This design comes from an exercise in tuning for small area and a short achievable clock period on the open sky130 flow, not from production work. Function was checked by simulation only, so behaviour that the tests miss may differ from the original. Power is estimated from default activity; no workload was simulated.

==> flow/design.v <==
/*verilator lint_off DECLFILENAME*/
module dff #(
    parameter int WIDTH = 1
) (
    input logic [WIDTH-1:0] din,
    input logic             clk,
    output logic [WIDTH-1:0] dout
);
  always_ff @(posedge clk) begin
    dout[WIDTH-1:0] <= din[WIDTH-1:0];
  end
endmodule
module dff_rst #(                                 
    parameter int WIDTH = 1,
    parameter logic [WIDTH-1:0] RST_VAL = 0
) (
    input logic             clk,
    input logic             rst_n,
    input logic [WIDTH-1:0] din,
    output logic [WIDTH-1:0] dout
);
  always_ff @(posedge clk) begin
    if (!rst_n) dout[WIDTH-1:0] <= RST_VAL[WIDTH-1:0];
    else dout[WIDTH-1:0] <= din[WIDTH-1:0];
  end
endmodule
module dff_rst_en #(
    parameter int WIDTH = 1,
    parameter logic [WIDTH-1:0] RESET_VAL = 0
) (
    input logic [WIDTH-1:0] din,
    input logic             clk,
    input logic             rst_n,
    input logic             en,
    output logic [WIDTH-1:0] dout
);
  dff_rst #(WIDTH, RESET_VAL) dff_rst_inst (
      .din((en) ? din[WIDTH-1:0] : dout[WIDTH-1:0]),
      .*
  );
endmodule
module dff_rst_vector #(
    parameter int WIDTH = 1,
    parameter logic [WIDTH-1:0] RST_VAL = 0
) (
    input logic             clk,
    input logic             rst_n,
    input logic [WIDTH-1:0] reset_val,
    input logic [WIDTH-1:0] din,
    output logic [WIDTH-1:0] dout
);
  always_ff @(posedge clk) begin
    if (!rst_n) dout[WIDTH-1:0] <= reset_val[WIDTH-1:0];
    else dout[WIDTH-1:0] <= din[WIDTH-1:0];
  end
endmodule
module dff_rst_en_vector #(
    parameter int WIDTH = 1,
    parameter logic [WIDTH-1:0] RST_VAL = 0
) (
    input logic clk,
    input logic rst_n,
    input logic en,
    input logic [WIDTH-1:0] reset_val,
    input logic [WIDTH-1:0] din,
    output logic [WIDTH-1:0] dout
);
  dff_rst_vector #(WIDTH, RST_VAL) dff_rst_vector_inst (
      .din((en) ? din : dout),
      .*
  );
endmodule
module dff_rst_flush #(
  parameter int WIDTH = 1,
  parameter logic [WIDTH-1:0] RESET_VAL = 0
) (
  input logic [WIDTH-1:0] din,
  input logic             clk,
  input logic rst_n,
  input logic flush,
  output logic [WIDTH-1:0] dout 
);
dff_rst_en #(WIDTH, RESET_VAL) ff_inst (
  .clk(clk),
  .rst_n(rst_n),
  .din((flush) ? RESET_VAL : din),
  .dout(dout),
  .en(1'b1)
);
endmodule
module dff_rst_en_flush #(
    parameter int WIDTH = 1,
    parameter logic [WIDTH-1:0] RESET_VAL = 0
) (
    input logic [WIDTH-1:0] din,
    input logic             clk,
    input logic             rst_n,
    input logic             en,
    input logic flush,
    output logic [WIDTH-1:0] dout
);
  logic [WIDTH-1:0] din_i;
  logic [WIDTH-1:0] dout_i;
  assign din_i = (flush) ? RESET_VAL[WIDTH-1:0] : din[WIDTH-1:0];
  assign dout = (flush) ? RESET_VAL[WIDTH-1:0] : dout_i[WIDTH-1:0];
  dff_rst_en #(WIDTH, RESET_VAL) dff_rst_en_inst (
      .clk(clk),
      .rst_n(rst_n),
      .en(en),
      .din(din_i[WIDTH-1:0]),
      .dout(dout_i[WIDTH-1:0])
  );
endmodule
module pc #(
    parameter int PC_WIDTH = 32,
    parameter logic [PC_WIDTH-1:0] INC_AMOUNT = 4
) (
    input logic                clk,
    input logic                rst_n,
    input logic [PC_WIDTH-1:0] reset_vector,
    input logic load,
    input logic inc,
    input logic stall,
    input  logic [PC_WIDTH-1:0] pc_in,
    output logic [PC_WIDTH-1:0] pc_out,
    output logic                pc_out_valid
);
  logic [PC_WIDTH-1:0] pc_d, pc_q;
  logic update_pc;
  dff_rst_en_vector #(PC_WIDTH) dff_rst_en_vector_inst (
      .reset_val(reset_vector[PC_WIDTH-1:0]),
      .din(pc_d[PC_WIDTH-1:0]),
      .dout(pc_q[PC_WIDTH-1:0]),
      .en(update_pc),
      .*
  );
  always_comb begin
    unique casez ({
      load, inc, stall
    })
      3'b1?0: begin   
        pc_d = pc_in;
        pc_out_valid = 1'b1;
        update_pc = 1'b1;
      end
      3'b010: begin   
        pc_d = pc_q + INC_AMOUNT;
        pc_out_valid = 1'b1;
        update_pc = 1'b1;
      end
      3'b??1: begin   
        pc_d = 'b0;
        pc_out_valid = 1'b0;
        update_pc = 1'b0;
      end
      default: begin
        pc_d = 'b0;
        pc_out_valid = 1'b0;
        update_pc = 1'b0;
      end
    endcase
  end
  assign pc_out[PC_WIDTH-1:0] = pc_q[PC_WIDTH-1:0];
endmodule
module twoscomp #(
    parameter WIDTH = 32
) (
    input logic [WIDTH-1:0] din,
    output logic [WIDTH-1:0] dout
);
  logic [WIDTH-1:1] dout_temp;   
  genvar i;
  for (i = 1; i < WIDTH; i++) begin : flip_after_first_one   
    assign dout_temp[i] = (|din[i-1:0]) ? ~din[i] : din[i];  
  end : flip_after_first_one
  assign dout[WIDTH-1:0] = {dout_temp[WIDTH-1:1], din[0]};
endmodule   
localparam XLEN = 32;
localparam XLEN_BYTES = XLEN / 8;
localparam BP_ADDR_SIZE = 8;
localparam RESET_VECTOR = 32'h00000000;
localparam INSTR_LEN = 32;
localparam INSTR_LEN_BYTES = INSTR_LEN / 8;
localparam DATA_LEN = XLEN;
localparam DATA_LEN_BYTES = DATA_LEN / 8;
localparam INSTR_MEM_WIDTH = XLEN;
localparam INSTR_MEM_DEPTH = 1024;
localparam INSTR_MEM_ADDR_WIDTH = $clog2(INSTR_MEM_DEPTH * INSTR_MEM_WIDTH / 8);
localparam INSTR_MEM_TAG_WIDTH = XLEN;
localparam DATA_MEM_WIDTH = XLEN;
localparam DATA_MEM_DEPTH = 1024;
localparam DATA_MEM_ADDR_WIDTH = $clog2(DATA_MEM_DEPTH * DATA_MEM_WIDTH / 8);
localparam REG_FILE_DEPTH = 32;
localparam REG_FILE_ADDR_WIDTH = $clog2(REG_FILE_DEPTH);
module ifu (
    input logic            clk,
    input logic            rst_n,
    input logic [XLEN-1:0] reset_vector,
    output logic [INSTR_MEM_ADDR_WIDTH-1:0] instr_mem_addr,
    output logic                            instr_mem_addr_valid,
    output logic [                XLEN-1:0] instr_mem_tag_out,
    input  logic [     INSTR_MEM_WIDTH-1:0] instr_mem_rdata,
    input  logic                            instr_mem_rdata_valid,
    input  logic [ INSTR_MEM_TAG_WIDTH-1:0] instr_mem_tag_in,
    output logic [BP_ADDR_SIZE-1:0] instr_tag_ifu_out,
    input logic [XLEN-1:0] bp_pc_in,
    input logic bp_dir,
    input logic                  pipe_stall,
    output logic [INSTR_LEN-1:0] instr,
    input logic [XLEN-1:0] pc_exu,
    input logic            pc_load,
    output logic                 instr_valid,
    output logic [     XLEN-1:0] instr_tag
);
  logic [XLEN-1:0] pc_out;
  logic pc_out_valid;
  logic bp_pc;
  assign instr_mem_addr = pc_out[INSTR_MEM_ADDR_WIDTH-1:0];
  assign instr_mem_tag_out = pc_out;
  assign instr_tag_ifu_out = pc_out[BP_ADDR_SIZE-1:0];
  assign bp_pc = bp_pc_in;
  pc pc_inst (
      .clk(clk),
      .rst_n(rst_n),
      .reset_vector(reset_vector),
      .stall(pipe_stall),
      .load(pc_load),
      .inc(~pc_load),
      .pc_in(pc_exu),
      .pc_out(pc_out),
      .pc_out_valid(pc_out_valid)
  );
  assign instr_mem_addr_valid = pc_out_valid & ~pc_load;
  dff_rst_en_flush #(.WIDTH(INSTR_LEN + 1 + XLEN)) instr_dff_inst (
      .clk  (clk),
      .rst_n(rst_n),
      .din  ({instr_mem_rdata_valid, instr_mem_rdata, instr_mem_tag_in}),
      .dout ({instr_valid, instr, instr_tag}),
      .en(~pipe_stall),
      .flush(pc_load)
  );
endmodule
typedef struct packed {
  logic [31:0]             instr;
  logic [XLEN-1:0]         instr_tag;
  logic [4:0]              rs1_addr;
  logic [4:0]              rs2_addr;
  logic [XLEN-1:0]         imm;
  logic                    imm_valid;
  logic [4:0]              rd_addr;
  logic [$clog2(XLEN)-1:0] shamt;
  logic alu;
  logic rs1;
  logic rs2;
  logic imm12;
  logic rd;
  logic shimm5;
  logic imm20;
  logic pc;
  logic load;
  logic store;
  logic lsu;
  logic add;
  logic sub;
  logic land;
  logic lor;
  logic lxor;
  logic sll;
  logic sra;
  logic srl;
  logic slt;
  logic unsign;
  logic condbr;
  logic beq;
  logic bne;
  logic bge;
  logic blt;
  logic jal;
  logic by;
  logic half;
  logic word;
  logic mul;
  logic rs1_sign;
  logic rs2_sign;
  logic low;
  logic div;
  logic rem;
  logic nop;
  logic legal;
} idu0_out_t;
typedef struct packed {
  logic alu;
  logic rs1;
  logic rs2;
  logic imm12;
  logic rd;
  logic shimm5;
  logic imm20;
  logic pc;
  logic load;
  logic store;
  logic lsu;
  logic add;
  logic sub;
  logic land;
  logic lor;
  logic lxor;
  logic sll;
  logic sra;
  logic srl;
  logic slt;
  logic unsign;
  logic condbr;
  logic beq;
  logic bne;
  logic bge;
  logic blt;
  logic jal;
  logic by;
  logic half;
  logic word;
  logic mul;
  logic rs1_sign;
  logic rs2_sign;
  logic low;
  logic div;
  logic rem;
  logic nop;
  logic legal;
} decode_out_t;
typedef struct packed {
  logic [31:0]             instr;
  logic [XLEN-1:0]         instr_tag;
  logic [XLEN-1:0]         rs1_data;
  logic [XLEN-1:0]         rs2_data;
  logic [4:0]              rs1_addr;
  logic [4:0]              rs2_addr;
  logic [XLEN-1:0]         imm;
  logic                    imm_valid;
  logic [4:0]              rd_addr;
  logic [$clog2(XLEN)-1:0] shamt;
  logic alu;
  logic rs1;
  logic rs2;
  logic imm12;
  logic rd;
  logic shimm5;
  logic imm20;
  logic pc;
  logic load;
  logic store;
  logic lsu;
  logic add;
  logic sub;
  logic land;
  logic lor;
  logic lxor;
  logic sll;
  logic sra;
  logic srl;
  logic slt;
  logic unsign;
  logic condbr;
  logic beq;
  logic bne;
  logic bge;
  logic blt;
  logic jal;
  logic by;
  logic half;
  logic word;
  logic mul;
  logic rs1_sign;
  logic rs2_sign;
  logic low;
  logic div;
  logic rem;
  logic nop;
  logic legal;
} idu1_out_t;
typedef struct packed {
  logic [31:0] instr;
  logic [XLEN-1:0] instr_tag;
  logic [4:0] rs1_addr;
  logic [4:0] rs2_addr;
  logic [4:0] rd_addr;
  logic mul;
  logic alu;
  logic div;
  logic lsu;
} last_issued_instr_t;
typedef enum logic [2:0] {
  LSU_IDLE,
  LSU_LOAD_1,
  LSU_LOAD_2,
  LSU_DONE
} lsu_state_t;
module decode (
    input  logic        [31:0] i,
    output decode_out_t        decode_out
);
  assign decode_out.alu = (~i[31]&~i[30]&~i[29]&~i[28]&~i[27]&~i[26]&~i[25]&~i[14]&~i[13]
    &i[12]&~i[6]&~i[5]&i[4]&~i[3]&~i[2]&i[1]&i[0]) | (~i[31]&i[30]&~i[29]
    &~i[28]&~i[27]&~i[26]&~i[25]&i[14]&~i[13]&i[12]&~i[6]&i[4]&~i[3]&~i[2]
    &i[1]&i[0]) | (~i[31]&~i[30]&~i[29]&~i[28]&~i[27]&~i[26]&~i[25]&i[14]
    &i[13]&i[12]&~i[6]&i[5]&i[4]&~i[3]&~i[2]&i[1]&i[0]) | (~i[31]&~i[30]
    &~i[29]&~i[28]&~i[27]&~i[26]&~i[25]&i[14]&i[13]&~i[12]&~i[6]&i[5]
    &i[4]&~i[3]&~i[2]&i[1]&i[0]) | (~i[31]&i[30]&~i[29]&~i[28]&~i[27]
    &~i[26]&~i[25]&~i[14]&~i[13]&~i[12]&~i[6]&i[5]&i[4]&~i[3]&~i[2]&i[1]
    &i[0]) | (~i[31]&~i[30]&~i[29]&~i[28]&~i[27]&~i[26]&~i[25]&i[14]
    &~i[13]&i[12]&~i[6]&i[4]&~i[3]&~i[2]&i[1]&i[0]) | (~i[31]&~i[30]
    &~i[29]&~i[28]&~i[27]&~i[26]&~i[25]&i[14]&~i[13]&~i[12]&~i[6]&i[5]
    &i[4]&~i[3]&~i[2]&i[1]&i[0]) | (~i[31]&~i[30]&~i[29]&~i[28]&~i[27]
    &~i[26]&~i[25]&~i[14]&~i[13]&i[12]&~i[6]&i[5]&i[4]&~i[3]&~i[2]&i[1]
    &i[0]) | (~i[31]&~i[30]&~i[29]&~i[28]&~i[27]&~i[26]&~i[25]&~i[14]
    &~i[13]&~i[12]&~i[6]&i[5]&i[4]&~i[3]&~i[2]&i[1]&i[0]) | (~i[31]&~i[30]
    &~i[29]&~i[28]&~i[27]&~i[26]&~i[25]&~i[14]&i[13]&~i[6]&i[5]&i[4]&~i[3]
    &~i[2]&i[1]&i[0]) | (i[6]&i[5]&~i[4]&i[3]&i[2]&i[1]&i[0]) | (~i[14]
    &~i[13]&~i[12]&i[6]&i[5]&~i[4]&~i[3]&i[2]&i[1]&i[0]) | (~i[14]&~i[13]
    &i[12]&i[6]&i[5]&~i[4]&~i[3]&~i[2]&i[1]&i[0]) | (~i[14]&~i[13]&~i[12]
    &i[6]&i[5]&~i[4]&~i[3]&~i[2]&i[1]&i[0]) | (i[14]&i[12]&i[6]&i[5]&~i[4]
    &~i[3]&~i[2]&i[1]&i[0]) | (i[14]&~i[12]&i[6]&i[5]&~i[4]&~i[3]&~i[2]
    &i[1]&i[0]) | (i[14]&i[13]&i[12]&~i[6]&~i[5]&i[4]&~i[3]&~i[2]&i[1]
    &i[0]) | (i[14]&i[13]&~i[12]&~i[6]&~i[5]&i[4]&~i[3]&~i[2]&i[1]&i[0]) | (
    i[14]&~i[13]&~i[12]&~i[6]&~i[5]&i[4]&~i[3]&~i[2]&i[1]&i[0]) | (~i[14]
    &~i[13]&~i[12]&~i[6]&~i[5]&i[4]&~i[3]&~i[2]&i[1]&i[0]) | (~i[6]&~i[5]
    &i[4]&~i[3]&i[2]&i[1]&i[0]) | (~i[6]&i[5]&i[4]&~i[3]&i[2]&i[1]&i[0]) | (
    ~i[14]&i[13]&~i[6]&~i[5]&i[4]&~i[3]&~i[2]&i[1]&i[0]);
  assign decode_out.rs1 = (~i[31]&~i[30]&~i[29]&~i[28]&~i[27]&~i[26]&~i[25]&~i[14]&~i[13]
    &i[12]&~i[6]&~i[5]&i[4]&~i[3]&~i[2]&i[1]&i[0]) | (~i[31]&i[30]&~i[29]
    &~i[28]&~i[27]&~i[26]&~i[25]&i[14]&~i[13]&i[12]&~i[6]&i[4]&~i[3]&~i[2]
    &i[1]&i[0]) | (~i[31]&~i[30]&~i[29]&~i[28]&~i[27]&~i[26]&~i[25]&i[14]
    &i[13]&i[12]&~i[6]&i[5]&i[4]&~i[3]&~i[2]&i[1]&i[0]) | (~i[31]&~i[30]
    &~i[29]&~i[28]&~i[27]&~i[26]&~i[25]&i[14]&i[13]&~i[12]&~i[6]&i[5]
    &i[4]&~i[3]&~i[2]&i[1]&i[0]) | (~i[31]&i[30]&~i[29]&~i[28]&~i[27]
    &~i[26]&~i[25]&~i[14]&~i[13]&~i[12]&~i[6]&i[5]&i[4]&~i[3]&~i[2]&i[1]
    &i[0]) | (~i[31]&~i[30]&~i[29]&~i[28]&~i[27]&~i[26]&~i[25]&i[14]
    &~i[13]&i[12]&~i[6]&i[4]&~i[3]&~i[2]&i[1]&i[0]) | (~i[31]&~i[30]
    &~i[29]&~i[28]&~i[27]&~i[26]&~i[25]&i[14]&~i[13]&~i[12]&~i[6]&i[5]
    &i[4]&~i[3]&~i[2]&i[1]&i[0]) | (~i[31]&~i[30]&~i[29]&~i[28]&~i[27]
    &~i[26]&~i[25]&~i[14]&~i[13]&i[12]&~i[6]&i[5]&i[4]&~i[3]&~i[2]&i[1]
    &i[0]) | (~i[31]&~i[30]&~i[29]&~i[28]&~i[27]&~i[26]&~i[25]&~i[14]
    &~i[13]&~i[12]&~i[6]&i[5]&i[4]&~i[3]&~i[2]&i[1]&i[0]) | (~i[31]&~i[30]
    &~i[29]&~i[28]&~i[27]&~i[26]&i[25]&i[14]&~i[6]&i[5]&i[4]&~i[3]&~i[2]
    &i[1]&i[0]) | (~i[31]&~i[30]&~i[29]&~i[28]&~i[27]&~i[26]&i[25]&~i[14]
    &~i[6]&i[5]&i[4]&~i[3]&~i[2]&i[1]&i[0]) | (~i[31]&~i[30]&~i[29]&~i[28]
    &~i[27]&~i[26]&~i[25]&~i[14]&i[13]&~i[6]&i[5]&i[4]&~i[3]&~i[2]&i[1]
    &i[0]) | (~i[14]&~i[13]&~i[12]&i[6]&i[5]&~i[4]&~i[3]&i[2]&i[1]&i[0]) | (
    ~i[14]&i[13]&~i[12]&~i[6]&~i[5]&~i[4]&~i[3]&~i[2]&i[1]&i[0]) | (
    ~i[14]&~i[13]&i[12]&i[6]&i[5]&~i[4]&~i[3]&~i[2]&i[1]&i[0]) | (~i[14]
    &~i[13]&~i[12]&i[6]&i[5]&~i[4]&~i[3]&~i[2]&i[1]&i[0]) | (~i[14]&~i[13]
    &i[12]&~i[6]&i[5]&~i[4]&~i[3]&~i[2]&i[1]&i[0]) | (~i[14]&~i[13]&~i[12]
    &~i[6]&i[5]&~i[4]&~i[3]&~i[2]&i[1]&i[0]) | (i[14]&i[12]&i[6]&i[5]
    &~i[4]&~i[3]&~i[2]&i[1]&i[0]) | (i[14]&~i[12]&i[6]&i[5]&~i[4]&~i[3]
    &~i[2]&i[1]&i[0]) | (i[14]&i[13]&i[12]&~i[6]&~i[5]&i[4]&~i[3]&~i[2]
    &i[1]&i[0]) | (~i[13]&i[12]&~i[6]&~i[5]&~i[4]&~i[3]&~i[2]&i[1]&i[0]) | (
    ~i[14]&i[13]&~i[12]&~i[6]&i[5]&~i[4]&~i[3]&~i[2]&i[1]&i[0]) | (~i[13]
    &~i[12]&~i[6]&~i[5]&~i[4]&~i[3]&~i[2]&i[1]&i[0]) | (i[14]&i[13]&~i[12]
    &~i[6]&~i[5]&i[4]&~i[3]&~i[2]&i[1]&i[0]) | (i[14]&~i[13]&~i[12]&~i[6]
    &~i[5]&i[4]&~i[3]&~i[2]&i[1]&i[0]) | (~i[14]&~i[13]&~i[12]&~i[6]&~i[5]
    &i[4]&~i[3]&~i[2]&i[1]&i[0]) | (~i[14]&i[13]&~i[6]&~i[5]&i[4]&~i[3]
    &~i[2]&i[1]&i[0]);
  assign decode_out.rs2 = (~i[31]&~i[29]&~i[28]&~i[27]&~i[26]&~i[25]&i[14]&~i[13]&i[12]&~i[6]
    &i[5]&i[4]&~i[3]&~i[2]&i[1]&i[0]) | (~i[31]&~i[30]&~i[29]&~i[28]
    &~i[27]&~i[26]&~i[25]&i[14]&i[13]&i[12]&~i[6]&i[5]&i[4]&~i[3]&~i[2]
    &i[1]&i[0]) | (~i[31]&~i[30]&~i[29]&~i[28]&~i[27]&~i[26]&~i[25]&i[14]
    &i[13]&~i[12]&~i[6]&i[5]&i[4]&~i[3]&~i[2]&i[1]&i[0]) | (~i[31]&i[30]
    &~i[29]&~i[28]&~i[27]&~i[26]&~i[25]&~i[14]&~i[13]&~i[12]&~i[6]&i[5]
    &i[4]&~i[3]&~i[2]&i[1]&i[0]) | (~i[31]&~i[30]&~i[29]&~i[28]&~i[27]
    &~i[26]&~i[25]&i[14]&~i[13]&~i[12]&~i[6]&i[5]&i[4]&~i[3]&~i[2]&i[1]
    &i[0]) | (~i[31]&~i[30]&~i[29]&~i[28]&~i[27]&~i[26]&~i[25]&~i[14]
    &~i[13]&i[12]&~i[6]&i[5]&i[4]&~i[3]&~i[2]&i[1]&i[0]) | (~i[31]&~i[30]
    &~i[29]&~i[28]&~i[27]&~i[26]&~i[25]&~i[14]&~i[13]&~i[12]&~i[6]&i[5]
    &i[4]&~i[3]&~i[2]&i[1]&i[0]) | (~i[31]&~i[30]&~i[29]&~i[28]&~i[27]
    &~i[26]&i[25]&i[14]&~i[6]&i[5]&i[4]&~i[3]&~i[2]&i[1]&i[0]) | (~i[31]
    &~i[30]&~i[29]&~i[28]&~i[27]&~i[26]&i[25]&~i[14]&~i[6]&i[5]&i[4]&~i[3]
    &~i[2]&i[1]&i[0]) | (~i[31]&~i[30]&~i[29]&~i[28]&~i[27]&~i[26]&~i[25]
    &~i[14]&i[13]&~i[6]&i[5]&i[4]&~i[3]&~i[2]&i[1]&i[0]) | (~i[14]&~i[13]
    &i[12]&i[6]&i[5]&~i[4]&~i[3]&~i[2]&i[1]&i[0]) | (~i[14]&~i[13]&~i[12]
    &i[6]&i[5]&~i[4]&~i[3]&~i[2]&i[1]&i[0]) | (~i[14]&~i[13]&i[12]&~i[6]
    &i[5]&~i[4]&~i[3]&~i[2]&i[1]&i[0]) | (~i[14]&~i[13]&~i[12]&~i[6]&i[5]
    &~i[4]&~i[3]&~i[2]&i[1]&i[0]) | (i[14]&i[12]&i[6]&i[5]&~i[4]&~i[3]
    &~i[2]&i[1]&i[0]) | (i[14]&~i[12]&i[6]&i[5]&~i[4]&~i[3]&~i[2]&i[1]
    &i[0]) | (~i[14]&i[13]&~i[12]&~i[6]&i[5]&~i[4]&~i[3]&~i[2]&i[1]&i[0]);
  assign decode_out.imm12 = (~i[14]&~i[13]&~i[12]&i[6]&i[5]&~i[4]&~i[3]&i[2]&i[1]&i[0]) | (
    i[14]&i[13]&i[12]&~i[6]&~i[5]&i[4]&~i[3]&~i[2]&i[1]&i[0]) | (i[14]
    &i[13]&~i[12]&~i[6]&~i[5]&i[4]&~i[3]&~i[2]&i[1]&i[0]) | (i[14]&~i[13]
    &~i[12]&~i[6]&~i[5]&i[4]&~i[3]&~i[2]&i[1]&i[0]) | (~i[14]&~i[13]
    &~i[12]&~i[6]&~i[5]&i[4]&~i[3]&~i[2]&i[1]&i[0]) | (~i[14]&i[13]&~i[6]
    &~i[5]&i[4]&~i[3]&~i[2]&i[1]&i[0]);
  assign decode_out.rd = (~i[31]&~i[30]&~i[29]&~i[28]&~i[27]&~i[26]&~i[25]&~i[14]&~i[13]
    &i[12]&~i[6]&~i[5]&i[4]&~i[3]&~i[2]&i[1]&i[0]) | (~i[31]&i[30]&~i[29]
    &~i[28]&~i[27]&~i[26]&~i[25]&i[14]&~i[13]&i[12]&~i[6]&i[4]&~i[3]&~i[2]
    &i[1]&i[0]) | (~i[31]&~i[30]&~i[29]&~i[28]&~i[27]&~i[26]&~i[25]&i[14]
    &i[13]&i[12]&~i[6]&i[5]&i[4]&~i[3]&~i[2]&i[1]&i[0]) | (~i[31]&~i[30]
    &~i[29]&~i[28]&~i[27]&~i[26]&~i[25]&i[14]&i[13]&~i[12]&~i[6]&i[5]
    &i[4]&~i[3]&~i[2]&i[1]&i[0]) | (~i[31]&i[30]&~i[29]&~i[28]&~i[27]
    &~i[26]&~i[25]&~i[14]&~i[13]&~i[12]&~i[6]&i[5]&i[4]&~i[3]&~i[2]&i[1]
    &i[0]) | (~i[31]&~i[30]&~i[29]&~i[28]&~i[27]&~i[26]&~i[25]&i[14]
    &~i[13]&i[12]&~i[6]&i[4]&~i[3]&~i[2]&i[1]&i[0]) | (~i[31]&~i[30]
    &~i[29]&~i[28]&~i[27]&~i[26]&~i[25]&i[14]&~i[13]&~i[12]&~i[6]&i[5]
    &i[4]&~i[3]&~i[2]&i[1]&i[0]) | (~i[31]&~i[30]&~i[29]&~i[28]&~i[27]
    &~i[26]&~i[25]&~i[14]&~i[13]&i[12]&~i[6]&i[5]&i[4]&~i[3]&~i[2]&i[1]
    &i[0]) | (~i[31]&~i[30]&~i[29]&~i[28]&~i[27]&~i[26]&~i[25]&~i[14]
    &~i[13]&~i[12]&~i[6]&i[5]&i[4]&~i[3]&~i[2]&i[1]&i[0]) | (~i[31]&~i[30]
    &~i[29]&~i[28]&~i[27]&~i[26]&i[25]&i[14]&~i[6]&i[5]&i[4]&~i[3]&~i[2]
    &i[1]&i[0]) | (~i[31]&~i[30]&~i[29]&~i[28]&~i[27]&~i[26]&i[25]&~i[14]
    &~i[6]&i[5]&i[4]&~i[3]&~i[2]&i[1]&i[0]) | (~i[31]&~i[30]&~i[29]&~i[28]
    &~i[27]&~i[26]&~i[25]&~i[14]&i[13]&~i[6]&i[5]&i[4]&~i[3]&~i[2]&i[1]
    &i[0]) | (i[6]&i[5]&~i[4]&i[3]&i[2]&i[1]&i[0]) | (~i[14]&~i[13]&~i[12]
    &i[6]&i[5]&~i[4]&~i[3]&i[2]&i[1]&i[0]) | (~i[14]&i[13]&~i[12]&~i[6]
    &~i[5]&~i[4]&~i[3]&~i[2]&i[1]&i[0]) | (i[14]&i[13]&i[12]&~i[6]&~i[5]
    &i[4]&~i[3]&~i[2]&i[1]&i[0]) | (~i[13]&i[12]&~i[6]&~i[5]&~i[4]&~i[3]
    &~i[2]&i[1]&i[0]) | (~i[14]&i[13]&~i[12]&~i[6]&i[5]&~i[4]&~i[3]&~i[2]
    &i[1]&i[0]) | (~i[13]&~i[12]&~i[6]&~i[5]&~i[4]&~i[3]&~i[2]&i[1]&i[0]) | (
    i[14]&i[13]&~i[12]&~i[6]&~i[5]&i[4]&~i[3]&~i[2]&i[1]&i[0]) | (i[14]
    &~i[13]&~i[12]&~i[6]&~i[5]&i[4]&~i[3]&~i[2]&i[1]&i[0]) | (~i[14]
    &~i[13]&~i[12]&~i[6]&~i[5]&i[4]&~i[3]&~i[2]&i[1]&i[0]) | (~i[6]&~i[5]
    &i[4]&~i[3]&i[2]&i[1]&i[0]) | (~i[6]&i[5]&i[4]&~i[3]&i[2]&i[1]&i[0]) | (
    ~i[14]&i[13]&~i[6]&~i[5]&i[4]&~i[3]&~i[2]&i[1]&i[0]);
  assign decode_out.shimm5 = (~i[31]&~i[29]&~i[28]&~i[27]&~i[26]&~i[25]&i[14]&~i[13]&i[12]
    &~i[6]&~i[5]&i[4]&~i[3]&~i[2]&i[1]&i[0]) | (~i[31]&~i[30]&~i[29]
    &~i[28]&~i[27]&~i[26]&~i[25]&~i[14]&~i[13]&i[12]&~i[6]&~i[5]&i[4]
    &~i[3]&~i[2]&i[1]&i[0]);
  assign decode_out.imm20 = (i[6]&i[5]&~i[4]&i[3]&i[2]&i[1]&i[0]) | (~i[6]&~i[5]&i[4]&~i[3]
    &i[2]&i[1]&i[0]) | (~i[6]&i[5]&i[4]&~i[3]&i[2]&i[1]&i[0]);
  assign decode_out.pc = (i[6]&i[5]&~i[4]&i[3]&i[2]&i[1]&i[0]) | (~i[6]&~i[5]&i[4]&~i[3]&i[2]
    &i[1]&i[0]);
  assign decode_out.load = (~i[14]&i[13]&~i[12]&~i[6]&~i[5]&~i[4]&~i[3]&~i[2]&i[1]&i[0]) | (
    ~i[13]&i[12]&~i[6]&~i[5]&~i[4]&~i[3]&~i[2]&i[1]&i[0]) | (~i[13]&~i[12]
    &~i[6]&~i[5]&~i[4]&~i[3]&~i[2]&i[1]&i[0]);
  assign decode_out.store = (~i[14]&~i[13]&i[12]&~i[6]&i[5]&~i[4]&~i[3]&~i[2]&i[1]&i[0]) | (
    ~i[14]&~i[13]&~i[12]&~i[6]&i[5]&~i[4]&~i[3]&~i[2]&i[1]&i[0]) | (
    ~i[14]&i[13]&~i[12]&~i[6]&i[5]&~i[4]&~i[3]&~i[2]&i[1]&i[0]);
  assign decode_out.lsu = (~i[14]&i[13]&~i[12]&~i[6]&~i[5]&~i[4]&~i[3]&~i[2]&i[1]&i[0]) | (
    ~i[14]&~i[13]&i[12]&~i[6]&i[5]&~i[4]&~i[3]&~i[2]&i[1]&i[0]) | (~i[14]
    &~i[13]&~i[12]&~i[6]&i[5]&~i[4]&~i[3]&~i[2]&i[1]&i[0]) | (~i[13]
    &i[12]&~i[6]&~i[5]&~i[4]&~i[3]&~i[2]&i[1]&i[0]) | (~i[14]&i[13]&~i[12]
    &~i[6]&i[5]&~i[4]&~i[3]&~i[2]&i[1]&i[0]) | (~i[13]&~i[12]&~i[6]&~i[5]
    &~i[4]&~i[3]&~i[2]&i[1]&i[0]);
  assign decode_out.add = (~i[31]&~i[30]&~i[29]&~i[28]&~i[27]&~i[26]&~i[25]&~i[14]&~i[13]
    &~i[12]&~i[6]&i[5]&i[4]&~i[3]&~i[2]&i[1]&i[0]) | (~i[14]&~i[13]&~i[12]
    &~i[6]&~i[5]&i[4]&~i[3]&~i[2]&i[1]&i[0]) | (~i[6]&~i[5]&i[4]&~i[3]
    &i[2]&i[1]&i[0]);
  assign decode_out.sub = (~i[31]&i[30]&~i[29]&~i[28]&~i[27]&~i[26]&~i[25]&~i[14]&~i[13]
    &~i[12]&~i[6]&i[5]&i[4]&~i[3]&~i[2]&i[1]&i[0]) | (~i[31]&~i[30]&~i[29]
    &~i[28]&~i[27]&~i[26]&~i[25]&~i[14]&i[13]&~i[6]&i[5]&i[4]&~i[3]&~i[2]
    &i[1]&i[0]) | (~i[14]&~i[13]&i[12]&i[6]&i[5]&~i[4]&~i[3]&~i[2]&i[1]
    &i[0]) | (~i[14]&~i[13]&~i[12]&i[6]&i[5]&~i[4]&~i[3]&~i[2]&i[1]&i[0]) | (
    i[14]&i[12]&i[6]&i[5]&~i[4]&~i[3]&~i[2]&i[1]&i[0]) | (i[14]&~i[12]
    &i[6]&i[5]&~i[4]&~i[3]&~i[2]&i[1]&i[0]) | (~i[14]&i[13]&~i[6]&~i[5]
    &i[4]&~i[3]&~i[2]&i[1]&i[0]);
  assign decode_out.land = (~i[31]&~i[30]&~i[29]&~i[28]&~i[27]&~i[26]&~i[25]&i[14]&i[13]
    &i[12]&~i[6]&i[5]&i[4]&~i[3]&~i[2]&i[1]&i[0]) | (i[14]&i[13]&i[12]
    &~i[6]&~i[5]&i[4]&~i[3]&~i[2]&i[1]&i[0]);
  assign decode_out.lor = (~i[31]&~i[30]&~i[29]&~i[28]&~i[27]&~i[26]&~i[25]&i[14]&i[13]&~i[12]
    &~i[6]&i[5]&i[4]&~i[3]&~i[2]&i[1]&i[0]) | (i[14]&i[13]&~i[12]&~i[6]
    &~i[5]&i[4]&~i[3]&~i[2]&i[1]&i[0]) | (~i[6]&i[5]&i[4]&~i[3]&i[2]&i[1]
    &i[0]);
  assign decode_out.lxor = (~i[31]&~i[30]&~i[29]&~i[28]&~i[27]&~i[26]&~i[25]&i[14]&~i[13]
    &~i[12]&~i[6]&i[5]&i[4]&~i[3]&~i[2]&i[1]&i[0]) | (i[14]&~i[13]&~i[12]
    &~i[6]&~i[5]&i[4]&~i[3]&~i[2]&i[1]&i[0]);
  assign decode_out.sll = (~i[31]&~i[30]&~i[29]&~i[28]&~i[27]&~i[26]&~i[25]&~i[14]&~i[13]
    &i[12]&~i[6]&~i[5]&i[4]&~i[3]&~i[2]&i[1]&i[0]) | (~i[31]&~i[30]&~i[29]
    &~i[28]&~i[27]&~i[26]&~i[25]&~i[14]&~i[13]&i[12]&~i[6]&i[5]&i[4]&~i[3]
    &~i[2]&i[1]&i[0]);
  assign decode_out.sra = (~i[31]&i[30]&~i[29]&~i[28]&~i[27]&~i[26]&~i[25]&i[14]&~i[13]&i[12]
    &~i[6]&i[4]&~i[3]&~i[2]&i[1]&i[0]);
  assign decode_out.srl = (~i[31]&~i[30]&~i[29]&~i[28]&~i[27]&~i[26]&~i[25]&i[14]&~i[13]
    &i[12]&~i[6]&i[4]&~i[3]&~i[2]&i[1]&i[0]);
  assign decode_out.slt = (~i[31]&~i[30]&~i[29]&~i[28]&~i[27]&~i[26]&~i[25]&~i[14]&i[13]&~i[6]
    &i[5]&i[4]&~i[3]&~i[2]&i[1]&i[0]) | (~i[14]&i[13]&~i[6]&~i[5]&i[4]
    &~i[3]&~i[2]&i[1]&i[0]);
  assign decode_out.unsign = (~i[31]&~i[30]&~i[29]&~i[28]&~i[27]&~i[26]&~i[25]&~i[14]&i[13]
    &i[12]&~i[6]&i[4]&~i[3]&~i[2]&i[1]&i[0]) | (~i[31]&~i[30]&~i[29]
    &~i[28]&~i[27]&~i[26]&i[25]&i[14]&i[12]&~i[6]&i[5]&i[4]&~i[3]&~i[2]
    &i[1]&i[0]) | (i[14]&i[13]&i[6]&i[5]&~i[4]&~i[3]&~i[2]&i[1]&i[0]) | (
    ~i[14]&i[13]&i[12]&~i[6]&~i[5]&i[4]&~i[3]&~i[2]&i[1]&i[0]) | (i[14]
    &~i[13]&~i[6]&~i[5]&~i[4]&~i[3]&~i[2]&i[1]&i[0]);
  assign decode_out.condbr = (~i[14]&~i[13]&i[12]&i[6]&i[5]&~i[4]&~i[3]&~i[2]&i[1]&i[0]) | (
    ~i[14]&~i[13]&~i[12]&i[6]&i[5]&~i[4]&~i[3]&~i[2]&i[1]&i[0]) | (i[14]
    &i[12]&i[6]&i[5]&~i[4]&~i[3]&~i[2]&i[1]&i[0]) | (i[14]&~i[12]&i[6]
    &i[5]&~i[4]&~i[3]&~i[2]&i[1]&i[0]);
  assign decode_out.beq = (~i[14]&~i[13]&~i[12]&i[6]&i[5]&~i[4]&~i[3]&~i[2]&i[1]&i[0]);
  assign decode_out.bne = (~i[14]&~i[13]&i[12]&i[6]&i[5]&~i[4]&~i[3]&~i[2]&i[1]&i[0]);
  assign decode_out.bge = (i[14] & i[12] & i[6] & i[5] & ~i[4] & ~i[3] & ~i[2] & i[1] & i[0]);
  assign decode_out.blt = (i[14] & ~i[12] & i[6] & i[5] & ~i[4] & ~i[3] & ~i[2] & i[1] & i[0]);
  assign decode_out.jal = (i[6]&i[5]&~i[4]&i[3]&i[2]&i[1]&i[0]) | (~i[14]&~i[13]&~i[12]&i[6]
    &i[5]&~i[4]&~i[3]&i[2]&i[1]&i[0]);
  assign decode_out.by = (~i[14]&~i[13]&~i[12]&~i[6]&i[5]&~i[4]&~i[3]&~i[2]&i[1]&i[0]) | (
    ~i[13]&~i[12]&~i[6]&~i[5]&~i[4]&~i[3]&~i[2]&i[1]&i[0]);
  assign decode_out.half = (~i[14]&~i[13]&i[12]&~i[6]&i[5]&~i[4]&~i[3]&~i[2]&i[1]&i[0]) | (
    ~i[13]&i[12]&~i[6]&~i[5]&~i[4]&~i[3]&~i[2]&i[1]&i[0]);
  assign decode_out.word = (~i[14]&i[13]&~i[12]&~i[6]&~i[5]&~i[4]&~i[3]&~i[2]&i[1]&i[0]) | (
    ~i[14]&i[13]&~i[12]&~i[6]&i[5]&~i[4]&~i[3]&~i[2]&i[1]&i[0]);
  assign decode_out.mul = (~i[31]&~i[30]&~i[29]&~i[28]&~i[27]&~i[26]&i[25]&~i[14]&~i[6]&i[5]
    &i[4]&~i[3]&~i[2]&i[1]&i[0]);
  assign decode_out.rs1_sign = (~i[31]&~i[30]&~i[29]&~i[28]&~i[27]&~i[26]&i[25]&~i[14]&i[13]
    &~i[12]&~i[6]&i[5]&i[4]&~i[3]&~i[2]&i[1]&i[0]) | (~i[31]&~i[30]&~i[29]
    &~i[28]&~i[27]&~i[26]&i[25]&~i[14]&~i[13]&i[12]&~i[6]&i[5]&i[4]&~i[3]
    &~i[2]&i[1]&i[0]);
  assign decode_out.rs2_sign = (~i[31]&~i[30]&~i[29]&~i[28]&~i[27]&~i[26]&i[25]&~i[14]&~i[13]
    &i[12]&~i[6]&i[5]&i[4]&~i[3]&~i[2]&i[1]&i[0]);
  assign decode_out.low = (~i[31]&~i[30]&~i[29]&~i[28]&~i[27]&~i[26]&i[25]&~i[14]&~i[13]
    &~i[12]&~i[6]&i[5]&i[4]&~i[3]&~i[2]&i[1]&i[0]);
  assign decode_out.div = (~i[31]&~i[30]&~i[29]&~i[28]&~i[27]&~i[26]&i[25]&i[14]&~i[6]&i[5]
    &i[4]&~i[3]&~i[2]&i[1]&i[0]);
  assign decode_out.rem = (~i[31]&~i[30]&~i[29]&~i[28]&~i[27]&~i[26]&i[25]&i[14]&i[13]&~i[6]
    &i[5]&i[4]&~i[3]&~i[2]&i[1]&i[0]);
  assign decode_out.nop = (~i[31]&~i[30]&~i[29]&~i[28]&~i[27]&~i[26]&~i[25]&~i[24]&~i[23]
    &~i[22]&~i[21]&~i[20]&~i[19]&~i[18]&~i[17]&~i[16]&~i[15]&~i[14]&~i[13]
    &~i[12]&~i[11]&~i[10]&~i[9]&~i[8]&~i[7]&~i[6]&~i[5]&i[4]&~i[3]&~i[2]
    &i[1]&i[0]);
  assign decode_out.legal = (~i[31]&~i[30]&~i[29]&~i[28]&~i[27]&~i[26]&~i[25]&~i[6]&i[4]&~i[3]
    &i[1]&i[0]) | (~i[31]&~i[29]&~i[28]&~i[27]&~i[26]&~i[25]&~i[14]&~i[13]
    &~i[12]&~i[6]&~i[3]&~i[2]&i[1]&i[0]) | (~i[14]&~i[13]&~i[12]&i[6]
    &i[5]&~i[4]&~i[3]&i[1]&i[0]) | (~i[14]&~i[13]&i[5]&~i[4]&~i[3]&~i[2]
    &i[1]&i[0]) | (~i[12]&~i[6]&~i[5]&i[4]&~i[3]&i[1]&i[0]) | (~i[31]
    &~i[29]&~i[28]&~i[27]&~i[26]&~i[25]&i[14]&~i[13]&i[12]&~i[6]&i[4]
    &~i[3]&i[1]&i[0]) | (~i[31]&~i[30]&~i[29]&~i[28]&~i[27]&~i[26]&~i[6]
    &i[5]&i[4]&~i[3]&i[1]&i[0]) | (i[14]&i[6]&i[5]&~i[4]&~i[3]&~i[2]&i[1]
    &i[0]) | (i[6]&i[5]&~i[4]&i[3]&i[2]&i[1]&i[0]) | (~i[13]&~i[6]&~i[5]
    &~i[4]&~i[3]&~i[2]&i[1]&i[0]) | (i[13]&~i[6]&~i[5]&i[4]&~i[3]&i[1]
    &i[0]) | (~i[14]&~i[12]&~i[6]&~i[4]&~i[3]&~i[2]&i[1]&i[0]) | (~i[6]
    &i[4]&~i[3]&i[2]&i[1]&i[0]);
endmodule
module idu0 (
    input logic clk,
    input logic rst_n,
    input logic [INSTR_LEN-1:0] instr,
    input logic                 instr_valid,
    input logic [     XLEN-1:0] instr_tag,
    output idu0_out_t idu0_out,
    input logic             pipe_stall,
    input logic pipe_flush
);
  idu0_out_t   idu0_out_i;
  decode_out_t decode_out;
  decode decode_inst (
      .i(instr),
      .decode_out(decode_out)
  );
  assign idu0_out_i.instr = instr;
  assign idu0_out_i.instr_tag = instr_tag;
  assign idu0_out_i.rs1_addr = instr[19:15];
  assign idu0_out_i.rs2_addr = instr[24:20];
  assign idu0_out_i.imm = ({32{decode_out.imm20 & ~decode_out.pc}} & {instr[31:12], 12'h0}) |
                          ({32{decode_out.imm20 & decode_out.pc}} & {{11{instr[31]}}, instr[31], instr[19:12], instr[20], instr[30:21], 1'h0}) |
                          ({32{decode_out.imm12}} & {{20{instr[31]}}, instr[31:20]}) |
                          ({32{decode_out.condbr}} & {{19{instr[31]}}, instr[31], instr[7], instr[30:25], instr[11:8], 1'b0}) |
                          ({32{decode_out.load}} & {{20{instr[31]}}, instr[31:20]}) |
                          ({32{decode_out.store}} & {{20{instr[31]}}, instr[31:25], instr[11:7]});
  assign idu0_out_i.imm_valid = (decode_out.imm20 & ~decode_out.jal)|
                                decode_out.imm12 |
                                decode_out.load |
                                decode_out.store;
  assign idu0_out_i.rd_addr = instr[11:7];
  assign idu0_out_i.shamt = instr[24:20];
  assign idu0_out_i.alu = decode_out.alu;
  assign idu0_out_i.rs1 = decode_out.rs1;
  assign idu0_out_i.rs2 = decode_out.rs2;
  assign idu0_out_i.imm12 = decode_out.imm12;
  assign idu0_out_i.rd = decode_out.rd;
  assign idu0_out_i.shimm5 = decode_out.shimm5;
  assign idu0_out_i.imm20 = decode_out.imm20;
  assign idu0_out_i.pc = decode_out.pc;
  assign idu0_out_i.load = decode_out.load;
  assign idu0_out_i.store = decode_out.store;
  assign idu0_out_i.lsu = decode_out.lsu;
  assign idu0_out_i.add = decode_out.add;
  assign idu0_out_i.sub = decode_out.sub;
  assign idu0_out_i.land = decode_out.land;
  assign idu0_out_i.lor = decode_out.lor;
  assign idu0_out_i.lxor = decode_out.lxor;
  assign idu0_out_i.sll = decode_out.sll;
  assign idu0_out_i.sra = decode_out.sra;
  assign idu0_out_i.srl = decode_out.srl;
  assign idu0_out_i.slt = decode_out.slt;
  assign idu0_out_i.unsign = decode_out.unsign;
  assign idu0_out_i.condbr = decode_out.condbr;
  assign idu0_out_i.beq = decode_out.beq;
  assign idu0_out_i.bne = decode_out.bne;
  assign idu0_out_i.bge = decode_out.bge;
  assign idu0_out_i.blt = decode_out.blt;
  assign idu0_out_i.jal = decode_out.jal;
  assign idu0_out_i.by = decode_out.by;
  assign idu0_out_i.half = decode_out.half;
  assign idu0_out_i.word = decode_out.word;
  assign idu0_out_i.mul = decode_out.mul;
  assign idu0_out_i.rs1_sign = decode_out.rs1_sign;
  assign idu0_out_i.rs2_sign = decode_out.rs2_sign;
  assign idu0_out_i.low = decode_out.low;
  assign idu0_out_i.div = decode_out.div;
  assign idu0_out_i.rem = decode_out.rem;
  assign idu0_out_i.nop = decode_out.nop;
  assign idu0_out_i.legal = decode_out.legal;
  dff_rst_en_flush #(.WIDTH($bits(idu0_out_i))) idu0_out_flop_inst (
      .clk  (clk),
      .rst_n(rst_n),
      .din  (idu0_out_i),
      .dout (idu0_out),
      .en   (~pipe_stall),
      .flush(pipe_flush)
  );
endmodule
module idu1 (
    input logic clk,
    input logic rst_n,
    input idu0_out_t idu0_out,
    output idu1_out_t idu1_out,
    output logic pipe_stall,
    input logic pipe_flush,
    input logic [     4:0] exu_wb_rd_addr,
    input logic [XLEN-1:0] exu_wb_data,
    input logic            exu_wb_rd_wr_en,
    input logic            exu_mul_busy,
    input logic            exu_div_busy,
    input logic            exu_lsu_busy,
    input logic            exu_lsu_stall
);
  idu1_out_t idu1_out_i;
  idu1_out_t idu1_out_before_fwd;
  logic [XLEN-1:0] rs1_data, rs2_data;
  idu1_out_t idu1_out_gated;
  last_issued_instr_t last_issued_instr;
  reg_file reg_file_i (
      .clk      (clk),
      .rst_n    (rst_n),
      .rs1_addr (idu0_out.rs1_addr),
      .rs2_addr (idu0_out.rs2_addr),
      .rs1_rd_en(idu0_out.rs1 & idu0_out.legal),
      .rs2_rd_en(idu0_out.rs2 & idu0_out.legal),
      .rs1_data (rs1_data),
      .rs2_data (rs2_data),
      .rd_addr  (exu_wb_rd_addr),
      .rd_data  (exu_wb_data),
      .rd_wr_en (exu_wb_rd_wr_en)
  );
  assign idu1_out_i.instr = idu0_out.instr;
  assign idu1_out_i.instr_tag = idu0_out.instr_tag;
  assign idu1_out_i.imm = idu0_out.imm;
  assign idu1_out_i.rd_addr = idu0_out.rd_addr;
  assign idu1_out_i.shamt = idu0_out.shamt;
  assign idu1_out_i.imm_valid = idu0_out.imm_valid;
  assign idu1_out_i.rs1_addr = idu0_out.rs1_addr;
  assign idu1_out_i.rs2_addr = idu0_out.rs2_addr;
  assign idu1_out_i.rs1_data = (exu_wb_rd_addr == idu0_out.rs1_addr & exu_wb_rd_wr_en) ? exu_wb_data : rs1_data;
  assign idu1_out_i.rs2_data = (exu_wb_rd_addr == idu0_out.rs2_addr & exu_wb_rd_wr_en) ? exu_wb_data : rs2_data;
  assign idu1_out_i.alu = idu0_out.alu;
  assign idu1_out_i.rs1 = idu0_out.rs1;
  assign idu1_out_i.rs2 = idu0_out.rs2;
  assign idu1_out_i.imm12 = idu0_out.imm12;
  assign idu1_out_i.rd = idu0_out.rd;
  assign idu1_out_i.shimm5 = idu0_out.shimm5;
  assign idu1_out_i.imm20 = idu0_out.imm20;
  assign idu1_out_i.pc = idu0_out.pc;
  assign idu1_out_i.load = idu0_out.load;
  assign idu1_out_i.store = idu0_out.store;
  assign idu1_out_i.lsu = idu0_out.lsu;
  assign idu1_out_i.add = idu0_out.add;
  assign idu1_out_i.sub = idu0_out.sub;
  assign idu1_out_i.land = idu0_out.land;
  assign idu1_out_i.lor = idu0_out.lor;
  assign idu1_out_i.lxor = idu0_out.lxor;
  assign idu1_out_i.sll = idu0_out.sll;
  assign idu1_out_i.sra = idu0_out.sra;
  assign idu1_out_i.srl = idu0_out.srl;
  assign idu1_out_i.slt = idu0_out.slt;
  assign idu1_out_i.unsign = idu0_out.unsign;
  assign idu1_out_i.condbr = idu0_out.condbr;
  assign idu1_out_i.beq = idu0_out.beq;
  assign idu1_out_i.bne = idu0_out.bne;
  assign idu1_out_i.bge = idu0_out.bge;
  assign idu1_out_i.blt = idu0_out.blt;
  assign idu1_out_i.jal = idu0_out.jal;
  assign idu1_out_i.by = idu0_out.by;
  assign idu1_out_i.half = idu0_out.half;
  assign idu1_out_i.word = idu0_out.word;
  assign idu1_out_i.mul = idu0_out.mul;
  assign idu1_out_i.rs1_sign = idu0_out.rs1_sign;
  assign idu1_out_i.rs2_sign = idu0_out.rs2_sign;
  assign idu1_out_i.low = idu0_out.low;
  assign idu1_out_i.div = idu0_out.div;
  assign idu1_out_i.rem = idu0_out.rem;
  assign idu1_out_i.nop = idu0_out.nop;
  assign idu1_out_i.legal = idu0_out.legal;
  dff_rst_en_flush #(
      .WIDTH($bits(idu1_out_i))
  ) idu1_out_reg (
      .clk  (clk),
      .rst_n(rst_n),
      .din  (idu1_out_i),
      .dout (idu1_out_before_fwd),
      .en   (~pipe_stall),
      .flush(pipe_flush)
  );
  dff_rst_en_flush #(
      .WIDTH($bits(last_issued_instr))
  ) last_issued_instr_reg (
    .clk(clk),
    .rst_n(rst_n),
    .din(
        {idu1_out_before_fwd.instr,
         idu1_out_before_fwd.instr_tag,
         idu1_out_before_fwd.rs1_addr,
         idu1_out_before_fwd.rs2_addr,
         idu1_out_before_fwd.rd_addr,
         idu1_out_before_fwd.mul,
         idu1_out_before_fwd.alu,
         idu1_out_before_fwd.div,
         (idu1_out_before_fwd.load | idu1_out_before_fwd.store)}
    ),
    .dout(last_issued_instr),
    .en(~pipe_stall),
    .flush(pipe_flush)
  );    
  always_comb begin: operand_forwarding
    idu1_out_gated = idu1_out_before_fwd;
    if (idu1_out_before_fwd.rs1 & (idu1_out_before_fwd.rs1_addr == exu_wb_rd_addr)) begin
        idu1_out_gated.rs1_data = exu_wb_data;
    end
    if (idu1_out_before_fwd.rs2 & (idu1_out_before_fwd.rs2_addr == exu_wb_rd_addr)) begin
        idu1_out_gated.rs2_data = exu_wb_data;
    end
  end
  always_comb begin : pipe_stall_mgmt
    pipe_stall = 1'b0;
    if (last_issued_instr.mul & ~idu1_out_gated.mul & idu1_out_gated.legal & ~idu1_out_gated.nop) begin
        pipe_stall = exu_mul_busy;
    end
    else if (last_issued_instr.mul & idu1_out_gated.mul & ((last_issued_instr.rd_addr == idu1_out_gated.rs1_addr) | (last_issued_instr.rd_addr == idu1_out_gated.rs2_addr)) & idu1_out_gated.legal & ~idu1_out_gated.nop ) begin
        pipe_stall = exu_mul_busy;
    end
    else if (last_issued_instr.div) begin
        pipe_stall = exu_div_busy;
    end
    else if (last_issued_instr.lsu & ~idu1_out_gated.lsu & idu1_out_gated.legal & ~idu1_out_gated.nop) begin
        pipe_stall = exu_lsu_busy;
    end
    pipe_stall |= exu_lsu_stall;
  end
  always_comb begin: pipe_stall_output
    idu1_out = idu1_out_gated;
    idu1_out.legal = idu1_out_gated.legal & ~pipe_stall;
  end
endmodule
module reg_file (
    input logic clk,
    input logic rst_n,
    input  logic [     4:0] rs1_addr,
    input  logic [     4:0] rs2_addr,
    input  logic            rs1_rd_en,
    input  logic            rs2_rd_en,
    output logic [XLEN-1:0] rs1_data,
    output logic [XLEN-1:0] rs2_data,
    input logic [4:0] rd_addr,
    input logic [XLEN-1:0] rd_data,
    input logic rd_wr_en
);
  logic [XLEN-1:0] regs[32];
  genvar i;
  generate
    for (i = 0; i < 32; i++) begin : g_reg_file
      if (i == 0) begin : g_reg_zero
        assign regs[i] = 0;
      end else begin : g_reg_file_gen
        dff_rst_en #(
            .WIDTH(XLEN)   
        ) reg_i (
            .clk  (clk),
            .rst_n(rst_n),
            .en   (rd_wr_en & (rd_addr == i)),
            .din  (rd_data),
            .dout (regs[i])
        );
      end
    end
  endgenerate
  assign rs1_data = (rs1_rd_en) ? regs[rs1_addr] : {XLEN{1'b0}};
  assign rs2_data = (rs2_rd_en) ? regs[rs2_addr] : {XLEN{1'b0}};
endmodule
module alu (
    input logic clk,
    input logic rst_n,
    input idu1_out_t alu_ctrl,
    output logic [    31:0] instr_out,
    output logic [XLEN-1:0] instr_tag_out,
    output logic [XLEN-1:0] alu_wb_data,
    output logic [     4:0] alu_wb_rd_addr,
    output logic            alu_wb_rd_wr_en,
    output logic [XLEN-1:0] pc_out,
    output logic            pc_load,
    output logic pc_vld,
    output logic branch
);
  logic [XLEN-1:0] alu_wb_data_i;
  logic [     4:0] alu_wb_rd_addr_i;
  logic            alu_wb_rd_wr_en_i;
  logic [XLEN-1:0] a, b;
  logic [XLEN-1:0] aout, bm;
  logic cout, ov, neg;
  logic [3:1] logic_sel;
  logic [XLEN-1:0] lout;
  logic [XLEN-1:0] sout;
  logic pc_cout;
  logic [XLEN-1:0] pc;
  logic brn_taken;
  logic sel_logic, sel_shift, sel_adder;
  logic            slt_one;
  logic [XLEN-1:0] pcout;
  logic [XLEN-1:0] ashift;
  logic eq, ne, lt, ge;
  assign a = (alu_ctrl.jal | (alu_ctrl.pc & alu_ctrl.add)) ? alu_ctrl.instr_tag : alu_ctrl.rs1_data;
  assign b = ({XLEN{alu_ctrl.imm_valid}} & alu_ctrl.imm) | 
             ({XLEN{alu_ctrl.shimm5}} & {{(XLEN-5){1'b0}}, alu_ctrl.shamt[$clog2(
      XLEN
  )-1:0]}) | ({XLEN{alu_ctrl.rs2}} & alu_ctrl.rs2_data) | ({XLEN{alu_ctrl.jal}} & 32'h00000004);
  assign bm = (alu_ctrl.sub) ? ~b[XLEN-1:0] : b[XLEN-1:0];   
  assign {cout, aout[XLEN-1:0]} = {1'b0, a[XLEN-1:0]} + {1'b0, bm[XLEN-1:0]} + {32'b0, alu_ctrl.sub};
  assign ov = (~a[31] & ~bm[31] & aout[31]) | (a[31] & bm[31] & ~aout[31]);    
  assign neg = aout[XLEN-1];
  assign eq = a == b;
  assign ne = ~eq;
  assign {pc_cout, pc} = ({XLEN+1{(alu_ctrl.jal & alu_ctrl.pc) | alu_ctrl.condbr}} & (alu_ctrl.imm + alu_ctrl.instr_tag[XLEN-1:0])) |
                         ({XLEN+1{(alu_ctrl.jal & ~alu_ctrl.pc) }} & (alu_ctrl.imm + alu_ctrl.rs1_data[XLEN-1:0]));
  assign brn_taken = (alu_ctrl.beq & eq) | (alu_ctrl.bne & ne) | (alu_ctrl.bge & ge) | (alu_ctrl.blt & lt);
  assign pc_vld = (alu_ctrl.jal | (alu_ctrl.condbr & brn_taken)) & alu_ctrl.legal & ~alu_ctrl.nop & alu_ctrl.alu;
  assign branch = alu_ctrl.jal | alu_ctrl.condbr;
  assign logic_sel[3] = alu_ctrl.land | alu_ctrl.lor;   
  assign logic_sel[2] = alu_ctrl.lor | alu_ctrl.lxor;   
  assign logic_sel[1] = alu_ctrl.lor | alu_ctrl.lxor;   
  assign lout = (a[XLEN-1:0] & b[XLEN-1:0] & {XLEN{logic_sel[3]}}) |   
      (a[XLEN-1:0] & ~b[XLEN-1:0] & {XLEN{logic_sel[2]}}) |   
      (~a[XLEN-1:0] & b[XLEN-1:0] & {XLEN{logic_sel[1]}});   
  assign ashift[XLEN-1:0] = $signed(a) >>> b[$clog2(XLEN)-1:0];
  assign sout[XLEN-1:0] = ({XLEN{alu_ctrl.sll}} & (a[XLEN-1:0] << b[$clog2(
      XLEN
  )-1:0])) | ({XLEN{alu_ctrl.srl}} & (a[XLEN-1:0] >> b[$clog2(
      XLEN
  )-1:0])) | ({XLEN{alu_ctrl.sra}} & ashift[XLEN-1:0]);
  assign sel_logic = |{alu_ctrl.land, alu_ctrl.lor, alu_ctrl.lxor};   
  assign sel_shift = |{alu_ctrl.sll, alu_ctrl.srl, alu_ctrl.sra};
  assign sel_adder = (alu_ctrl.add | alu_ctrl.sub | alu_ctrl.jal) & ~alu_ctrl.slt;   
  assign lt = (~alu_ctrl.unsign & (neg ^ ov)) | (alu_ctrl.unsign & ~cout);
  assign ge = ~lt;
  assign slt_one = (alu_ctrl.slt & lt);
  assign alu_wb_data_i[XLEN-1:0] = ({XLEN{sel_logic}} & lout[XLEN-1:0]) |
                                 ({XLEN{sel_shift}} & sout[XLEN-1:0]) | 
                                 ({XLEN{sel_adder }} & aout[XLEN-1:0]) |
                                 ({XLEN{slt_one}} & {{(XLEN-1){1'b0}}, 1'b1}) ;       
  assign alu_wb_rd_addr_i = alu_ctrl.rd_addr;
  assign alu_wb_rd_wr_en_i = alu_ctrl.rd & alu_ctrl.legal & alu_ctrl.alu & ~alu_ctrl.nop;
  dff_rst #(
      .WIDTH($bits({alu_wb_data, alu_wb_rd_addr, alu_wb_rd_wr_en}))
  ) alu_wb_data_ff (
      .clk  (clk),
      .rst_n(rst_n),
      .din  ({alu_wb_data_i, alu_wb_rd_addr_i, alu_wb_rd_wr_en_i}),
      .dout ({alu_wb_data, alu_wb_rd_addr, alu_wb_rd_wr_en})
  );
  dff_rst #(
      .WIDTH(XLEN + 32)
  ) instr_tag_ff (
      .clk  (clk),
      .rst_n(rst_n),
      .din  ({alu_ctrl.instr_tag, alu_ctrl.instr}),
      .dout ({instr_tag_out, instr_out})
  );
  dff_rst #(.WIDTH(XLEN + 1)) pc_ff (
    .clk(clk),
    .rst_n(rst_n),
    .din({pc, pc_vld}),
    .dout({pc_out, pc_load})
  );
endmodule
module mul (
    input  logic                 clk,
    input  logic                 rst_n,
    input  idu1_out_t            mul_ctrl,
    input  logic                 freeze,
    output logic      [XLEN-1:0] out,
    output logic      [     4:0] out_rd_addr,
    output logic                 out_rd_wr_en,
    output logic      [XLEN-1:0] instr_tag_out,
    output logic      [    31:0] instr_out,
    output logic                 mul_busy
);
  logic valid_e1, valid_e2;
  logic mul_c1_e1_clken, mul_c1_e2_clken, mul_c1_e3_clken;
  logic exu_mul_c1_e1_clk, exu_mul_c1_e2_clk, exu_mul_c1_e3_clk;
  logic [XLEN-1:0] a_ff_e1, a_e1;
  logic [XLEN-1:0] b_ff_e1, b_e1;
  logic rs1_sign_e1, rs1_neg_e1;
  logic rs2_sign_e1, rs2_neg_e1;
  logic signed [XLEN:0] a_ff_e2, b_ff_e2;
  logic signed [2*XLEN:0] prod_e3;
  logic low_e1, low_e2, low_e3;
  logic [XLEN-1:0] a, b;
  logic [4:0] out_rd_addr_e1, out_rd_addr_e2, out_rd_addr_e3;
  logic out_rd_wr_en_e1, out_rd_wr_en_e2, out_rd_wr_en_e3;
  logic [XLEN-1:0] instr_tag_e1, instr_tag_e2, instr_tag_e3;
  logic [XLEN-1:0] instr_e1, instr_e2, instr_e3;
  assign a = mul_ctrl.rs1_data;
  assign b = mul_ctrl.rs2_data;
  dff_rst_en #(1) valid_e1_ff (
      .din (mul_ctrl.legal & mul_ctrl.mul),
      .dout(valid_e1),
      .en  (~freeze),
      .*
  );
  dff_rst #(1) rs1_sign_e1_ff (
      .din (mul_ctrl.rs1_sign),
      .dout(rs1_sign_e1),
      .*
  );
  dff_rst #(1) rs2_sign_e1_ff (
      .din (mul_ctrl.rs2_sign),
      .dout(rs2_sign_e1),
      .*
  );
  dff_rst #(1) low_e1_ff (
      .din (mul_ctrl.low),
      .dout(low_e1),
      .*
  );
  dff_rst #(XLEN) a_e1_ff (
      .din (a[XLEN-1:0]),
      .dout(a_ff_e1[XLEN-1:0]),
      .*
  );
  dff_rst #(XLEN) b_e1_ff (
      .din (b[XLEN-1:0]),
      .dout(b_ff_e1[XLEN-1:0]),
      .*
  );
  dff_rst #(5) out_rd_addr_ff (
      .din (mul_ctrl.rd_addr),
      .dout(out_rd_addr_e1),
      .*
  );
  dff_rst #(1) out_rd_wr_en_ff (
      .din (mul_ctrl.legal & mul_ctrl.mul),
      .dout(out_rd_wr_en_e1),
      .*
  );
  dff_rst #(XLEN + 32) instr_tag_ff (
      .din ({mul_ctrl.instr_tag, mul_ctrl.instr}),
      .dout({instr_tag_e1, instr_e1}),
      .*
  );
  assign a_e1[XLEN-1:0] = a_ff_e1[XLEN-1:0];
  assign b_e1[XLEN-1:0] = b_ff_e1[XLEN-1:0];
  assign rs1_neg_e1 = rs1_sign_e1 & a_e1[XLEN-1];
  assign rs2_neg_e1 = rs2_sign_e1 & b_e1[XLEN-1];
  dff_rst_en #(1) valid_e2_ff (
      .din (valid_e1),
      .dout(valid_e2),
      .en  (~freeze),
      .*
  );
  dff_rst #(1) low_e2_ff (
      .din (low_e1),
      .dout(low_e2),
      .*
  );
  dff_rst #(XLEN + 1) a_e2_ff (
      .din ({rs1_neg_e1, a_e1[XLEN-1:0]}),
      .dout(a_ff_e2[XLEN:0]),
      .*
  );
  dff_rst #(XLEN + 1) b_e2_ff (
      .din ({rs2_neg_e1, b_e1[XLEN-1:0]}),
      .dout(b_ff_e2[XLEN:0]),
      .*
  );
  dff_rst #(5) out_rd_addr_e2_ff (
      .din (out_rd_addr_e1),
      .dout(out_rd_addr_e2),
      .*
  );
  dff_rst #(1) out_rd_wr_en_e2_ff (
      .din (out_rd_wr_en_e1),
      .dout(out_rd_wr_en_e2),
      .*
  );
  dff_rst #(XLEN + 32) instr_tag_e2_ff (
      .din ({instr_tag_e1, instr_e1}),
      .dout({instr_tag_e2, instr_e2}),
      .*
  );
  logic signed [2*XLEN+1:0] prod_e2;
  assign prod_e2[2*XLEN+1:0] = a_ff_e2 * b_ff_e2;
  dff_rst #(1) low_e3_ff (
      .din (low_e2),
      .dout(low_e3),
      .*
  );
  dff_rst #(2 * XLEN + 1) prod_e3_ff (
      .din (prod_e2[2*XLEN:0]),
      .dout(prod_e3[2*XLEN:0]),
      .*
  );
  dff_rst #(5) out_rd_addr_e3_ff (
      .din (out_rd_addr_e2),
      .dout(out_rd_addr_e3),
      .*
  );
  dff_rst #(1) out_rd_wr_en_e3_ff (
      .din (out_rd_wr_en_e2),
      .dout(out_rd_wr_en_e3),
      .*
  );
  dff_rst #(XLEN + 32) instr_tag_e3_ff (
      .din ({instr_tag_e2, instr_e2}),
      .dout({instr_tag_e3, instr_e3}),
      .*
  );
  assign out[XLEN-1:0] = low_e3 ? prod_e3[XLEN-1:0] : prod_e3[2*XLEN-1:XLEN];
  assign out_rd_addr = out_rd_addr_e3;
  assign out_rd_wr_en = out_rd_wr_en_e3;
  assign instr_tag_out = instr_tag_e3;
  assign instr_out = instr_e3;
  assign mul_busy = out_rd_wr_en_e1 | out_rd_wr_en_e2;
endmodule
module div (
    input logic clk,    
    input logic rst_n,  
    input logic dec_tlu_fast_div_disable,   
    input idu1_out_t dp,   
    input logic flush_lower,   
    output logic valid_ff_e1,    
    output logic finish_early,   
    output logic finish,         
    output logic div_stall,      
    output logic [    31:0] out,             
    output logic [     4:0] out_addr,
    output logic            out_valid,
    output logic [XLEN-1:0] instr_tag_out,
    output logic [    31:0] instr_out
);
  logic run_in, run_state;
  logic [5:0] count_in, count;
  logic [32:0] m_ff;
  logic        qff_enable;
  logic        aff_enable;
  logic [32:0] q_in, q_ff;
  logic [32:0] a_in, a_ff;
  logic [32:0] m_eff;
  logic [32:0] a_shift;
  logic dividend_neg_ff, divisor_neg_ff;
  logic [31:0] dividend_comp;
  logic [31:0] dividend_eff;
  logic [31:0] q_ff_comp;
  logic [31:0] q_ff_eff;
  logic [31:0] a_ff_comp;
  logic [31:0] a_ff_eff;
  logic sign_ff, sign_eff;
  logic        rem_ff;
  logic        add;
  logic [32:0] a_eff;
  logic [64:0] a_eff_shift;
  logic        rem_correct;
  logic        flush_lower_ff;
  logic        valid_e1;
  logic smallnum_case, smallnum_case_ff;
  logic [3:0] smallnum, smallnum_ff;
  logic m_already_comp;
  logic [31:0] dividend;
  logic [31:0] divisor;
  assign dividend = dp.rs1_data;
  assign divisor  = dp.rs2_data;
  dff_rst #(1) flush_any_ff (
      .*,
      .din (flush_lower),
      .dout(flush_lower_ff)
  );
  dff_rst #(1) e1val_ff (
      .*,
      .din (dp.legal & dp.div & ~flush_lower_ff),
      .dout(valid_ff_e1)
  );
  dff_rst #(1) runff (
      .*,
      .din (run_in),
      .dout(run_state)
  );
  dff_rst #(6) countff (
      .*,
      .din (count_in[5:0]),
      .dout(count[5:0])
  );
  dff_rst_en #(4) miscf (
      .*,
      .din ({dividend[31], divisor[31], sign_eff, dp.rem}),
      .dout({dividend_neg_ff, divisor_neg_ff, sign_ff, rem_ff}),
      .en  (dp.legal & dp.div)
  );
  dff_rst #(5) smallnumff (
      .*,
      .din ({smallnum_case, smallnum[3:0]}),
      .dout({smallnum_case_ff, smallnum_ff[3:0]})
  );
  dff_rst_en #(33) mff (
      .*,
      .en  (dp.legal & dp.div),
      .din ({~dp.unsign & divisor[31], divisor[31:0]}),
      .dout(m_ff[32:0])
  );
  dff_rst_en #(33) qff (
      .*,
      .en  (qff_enable),
      .din (q_in[32:0]),
      .dout(q_ff[32:0])
  );
  dff_rst_en #(33) aff (
      .*,
      .en  (aff_enable),
      .din (a_in[32:0]),
      .dout(a_ff[32:0])
  );
  twoscomp #(32) dividend_c (
      .din (q_ff[31:0]),
      .dout(dividend_comp[31:0])
  );
  twoscomp #(32) q_ff_c (
      .din (q_ff[31:0]),
      .dout(q_ff_comp[31:0])
  );
  twoscomp #(32) a_ff_c (
      .din (a_ff[31:0]),
      .dout(a_ff_comp[31:0])
  );
  dff_rst_en #(5) out_addr_ff (
      .*,
      .en  (dp.legal & dp.div),
      .din (dp.rd_addr),
      .dout(out_addr)
  );
  dff_rst_en #(XLEN + INSTR_LEN) instr_tag_ff (
      .*,
      .en  (dp.legal & dp.div),
      .din ({dp.instr_tag, dp.instr}),
      .dout({instr_tag_out, instr_out})
  );
  assign valid_e1 = valid_ff_e1 & ~flush_lower_ff;
  assign smallnum_case           = ((q_ff[31:4] == 28'b0) & (m_ff[31:4] == 28'b0) & (m_ff[31:0] != 32'b0) & ~rem_ff & valid_e1 & ~dec_tlu_fast_div_disable) |
                                    ((q_ff[31:0] == 32'b0) &                         (m_ff[31:0] != 32'b0) & ~rem_ff & valid_e1 & ~dec_tlu_fast_div_disable);
  assign smallnum[3] = (q_ff[3] & ~m_ff[3] & ~m_ff[2] & ~m_ff[1]);
  assign smallnum[2]             = ( q_ff[3] &                                  ~m_ff[3] & ~m_ff[2] &            ~m_ff[0]) |
                                    ( q_ff[2] &                                  ~m_ff[3] & ~m_ff[2] & ~m_ff[1]           ) |
                                    ( q_ff[3] &  q_ff[2] &                       ~m_ff[3] & ~m_ff[2]                      );
  assign smallnum[1]             = ( q_ff[2] &                                  ~m_ff[3] & ~m_ff[2] &            ~m_ff[0]) |
                                    (                       q_ff[1] &            ~m_ff[3] & ~m_ff[2] & ~m_ff[1]           ) |
                                    ( q_ff[3] &                                  ~m_ff[3] &            ~m_ff[1] & ~m_ff[0]) |
                                    ( q_ff[3] & ~q_ff[2] &                       ~m_ff[3] & ~m_ff[2] &  m_ff[1] &  m_ff[0]) |
                                    (~q_ff[3] &  q_ff[2] &  q_ff[1] &            ~m_ff[3] & ~m_ff[2]                      ) |
                                    ( q_ff[3] &  q_ff[2] &                       ~m_ff[3] &                       ~m_ff[0]) |
                                    ( q_ff[3] &  q_ff[2] &                       ~m_ff[3] &  m_ff[2] & ~m_ff[1]           ) |
                                    ( q_ff[3] &             q_ff[1] & ~m_ff[3] &                       ~m_ff[1]           ) |
                                    ( q_ff[3] &  q_ff[2] &  q_ff[1] &            ~m_ff[3] &  m_ff[2]                      );
  assign smallnum[0]             = (            q_ff[2] &  q_ff[1] &  q_ff[0] & ~m_ff[3] &            ~m_ff[1]           ) |
                                    ( q_ff[3] & ~q_ff[2] &  q_ff[0] &            ~m_ff[3] &             m_ff[1] &  m_ff[0]) |
                                    (            q_ff[2] &                       ~m_ff[3] &            ~m_ff[1] & ~m_ff[0]) |
                                    (                       q_ff[1] &            ~m_ff[3] & ~m_ff[2] &            ~m_ff[0]) |
                                    (                                  q_ff[0] & ~m_ff[3] & ~m_ff[2] & ~m_ff[1]           ) |
                                    (~q_ff[3] &  q_ff[2] & ~q_ff[1] &            ~m_ff[3] & ~m_ff[2] &  m_ff[1] &  m_ff[0]) |
                                    (~q_ff[3] &  q_ff[2] &  q_ff[1] &            ~m_ff[3] &                       ~m_ff[0]) |
                                    ( q_ff[3] &                                             ~m_ff[2] & ~m_ff[1] & ~m_ff[0]) |
                                    ( q_ff[3] & ~q_ff[2] &                       ~m_ff[3] &  m_ff[2] &  m_ff[1]           ) |
                                    (~q_ff[3] &  q_ff[2] &  q_ff[1] &            ~m_ff[3] &  m_ff[2] & ~m_ff[1]           ) |
                                    (~q_ff[3] &  q_ff[2] &             q_ff[0] & ~m_ff[3] &            ~m_ff[1]           ) |
                                    ( q_ff[3] & ~q_ff[2] & ~q_ff[1] &            ~m_ff[3] &  m_ff[2] &             m_ff[0]) |
                                    (           ~q_ff[2] &  q_ff[1] &  q_ff[0] & ~m_ff[3] & ~m_ff[2]                      ) |
                                    ( q_ff[3] &  q_ff[2] &                                             ~m_ff[1] & ~m_ff[0]) |
                                    ( q_ff[3] &             q_ff[1] &                       ~m_ff[2] &            ~m_ff[0]) |
                                    (~q_ff[3] &  q_ff[2] &  q_ff[1] &  q_ff[0] & ~m_ff[3] &  m_ff[2]                      ) |
                                    ( q_ff[3] &  q_ff[2] &                        m_ff[3] & ~m_ff[2]                      ) |
                                    ( q_ff[3] &             q_ff[1] &             m_ff[3] & ~m_ff[2] & ~m_ff[1]           ) |
                                    ( q_ff[3] &                        q_ff[0] &            ~m_ff[2] & ~m_ff[1]           ) |
                                    ( q_ff[3] &            ~q_ff[1] &            ~m_ff[3] &  m_ff[2] &  m_ff[1] &  m_ff[0]) |
                                    ( q_ff[3] &  q_ff[2] &  q_ff[1] &             m_ff[3] &                       ~m_ff[0]) |
                                    ( q_ff[3] &  q_ff[2] &  q_ff[1] &             m_ff[3] &            ~m_ff[1]           ) |
                                    ( q_ff[3] &  q_ff[2] &             q_ff[0] &  m_ff[3] &            ~m_ff[1]           ) |
                                    ( q_ff[3] & ~q_ff[2] &  q_ff[1] &            ~m_ff[3] &             m_ff[1]           ) |
                                    ( q_ff[3] &             q_ff[1] &  q_ff[0] &            ~m_ff[2]                      ) |
                                    ( q_ff[3] &  q_ff[2] &  q_ff[1] &  q_ff[0] &  m_ff[3]                                 );
  logic [ 4:0] a_cls;
  logic [ 4:0] b_cls;
  logic [ 5:0] shortq;
  logic [ 5:0] shortq_shift;
  logic [ 5:0] shortq_shift_ff;
  logic        shortq_enable;
  logic        shortq_enable_ff;
  logic [32:0] short_dividend;
  assign short_dividend[31:0] = q_ff[31:0];
  assign short_dividend[32]   = sign_ff & q_ff[31];
  logic [3:0] shortq_raw;
  logic [3:0] shortq_shift_xx;
  assign a_cls[4:3] = 2'b0;
  assign a_cls[2]                =  (~short_dividend[32] & (short_dividend[31:24] != {8{1'b0}})) | ( short_dividend[32] & (short_dividend[31:23] != {9{1'b1}}));
  assign a_cls[1]                =  (~short_dividend[32] & (short_dividend[23:16] != {8{1'b0}})) | ( short_dividend[32] & (short_dividend[22:15] != {8{1'b1}}));
  assign a_cls[0]                =  (~short_dividend[32] & (short_dividend[15:08] != {8{1'b0}})) | ( short_dividend[32] & (short_dividend[14:07] != {8{1'b1}}));
  assign b_cls[4:3] = 2'b0;
  assign b_cls[2]                =  (~m_ff[32]           & (          m_ff[31:24] != {8{1'b0}})) | ( m_ff[32]           & (          m_ff[31:24] != {8{1'b1}}));
  assign b_cls[1]                =  (~m_ff[32]           & (          m_ff[23:16] != {8{1'b0}})) | ( m_ff[32]           & (          m_ff[23:16] != {8{1'b1}}));
  assign b_cls[0]                =  (~m_ff[32]           & (          m_ff[15:08] != {8{1'b0}})) | ( m_ff[32]           & (          m_ff[15:08] != {8{1'b1}}));
  assign shortq_raw[3] = ((a_cls[2:1] == 2'b01) & (b_cls[2] == 1'b1)) |   
      ( (a_cls[2:0] == 3'b001) & (b_cls[2]   == 1'b1  ) ) |
                                    ( (a_cls[2:0] == 3'b000) & (b_cls[2]   == 1'b1  ) ) |
                                    ( (a_cls[2:0] == 3'b001) & (b_cls[2:1] == 2'b01 ) ) |
                                    ( (a_cls[2:0] == 3'b000) & (b_cls[2:1] == 2'b01 ) ) |
                                    ( (a_cls[2:0] == 3'b000) & (b_cls[2:0] == 3'b001) );
  assign shortq_raw[2] = ((a_cls[2] == 1'b1) & (b_cls[2] == 1'b1)) |   
      ( (a_cls[2:1] == 2'b01 ) & (b_cls[2:1] == 2'b01 ) ) |
                                    ( (a_cls[2:0] == 3'b001) & (b_cls[2:0] == 3'b001) ) |
                                    ( (a_cls[2:0] == 3'b000) & (b_cls[2:0] == 3'b000) );
  assign shortq_raw[1] = ((a_cls[2] == 1'b1) & (b_cls[2:1] == 2'b01)) |   
      ( (a_cls[2:1] == 2'b01 ) & (b_cls[2:0] == 3'b001) ) |
                                    ( (a_cls[2:0] == 3'b001) & (b_cls[2:0] == 3'b000) );
  assign shortq_raw[0] = ((a_cls[2] == 1'b1) & (b_cls[2:0] == 3'b001)) |   
      ((a_cls[2:1] == 2'b01) & (b_cls[2:0] == 3'b000));
  assign shortq_enable = valid_ff_e1 & (m_ff[31:0] != 32'b0) & (shortq_raw[3:0] != 4'b0);
  assign shortq_shift[3:0] = ({4{shortq_enable}} & shortq_raw[3:0]);
  dff #(5) i_shortq_ff (
      .*,
      .din ({shortq_enable, shortq_shift[3:0]}),
      .dout({shortq_enable_ff, shortq_shift_xx[3:0]})
  );
  assign shortq_shift_ff[5:0] = ({6{shortq_shift_xx[3]}} & 6'b01_1111) |   
      ({6{shortq_shift_xx[2]}} & 6'b01_1000) |   
      ({6{shortq_shift_xx[1]}} & 6'b01_0000) |   
      ({6{shortq_shift_xx[0]}} & 6'b00_1000);   
  dff #(1) out_valid_ff (
      .*,
      .din (finish),
      .dout(out_valid)
  );
  assign div_stall = run_state;
  assign run_in = (dp.legal & dp.div | run_state) & ~finish & ~flush_lower_ff;
  assign count_in[5:0]           = {6{run_state & ~finish & ~flush_lower_ff & ~shortq_enable}} & (count[5:0] + shortq_shift_ff[5:0] + 6'd1);
  assign finish_early = smallnum_case;
  assign finish                  = (smallnum_case | ((~rem_ff) ? (count[5:0] == 6'd32) : (count[5:0] == 6'd33))) & ~flush_lower & ~flush_lower_ff;
  assign sign_eff = ~dp.unsign & (divisor[31:0] != 32'b0);
  assign q_in[32:0]              = ({33{~run_state                                   }} &  {1'b0,dividend[31:0]}) |
                                    ({33{ run_state &  (valid_ff_e1 | shortq_enable_ff)}} &  ({dividend_eff[31:0], ~a_in[32]} << shortq_shift_ff[5:0])) |
                                    ({33{ run_state & ~(valid_ff_e1 | shortq_enable_ff)}} &  {q_ff[31:0], ~a_in[32]});
  assign qff_enable = dp.legal & dp.div | (run_state & ~shortq_enable);
  assign dividend_eff[31:0] = (sign_ff & dividend_neg_ff) ? dividend_comp[31:0] : q_ff[31:0];
  assign m_eff[32:0] = (add) ? m_ff[32:0] : ~m_ff[32:0];
  assign a_eff_shift[64:0] = {33'b0, dividend_eff[31:0]} << shortq_shift_ff[5:0];
  assign a_eff[32:0]             = ({33{ rem_correct                    }} &  a_ff[32:0]           ) |
                                    ({33{~rem_correct & ~shortq_enable_ff}} & {a_ff[31:0], q_ff[32]}) |
                                    ({33{~rem_correct &  shortq_enable_ff}} &  a_eff_shift[64:32]   );
  assign a_shift[32:0] = {33{run_state}} & a_eff[32:0];
  assign a_in[32:0] = {33{run_state}} & (a_shift[32:0] + m_eff[32:0] + {32'b0, ~add});
  assign aff_enable = dp.legal & dp.div | (run_state & ~shortq_enable & (count[5:0] != 6'd33)) | rem_correct;
  assign m_already_comp = (divisor_neg_ff & sign_ff);
  assign add = (a_ff[32] | rem_correct) ^ m_already_comp;
  assign rem_correct = (count[5:0] == 6'd33) & rem_ff & a_ff[32];
  assign q_ff_eff[31:0]          = (sign_ff & (dividend_neg_ff ^ divisor_neg_ff)) ? q_ff_comp[31:0] : q_ff[31:0];
  assign a_ff_eff[31:0] = (sign_ff & dividend_neg_ff) ? a_ff_comp[31:0] : a_ff[31:0];
  assign out[31:0]               = ({32{ smallnum_case_ff          }} & {28'b0, smallnum_ff[3:0]}) |
                                    ({32{                     rem_ff}} &  a_ff_eff[31:0]          ) |
                                    ({32{~smallnum_case_ff & ~rem_ff}} &  q_ff_eff[31:0]          );
endmodule
module lsu (
    input logic             clk,
    input logic             rst_n,
    input idu1_out_t lsu_ctrl,
    output logic lsu_stall,
    output logic lsu_busy,
    output logic [XLEN-1:0] lsu_dccm_raddr,
    output logic        lsu_dccm_rvalid_in,
    input logic [XLEN-1:0] lsu_dccm_rdata,
    input logic lsu_dccm_rvalid_out,
    output logic [XLEN-1:0] lsu_dccm_waddr,
    output logic        lsu_dccm_wen,
    output logic [XLEN-1:0] lsu_dccm_wdata,
    output logic [4:0] lsu_wb_rd_addr,
    output logic [XLEN-1:0] lsu_wb_data,
    output logic             lsu_wb_rd_wr_en,
    output logic [XLEN-1:0] instr_tag_out,
    output logic [31:0]     instr_out
);
  logic dc1_by, dc1_half, dc1_word, dc1_store, dc1_load, dc1_legal, dc1_unsign;
  logic lsu_stall_q;
  logic dc1_lsu_valid;
  logic dc1_unaligned_addr;
  logic [XLEN-1:0] dc1_rs1_data, dc1_rs2_data, dc1_imm;
  logic [XLEN-1:0] dc1_computed_addr;
  logic [4:0] dc1_rd_addr;
  logic         dc1_store_needs_load;
  logic         dc1_store_forward;
  logic [XLEN-1:0] dc1_forward_value;
  logic dc2_by, dc2_half, dc2_word, dc2_store, dc2_load, dc2_legal, dc2_unsign;
  logic dc2_lsu_valid;
  logic dc2_unaligned_addr;
  logic [XLEN-1:0] dc2_computed_addr;
  logic [XLEN-1:0] dc2_load_buffer;
  logic [4:0] dc2_rd_addr;
  logic [XLEN-1:0] dc2_rs2_data;
  logic         dc2_store_needs_load;
  logic         dc2_store_forward;
  logic [XLEN-1:0] dc2_forward_value;
  logic            dc2_store_forward_next;
  logic [XLEN-1:0] dc2_forward_value_next;
  logic dc3_by, dc3_half, dc3_word, dc3_store, dc3_load, dc3_legal, dc3_unsign;
  logic dc3_lsu_valid;
  logic dc3_unaligned_addr;
  logic [XLEN-1:0] dc3_computed_addr;
  logic [XLEN-1:0] dc3_load_buffer;
  logic [XLEN-1:0] dc3_wb_data;
  logic [XLEN-1:0] dc3_wb_data_mask;
  logic [XLEN-1:0] dc3_wb_sext_mask;
  logic [4:0] dc3_rd_addr;
  logic [$clog2(XLEN)-1:0] dc3_shamt;
  logic [2:0] dc3_shamt_by;
  logic [XLEN-1:0] dc3_rs2_data;
  logic [        XLEN-1:0] dc1_lsu_instr_tag_out;
  logic [            31:0] dc1_lsu_instr_out;
  logic [        XLEN-1:0] dc2_lsu_instr_tag_out;
  logic [            31:0] dc2_lsu_instr_out;
  logic [        XLEN-1:0] dc3_lsu_instr_tag_out;
  logic [            31:0] dc3_lsu_instr_out;
  logic [XLEN-1:0] dc3_store_buffer;
  logic             dc3_store_forward;
  logic [XLEN-1:0] dc3_forward_value;
  dff_rst #(.WIDTH(7)) lsu_ctrl_reg (
    .clk(clk),
    .rst_n(rst_n),
    .din({
      lsu_ctrl.by,
      lsu_ctrl.half,
      lsu_ctrl.word,
      lsu_ctrl.load,
      lsu_ctrl.store,
      lsu_ctrl.unsign,
      lsu_ctrl.legal
    }),
    .dout({dc1_by, dc1_half, dc1_word, dc1_load, dc1_store, dc1_unsign, dc1_legal})
  );
  dff_rst #(.WIDTH($bits({lsu_ctrl.rs1_data, lsu_ctrl.rs2_data, lsu_ctrl.imm, lsu_ctrl.rd_addr}))) 
  lsu_data_reg (
    .clk(clk),
    .rst_n(rst_n),
    .din({lsu_ctrl.rs1_data, lsu_ctrl.rs2_data, lsu_ctrl.imm, lsu_ctrl.rd_addr}),
    .dout({dc1_rs1_data, dc1_rs2_data, dc1_imm, dc1_rd_addr})
  );
  dff_rst #(.WIDTH(XLEN)) lsu_instr_tag_reg (
    .clk(clk),
    .rst_n(rst_n),
    .din(lsu_ctrl.instr_tag),
    .dout(dc1_lsu_instr_tag_out)
  );
  dff_rst #(.WIDTH(XLEN)) lsu_instr_out_reg (
    .clk(clk),
    .rst_n(rst_n),
    .din(lsu_ctrl.instr),
    .dout(dc1_lsu_instr_out)
  ); 
  assign dc1_lsu_valid = dc1_legal & (dc1_load | dc1_store);
  assign dc1_computed_addr = dc1_rs1_data + {{XLEN - 12{dc1_unsign & dc1_imm[11]}}, dc1_imm[10:0]};
  assign dc1_unaligned_addr = lsu_stall_q ? 'b0 : (|(dc1_computed_addr[1:0]) & dc1_word) | (&dc1_computed_addr[1:0] & dc1_half);
  assign dc1_store_needs_load = dc1_store & (dc1_by | dc1_half | dc1_unaligned_addr);
  assign dc1_store_forward = ((dc1_store | dc1_load) & dc1_legal) & (dc2_store & dc2_legal) & (lsu_dccm_waddr[XLEN-1:0] == {dc1_computed_addr[XLEN-1:2], 2'b00});
  assign dc1_forward_value = lsu_dccm_wdata;
  dff_rst #( .WIDTH ($bits({
      dc2_by,
      dc2_half,
      dc2_word,
      dc2_load,
      dc2_store,
      dc2_unsign,
      dc2_legal,
      dc2_unaligned_addr,
      dc1_computed_addr,
      dc1_rd_addr,
      dc2_lsu_valid,
      dc1_store_needs_load,
      dc1_rs2_data,
      dc1_store_forward,
      dc1_forward_value
  }))) dc2_dccm_rdata_reg (
    .clk(clk),
    .rst_n(rst_n),
    .din({
      dc1_by,
      dc1_half,
      dc1_word,
      dc1_load,
      dc1_store,
      dc1_unsign,
      dc1_legal,
      dc1_unaligned_addr,
      dc1_computed_addr,
      dc1_rd_addr,
      dc1_lsu_valid,
      dc1_store_needs_load,
      dc1_rs2_data,
      dc1_store_forward,
      dc1_forward_value
    }),
    .dout({
      dc2_by,
      dc2_half,
      dc2_word,
      dc2_load,
      dc2_store,
      dc2_unsign,
      dc2_legal,
      dc2_unaligned_addr,
      dc2_computed_addr,
      dc2_rd_addr,
      dc2_lsu_valid,
      dc2_store_needs_load,
      dc2_rs2_data,
      dc2_store_forward,
      dc2_forward_value
    })
  );
  dff_rst #(.WIDTH(XLEN)) dc2_instr_tag_reg (
    .clk(clk),
    .rst_n(rst_n),
    .din(dc1_lsu_instr_tag_out),
    .dout(dc2_lsu_instr_tag_out)
  );
  dff_rst #(.WIDTH(XLEN)) dc2_instr_out_reg (
    .clk(clk),
    .rst_n(rst_n),
    .din(dc1_lsu_instr_out),
    .dout(dc2_lsu_instr_out)
  ); 
  logic [2*XLEN-1:0] dc2_store_mask_base;
  logic [2*XLEN-1:0] dc2_store_mask;
  logic [2*XLEN-1:0] dc2_store_buffer;
  assign dc2_store_mask_base = {2*XLEN{dc2_by}} & 64'h00000000000000FF |
                               {2*XLEN{dc2_half}} & 64'h000000000000FFFF |
                               {2*XLEN{dc2_word}} & 64'h00000000FFFFFFFF;
  assign dc2_store_mask = dc2_store_mask_base << {dc2_computed_addr[1:0], 3'b000};
  assign dc2_store_buffer = dc2_store_forward ? (({{XLEN{1'b0}}, dc2_rs2_data} & dc2_store_mask_base) << {dc2_computed_addr[1:0], 3'b000}) | ({{XLEN{1'b0}},dc2_forward_value} & ~dc2_store_mask) :
                                                (({{XLEN{1'b0}}, dc2_rs2_data} & dc2_store_mask_base) << {dc2_computed_addr[1:0], 3'b000}) | ({{XLEN{1'b0}},lsu_dccm_rdata} & ~dc2_store_mask) ;
  assign dc2_store_forward_next = ((dc2_store | dc2_load) & dc2_legal & dc2_unaligned_addr) & (dc3_store & dc3_legal) & (lsu_dccm_waddr[XLEN-1:0] == {dc2_computed_addr[XLEN-1:2] + 30'd1, 2'b00});
  assign dc2_forward_value_next = lsu_dccm_wdata;
  assign dc2_load_buffer = (dc2_store_forward) ? dc2_forward_value >> {dc2_computed_addr[1:0], 3'b000} : lsu_dccm_rdata >> {dc2_computed_addr[1:0], 3'b000};
  dff_rst #(.WIDTH($bits({
    dc3_load_buffer,
    dc3_unaligned_addr,
    dc3_computed_addr,
    dc3_by,
    dc3_half,
    dc3_word,
    dc3_load,
    dc3_store,
    dc3_unsign,
    dc3_legal,
    dc3_rd_addr,
    dc3_rs2_data,
    dc3_store_forward,
    dc3_forward_value
  }))) dc3_dccm_rdata_reg (
    .clk(clk),
    .rst_n(rst_n),
    .din({
      dc2_load_buffer,
      dc2_unaligned_addr,
      dc2_computed_addr,
      dc2_by,
      dc2_half,
      dc2_word,
      dc2_load,
      dc2_store,
      dc2_unsign,
      dc2_legal,
      dc2_rd_addr,
      dc2_rs2_data,
      dc2_store_forward_next,
      dc2_forward_value_next
    }),
    .dout({
      dc3_load_buffer,
      dc3_unaligned_addr,
      dc3_computed_addr,
      dc3_by,
      dc3_half,
      dc3_word,
      dc3_load,
      dc3_store,
      dc3_unsign,
      dc3_legal,
      dc3_rd_addr,
      dc3_rs2_data,
      dc3_store_forward,
      dc3_forward_value
    })
  );
  dff_rst #(.WIDTH(XLEN)) dc3_instr_tag_reg (
    .clk(clk),
    .rst_n(rst_n),
    .din(dc2_lsu_instr_tag_out),
    .dout(dc3_lsu_instr_tag_out)
  );
  dff_rst #(.WIDTH(XLEN)) dc3_instr_out_reg (
    .clk(clk),
    .rst_n(rst_n),
    .din(dc2_lsu_instr_out),
    .dout(dc3_lsu_instr_out)
  );
  dff_rst #(.WIDTH(1)) stall_reg (
    .clk(clk),
    .rst_n(rst_n),
    .din(lsu_stall),
    .dout(lsu_stall_q)
  );
  assign dc3_shamt_by = (3'd4 - {1'd0, dc3_computed_addr[1:0]});
  assign dc3_shamt = {dc3_shamt_by[1:0], 3'b000};
  assign dc3_wb_data = ({XLEN{~dc3_unaligned_addr & ~dc3_store_forward}} & dc3_load_buffer) |
                       ({XLEN{dc3_unaligned_addr & ~dc3_store_forward}} & (dc3_load_buffer | (lsu_dccm_rdata << dc3_shamt))) |
                       ({XLEN{~dc3_unaligned_addr & dc3_store_forward}} & dc3_forward_value) |
                       ({XLEN{dc3_unaligned_addr & dc3_store_forward}} & (dc3_load_buffer | (dc3_forward_value << dc3_shamt)));
  assign dc3_wb_sext_mask = ({{XLEN-8{dc3_by & ~dc3_unsign & dc3_wb_data[7]}} & 24'hFFFFFF, 8'h00}) |
                            ({{XLEN-16{dc2_half & ~dc3_unsign & dc3_wb_data[15]}} & 16'hFFFF, 16'h0000});
  assign dc3_wb_data_mask = ({XLEN{dc3_by}} & 32'h000000FF) |
                            ({XLEN{dc3_half}} & 32'h0000FFFF) |
                            ({XLEN{dc3_word}} & 32'hFFFFFFFF);
  assign dc3_store_buffer = (dc3_store_forward) ? (dc3_rs2_data >> dc3_shamt) | (dc3_forward_value & ~(dc3_wb_data_mask << dc3_shamt)) :
                                                  (dc3_rs2_data >> dc3_shamt) | (lsu_dccm_rdata & ~(dc3_wb_data_mask << dc3_shamt));
  assign lsu_dccm_raddr = ({XLEN{dc1_lsu_valid & (dc1_load | dc1_store_needs_load) & ~dc2_unaligned_addr}} & {dc1_computed_addr[XLEN-1:2], 2'b00}) |
                          ({XLEN{dc2_lsu_valid & (dc2_load | dc2_store_needs_load) & dc2_unaligned_addr}} & {dc2_computed_addr[XLEN-1:2] + 30'd1, 2'b00});
  assign lsu_dccm_rvalid_in = (dc1_lsu_valid & ~dc2_unaligned_addr & ~dc1_store_forward) | 
                              (dc2_lsu_valid & dc2_unaligned_addr & ~dc2_store_forward);
  assign lsu_dccm_waddr = ({XLEN{dc2_legal & dc2_store & ~dc3_unaligned_addr}} & {dc2_computed_addr[XLEN-1:2], 2'b00}) |
                          ({XLEN{dc3_legal & dc3_store & dc3_unaligned_addr}} & {dc3_computed_addr[XLEN-1:2] + 30'd1, 2'b00});
  assign lsu_dccm_wen  = (dc2_legal & dc2_store) | (dc3_legal & dc3_store & dc3_unaligned_addr);
  assign lsu_dccm_wdata = ({XLEN{dc2_legal & dc2_store & ~dc2_unaligned_addr}} & dc2_store_buffer[XLEN-1:0]) |
                          ({XLEN{dc3_legal & dc3_store & dc3_unaligned_addr}} & dc3_store_buffer);
  assign lsu_wb_rd_wr_en = dc3_load & dc3_legal;
  assign lsu_wb_rd_addr = dc3_rd_addr;
  assign lsu_wb_data = (dc3_wb_data & dc3_wb_data_mask) | dc3_wb_sext_mask;
  assign lsu_stall = dc1_unaligned_addr;
  assign lsu_busy = dc1_lsu_valid | dc2_lsu_valid;
  assign instr_tag_out = dc3_lsu_instr_tag_out;
  assign instr_out = dc3_lsu_instr_out;
 endmodule
module exu (
    input logic clk,
    input logic rst_n,
    input idu1_out_t idu1_out,
    output logic [XLEN-1:0] instr_tag_out,
    output logic [XLEN-1:0] instr_out,
    output logic [        XLEN-1:0] exu_wb_data,
    output logic [$clog2(XLEN)-1:0] exu_wb_rd_addr,
    output logic                    exu_wb_rd_wr_en,
    output logic                    exu_mul_busy,
    output logic                    exu_div_busy,
    output logic                    exu_lsu_stall,
    output logic                    exu_lsu_busy,
    output logic [BP_ADDR_SIZE-1:0] instr_tag_exu_out,
    output logic exu_br_dir,
    output logic [XLEN-1:0] exu_pc_out,
    output logic exu_bp_strobe,
    output logic [XLEN-1:0] dccm_raddr,           
    output logic            dccm_rvalid_in,
    input logic [XLEN-1:0] dccm_rdata,
    input logic            dccm_rvalid_out,
    output logic [XLEN-1:0] dccm_waddr,
    output logic            dccm_wen,
    output logic [XLEN-1:0] dccm_wdata,
    output logic [XLEN-1:0] pc_out,
    output logic            pc_load
);
  logic [XLEN-1:0] alu_wb_data;
  logic [     4:0] alu_wb_rd_addr;
  logic            alu_wb_rd_wr_en;
  logic [XLEN-1:0] mul_wb_data;
  logic [     4:0] mul_wb_rd_addr;
  logic            mul_wb_rd_wr_en;
  logic [XLEN-1:0] div_wb_data;
  logic [     4:0] div_wb_rd_addr;
  logic            div_wb_rd_wr_en;
  logic [XLEN-1:0] lsu_wb_data;
  logic [     4:0] lsu_wb_rd_addr;
  logic            lsu_wb_rd_wr_en;
  logic alu_br_dir;
  logic branch;
  logic [XLEN-1:0] alu_instr_tag_out;
  logic [    31:0] alu_instr_out;
  logic [XLEN-1:0] mul_instr_tag_out;
  logic [    31:0] mul_instr_out;
  logic [XLEN-1:0] div_instr_tag_out;
  logic [    31:0] div_instr_out;
  logic [XLEN-1:0] lsu_instr_tag_out;
  logic [    31:0] lsu_instr_out;
  alu alu_inst (
      .clk            (clk),
      .rst_n          (rst_n),
      .alu_ctrl       (idu1_out),
      .alu_wb_data    (alu_wb_data),
      .alu_wb_rd_addr (alu_wb_rd_addr),
      .alu_wb_rd_wr_en(alu_wb_rd_wr_en),
      .pc_out(pc_out),
      .pc_load(pc_load),
      .pc_vld(alu_br_dir),
      .branch(branch),
      .instr_tag_out  (alu_instr_tag_out),
      .instr_out      (alu_instr_out)
  );
  mul mul_inst (
    .clk(clk),
    .rst_n(rst_n),
    .mul_ctrl(idu1_out),
    .freeze(1'b0),
    .out(mul_wb_data),
    .out_rd_addr(mul_wb_rd_addr),
    .out_rd_wr_en(mul_wb_rd_wr_en),
    .instr_tag_out(mul_instr_tag_out),
    .instr_out(mul_instr_out),
    .mul_busy(exu_mul_busy)
  );
  div div_inst (
      .clk                     (clk),
      .rst_n                   (rst_n),
      .dp                      (idu1_out),
      .dec_tlu_fast_div_disable(1'b0),
      .flush_lower             (1'b0),
      .out                     (div_wb_data),
      .out_addr                (div_wb_rd_addr),
      .out_valid               (div_wb_rd_wr_en),
      .finish                  (),
      .finish_early            (),
      .valid_ff_e1             (),
      .instr_out               (div_instr_out),
      .instr_tag_out           (div_instr_tag_out),
      .div_stall               (exu_div_busy)
  );
  lsu lsu_inst (
    .clk(clk),
    .rst_n(rst_n),
    .lsu_ctrl(idu1_out),
    .lsu_stall(exu_lsu_stall),
    .lsu_busy(exu_lsu_busy),
    .lsu_dccm_raddr(dccm_raddr),
    .lsu_dccm_rvalid_in(dccm_rvalid_in),
    .lsu_dccm_rdata(dccm_rdata),
    .lsu_dccm_rvalid_out(dccm_rvalid_out),
    .lsu_dccm_waddr(dccm_waddr),
    .lsu_dccm_wen(dccm_wen),
    .lsu_dccm_wdata(dccm_wdata),
    .lsu_wb_rd_addr(lsu_wb_rd_addr),
    .lsu_wb_rd_wr_en(lsu_wb_rd_wr_en),
    .lsu_wb_data(lsu_wb_data),
    .instr_tag_out(lsu_instr_tag_out),
    .instr_out(lsu_instr_out)
  );
  assign exu_wb_data[XLEN-1:0] = ({(XLEN) {alu_wb_rd_wr_en}} & alu_wb_data) |
                                 ({(XLEN) {mul_wb_rd_wr_en}} & mul_wb_data) |
                                 ({(XLEN) {div_wb_rd_wr_en}} & div_wb_data) |
                                 ({(XLEN) {lsu_wb_rd_wr_en}} & lsu_wb_data);
  assign exu_wb_rd_addr[4:0] = ({(5) {alu_wb_rd_wr_en}} & alu_wb_rd_addr) |
                               ({(5) {mul_wb_rd_wr_en}} & mul_wb_rd_addr) |
                               ({(5) {div_wb_rd_wr_en}} & div_wb_rd_addr) |
                               ({(5) {lsu_wb_rd_wr_en}} & lsu_wb_rd_addr);  
  assign exu_wb_rd_wr_en = alu_wb_rd_wr_en | mul_wb_rd_wr_en | div_wb_rd_wr_en | lsu_wb_rd_wr_en;
  assign instr_tag_exu_out = instr_tag_out[BP_ADDR_SIZE-1:0];
  assign exu_br_dir = alu_br_dir;
  assign exu_pc_out = pc_out;
  assign exu_bp_strobe = branch;
  assign instr_tag_out = ({(XLEN) {alu_wb_rd_wr_en}} & alu_instr_tag_out) |
                         ({(XLEN) {mul_wb_rd_wr_en}} & mul_instr_tag_out) |
                         ({(XLEN) {div_wb_rd_wr_en}} & div_instr_tag_out) |
                         ({(XLEN) {lsu_wb_rd_wr_en}} & lsu_instr_tag_out);
  assign instr_out = ({(32) {alu_wb_rd_wr_en}} & alu_instr_out) | 
                     ({(32) {mul_wb_rd_wr_en}} & mul_instr_out) |
                     ({(32) {div_wb_rd_wr_en}} & div_instr_out) |
                     ({(32) {lsu_wb_rd_wr_en}} & lsu_instr_out);
endmodule
module core_top (
    input logic            clk,
    input logic            rst_n,
    input logic [XLEN-1:0] reset_vector,
    output logic [INSTR_MEM_ADDR_WIDTH-1:0] imem_addr,
    output logic                            imem_addr_valid,
    output logic [ INSTR_MEM_TAG_WIDTH-1:0] imem_tag_out,
    input  logic [     INSTR_MEM_WIDTH-1:0] imem_rdata,
    input  logic                            imem_rdata_valid,
    input  logic [ INSTR_MEM_TAG_WIDTH-1:0] imem_tag_in,
    output logic [XLEN-1:0] dmem_raddr,
    output logic            dmem_rvalid_in,
    input  logic [XLEN-1:0] dmem_rdata,
    input  logic            dmem_rvalid_out,
    output logic [XLEN-1:0] dmem_waddr,
    output logic            dmem_wen,
    output logic [XLEN-1:0] dmem_wdata,
    output logic [XLEN-1:0] wb_data,
    output logic [     4:0] wb_rd_addr,
    output logic            wb_rd_wr_en
);
  logic      [           INSTR_LEN-1:0] instr;
  logic                                 instr_valid;
  idu0_out_t                            idu0_out;
  idu1_out_t                            idu1_out;
  logic                                 pipe_stall;
  logic      [                XLEN-1:0] exu_wb_data;
  logic      [                     4:0] exu_wb_rd_addr;
  logic                                 exu_wb_rd_wr_en;
  logic                                 exu_mul_busy;
  logic                                 exu_div_busy;
  logic                                 exu_lsu_busy;
  logic                                 exu_lsu_stall;
  logic [BP_ADDR_SIZE-1:0] instr_tag_exu_out;
  logic exu_br_dir;
  logic [XLEN-1:0] exu_pc_out;
  logic exu_bp_strobe;
  logic [BP_ADDR_SIZE-1:0] instr_tag_ifu_out;
  logic [XLEN-1:0] pc_out;
  logic            pc_load;
  logic      [                XLEN-1:0] exu_instr_tag_out;
  logic      [                XLEN-1:0] exu_instr_out;
  logic      [                XLEN-1:0] instr_tag;
  ifu ifu_inst (
      .clk                  (clk),
      .rst_n                (rst_n),
      .reset_vector         (reset_vector),
      .instr_mem_addr       (imem_addr),
      .instr_mem_addr_valid (imem_addr_valid),
      .instr_mem_rdata      (imem_rdata),
      .instr_mem_rdata_valid(imem_rdata_valid),
      .instr_mem_tag_out    (imem_tag_out),
      .instr_mem_tag_in     (imem_tag_in),
      .instr                (instr),
      .instr_valid          (instr_valid),
      .instr_tag            (instr_tag),
      .pipe_stall           (pipe_stall),
      .pc_exu(pc_out),
      .pc_load(pc_load),
      .instr_tag_ifu_out(instr_tag_ifu_out),
      .bp_pc_in('0),
      .bp_dir(1'b0)
  );
  idu0 idu0_inst (
      .clk        (clk),
      .rst_n      (rst_n),
      .instr      (instr),
      .instr_valid(instr_valid),
      .instr_tag  (instr_tag),
      .pipe_stall (pipe_stall),
      .idu0_out   (idu0_out),
      .pipe_flush(pc_load)
  );
  idu1 idu1_inst (
      .clk            (clk),
      .rst_n          (rst_n),
      .idu0_out       (idu0_out),
      .idu1_out       (idu1_out),
      .exu_wb_data    (exu_wb_data),
      .exu_wb_rd_addr (exu_wb_rd_addr),
      .exu_wb_rd_wr_en(exu_wb_rd_wr_en),
      .exu_mul_busy   (exu_mul_busy),
      .exu_div_busy   (exu_div_busy),
      .exu_lsu_busy   (exu_lsu_busy),
      .exu_lsu_stall  (exu_lsu_stall),
      .pipe_stall     (pipe_stall),
      .pipe_flush(pc_load)
  );
  exu exu_inst (
      .clk            (clk),
      .rst_n          (rst_n),
      .idu1_out       (idu1_out),
      .instr_tag_out  (exu_instr_tag_out),
      .instr_out      (exu_instr_out),
      .exu_wb_data    (exu_wb_data),
      .exu_wb_rd_addr (exu_wb_rd_addr),
      .exu_wb_rd_wr_en(exu_wb_rd_wr_en),
      .exu_mul_busy   (exu_mul_busy),
      .exu_div_busy   (exu_div_busy),
      .exu_lsu_busy   (exu_lsu_busy),
      .exu_lsu_stall  (exu_lsu_stall),
      .dccm_raddr     (dmem_raddr),
      .dccm_rvalid_in (dmem_rvalid_in),
      .dccm_rdata     (dmem_rdata),
      .dccm_rvalid_out(dmem_rvalid_out),
      .dccm_waddr     (dmem_waddr),
      .dccm_wen       (dmem_wen),
      .dccm_wdata     (dmem_wdata),
      .pc_out(pc_out),
      .pc_load(pc_load),
      .instr_tag_exu_out(instr_tag_exu_out),
      .exu_br_dir(exu_br_dir),
      .exu_pc_out(exu_pc_out),
      .exu_bp_strobe(exu_bp_strobe)
  );
  assign wb_data     = exu_wb_data;
  assign wb_rd_addr  = exu_wb_rd_addr;
  assign wb_rd_wr_en = exu_wb_rd_wr_en;
endmodule
==> flow/run.sh <==
#!/bin/bash
# synth_recipe.tcl (not shown) runs the flow's synth.tcl, then flattens the netlist and writes it again
# the make line also repeats each setting of config.mk as NAME=value (left out here)
make -C /OpenROAD-flow-scripts/flow DESIGN_CONFIG=/design/flow/config.mk WORK_HOME=/design/flow/orfs CLKGATE_MAP_FILE= SYNTH_SCRIPT=/design/flow/synth_recipe.tcl finish
==> flow/config.mk <==
export PLATFORM = sky130hd
export DESIGN_NAME = core_top
export DESIGN_NICKNAME = core_top
export VERILOG_FILES = /design/flow/design.v
export SDC_FILE = /design/flow/constraint.sdc
export NUM_CORES = 4
export LEC_CHECK = 0
export CAP_MARGIN = 20
export CORE_MARGIN = 2
export CORE_UTILIZATION = 40
export SLEW_MARGIN = 20
==> flow/constraint.sdc <==
create_clock -name core_clock -period 15.0 [get_ports {clk}]
set_input_delay 3.0000 -clock core_clock [delete_from_list [all_inputs] [get_ports {clk}]]
set_output_delay 3.0000 -clock core_clock [all_outputs]
set_load 0.01 [all_outputs]
Port wiring:
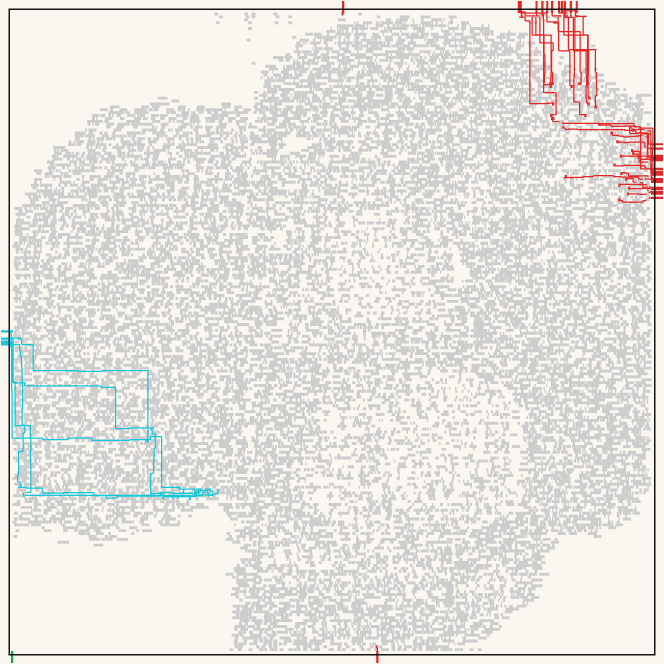
cyan -> wb_rd_addr  # bits 5, direction output, edge west, end cells 5, buffers 5, wire 1,700 um
red -> dmem_raddr  # bits 32, direction output, edge 18 east, 13 north, 1 south, end cells 32, buffers 30, wire 2,240 um
green -> dmem_rvalid_out  # bits 1, direction input, edge south, end cells 0, buffers 0

Where the registers sit:
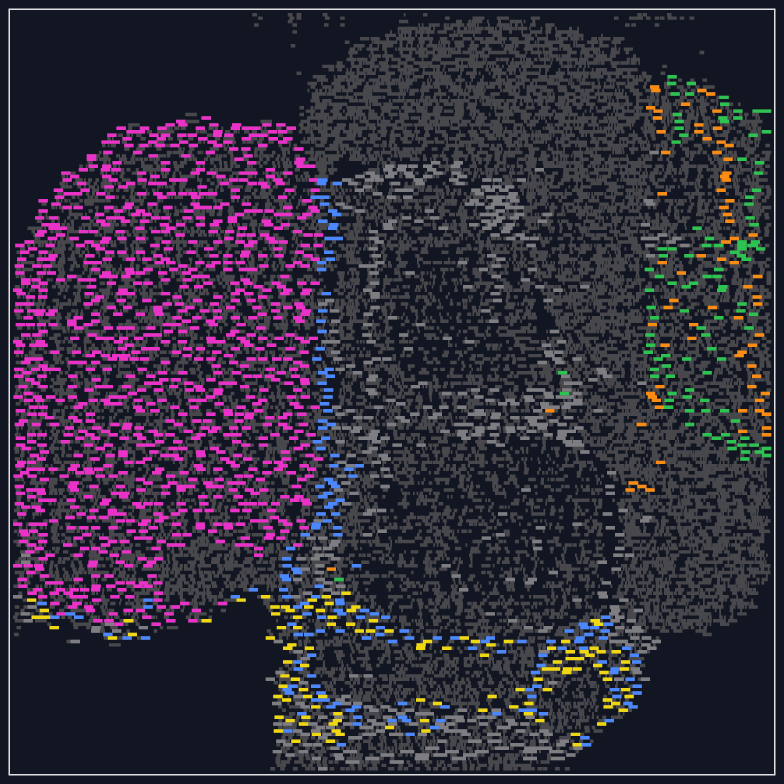
green -> exu_inst.lsu_inst.dc3_dccm_rdata_reg.dout  # flops 106
magenta -> idu1_inst.reg_file_i.g_reg_file.g_reg_file_gen.reg_i.dff_rst_inst.dout  # flops 992
orange -> exu_inst.lsu_inst.dc2_dccm_rdata_reg.dout  # flops 76
yellow -> idu0_inst.idu0_out_flop_inst.dff_rst_en_inst.dff_rst_inst.dout  # flops 116
blue -> idu1_inst.idu1_out_reg.dff_rst_en_inst.dff_rst_inst.dout  # flops 180
area occupied by registers: 40,390 sq um
Seq power: 0.00540 W
utilization after layout: 0.4460
sequential share of cell area: 0.2527

==> metrics.md <==
| Metric | Value |
|---|---|
| Combinational power | `0.000373 W` |
| Post-Syn Area | `143,800 sq um` |
| Crit path largest cell delay | `0.62 ns` |
| LEAKAGE | `60.18 nW` |
| Die height | `603.5 um` |
| Adder-Cell Fraction of Synth Area | `0.1995` |
| Avg Cell Area, Syn | `8.581 sq um` |
| Crit path max fanout | `37` |
| Worst R2R Setup Slack | `5.60 ns` |
| Switching Share | `0.2389` |
| Starting Density | `0.4011` |
| DR vias | `135,516` |
| Non-clk bufs | `765` |
| Critical R2R Capture | `exu_inst.mul_inst.prod_e3_ff.dout[61]` |
| # placed instances | `20,877` |
| Post-synth cell types | `116` |
| Register share of total power | `0.461` |
| Placeable core area | `358,400 sq um` |
| Die X | `603.5 um` |
| Maximum buffer depth of the clock tree | `4` |
| Max-slew headroom | `0.1612` |
| Peak supply drop | `0.09622 mV` |
| Synth area leaders | `dfxtp_1 (27%), fa_1 (16%), a211oi_1 (5.7%), nor2_1 (4.7%), ha_1 (4.2%)` |
| Worst endpoint required time | `12.00 ns` |
| WP data arrival | `7.36 ns` |
| Total power | `0.01173 W` |
| Design area | `159,800 sq um` |
| Area grow syn2layout | `11.19%` |
| Sink Count | `2,000` |
| Met2 Routed Length | `284.8 mm` |
| N_diodes | `38` |
| Hold_ws | `0.4281 ns` |
| Total Wirelength | `677.9 mm` |
| Critical path launch point type | `primary input` |
| TritonCTS clock tree | `yes` |
| R2R Path Start | `exu_inst.mul_inst.b_e2_ff.dout[0]` |
| Kind of end point of the critical path | `primary output` |
| Slowest-stage cell, CP | `a222oi_1` |
| H-tree levels | `4` |
| Avg WL per Cell | `31.79 um` |
| Post-synth top cells | `dfxtp_1 (1,968), nor2_1 (1,818), nand2_1 (1,454), inv_1 (1,262), clkbuf_1 (1,218)` |
| Final Setup Violations | `0` |
| Simple-gate portion of the synthesized area | `0.1640` |
| CP bufs+invs | `4` |
| GRT Max-Usage Layer | `met2` |
| Total track usage | `0.3616` |
| Final setup margin | `4.638 ns` |
| Largest net degree at the start of global routing | `205` |
| Largest family of logic cells by synthesized area | `compound AO/OA/AOI/OAI gates` |
| Detail Placement HPWL | `479.7 mm` |
| WS Path Type | `primary input to primary output` |
| Hold violation count in the final report | `0` |
| Post-CTS Setup Bufs | `0` |
| Critical path, cell by cell | `clkdlybuf4s50_1 > mux4_2 > a211oi_1 > o22ai_1 > a222oi_1 > o21ai_1 > a21oi_4 > buf_4 > inv_1 > clkdlybuf4s50_1` |
| Unrepaired setup endpoints after global routing | `no` |
| Fraction of area in multi-input gates | `0.5894` |
| Initial antenna violation count | `57` |
| Post-CTS sizing | `0` |
| Outcome | `complete, no violations` |
| Count leader, synth | `dfxtp_1` |
Clock network drawn from the DEF:
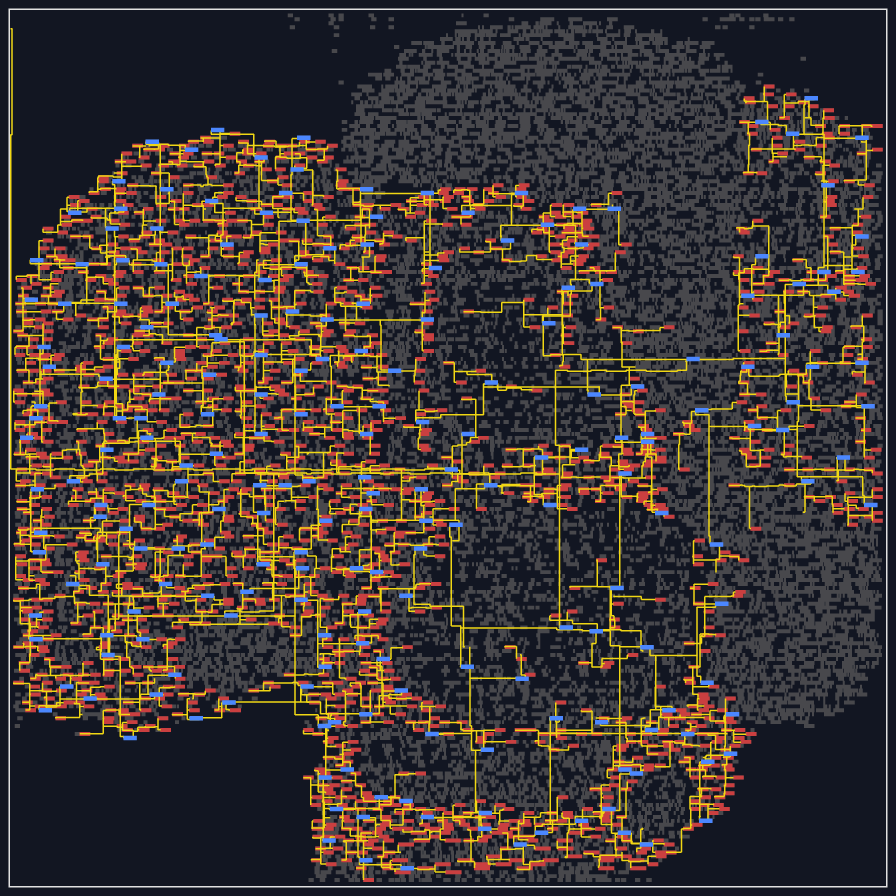
blue -> clock-net drivers  # count 222
yellow -> clock wires  # length 28.6 mm
red -> flip-flops  # count 2,000
routed clock nets = 223
clk pwr: 0.00595 W
Clk pwr share: 0.508
final setup skew: 0.1286 ns

The clock network:
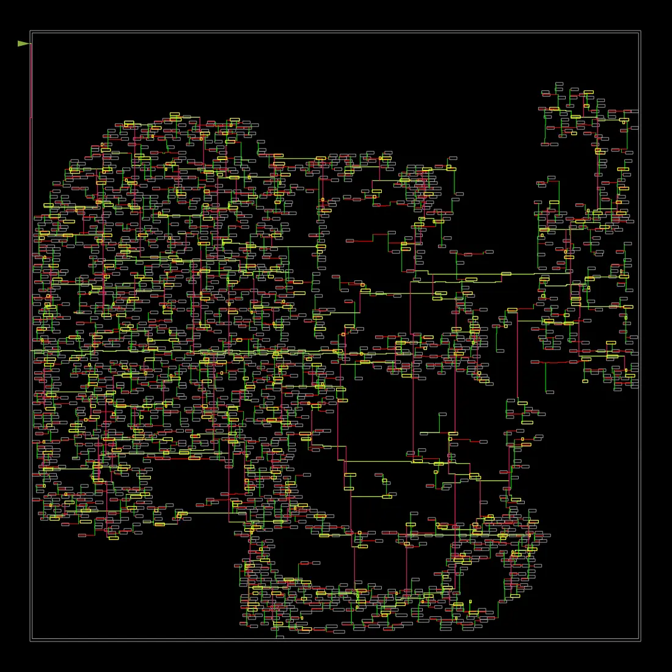
sequential cell count: 2,000
Clock Buffer Count: 303
CTS Buf Count: 222

-- re-timing with driven ports --
No port has a modelled driver above. Below, the same layout with a new extraction and two added sets of constraints.
Step 1 sets driving cells, clkbuf_16 on the clock port and buf_2 on the other inputs (assumed; they add their load-dependent delay and slew).
Step 2 times the ports against the registers' clock, not the clock port: input delays grow and output delays shrink by t, the midpoint of the rising clock arrivals with the driver on.
a / b / c = ideal ports / drivers / drivers and shift; a / b = the first two.
t, ns: 1.052
slack for setup (ns): 4.638 / 4.555 / 3.852
hold WS [ns]: 0.428 / 0.428 / 0.428
worst register clock-pin slew, ns: 0.08 / 0.08
After both steps this run still meets setup and hold. The setup slack of this run moves by -0.083 ns with the drivers and by -0.786 ns with both steps.
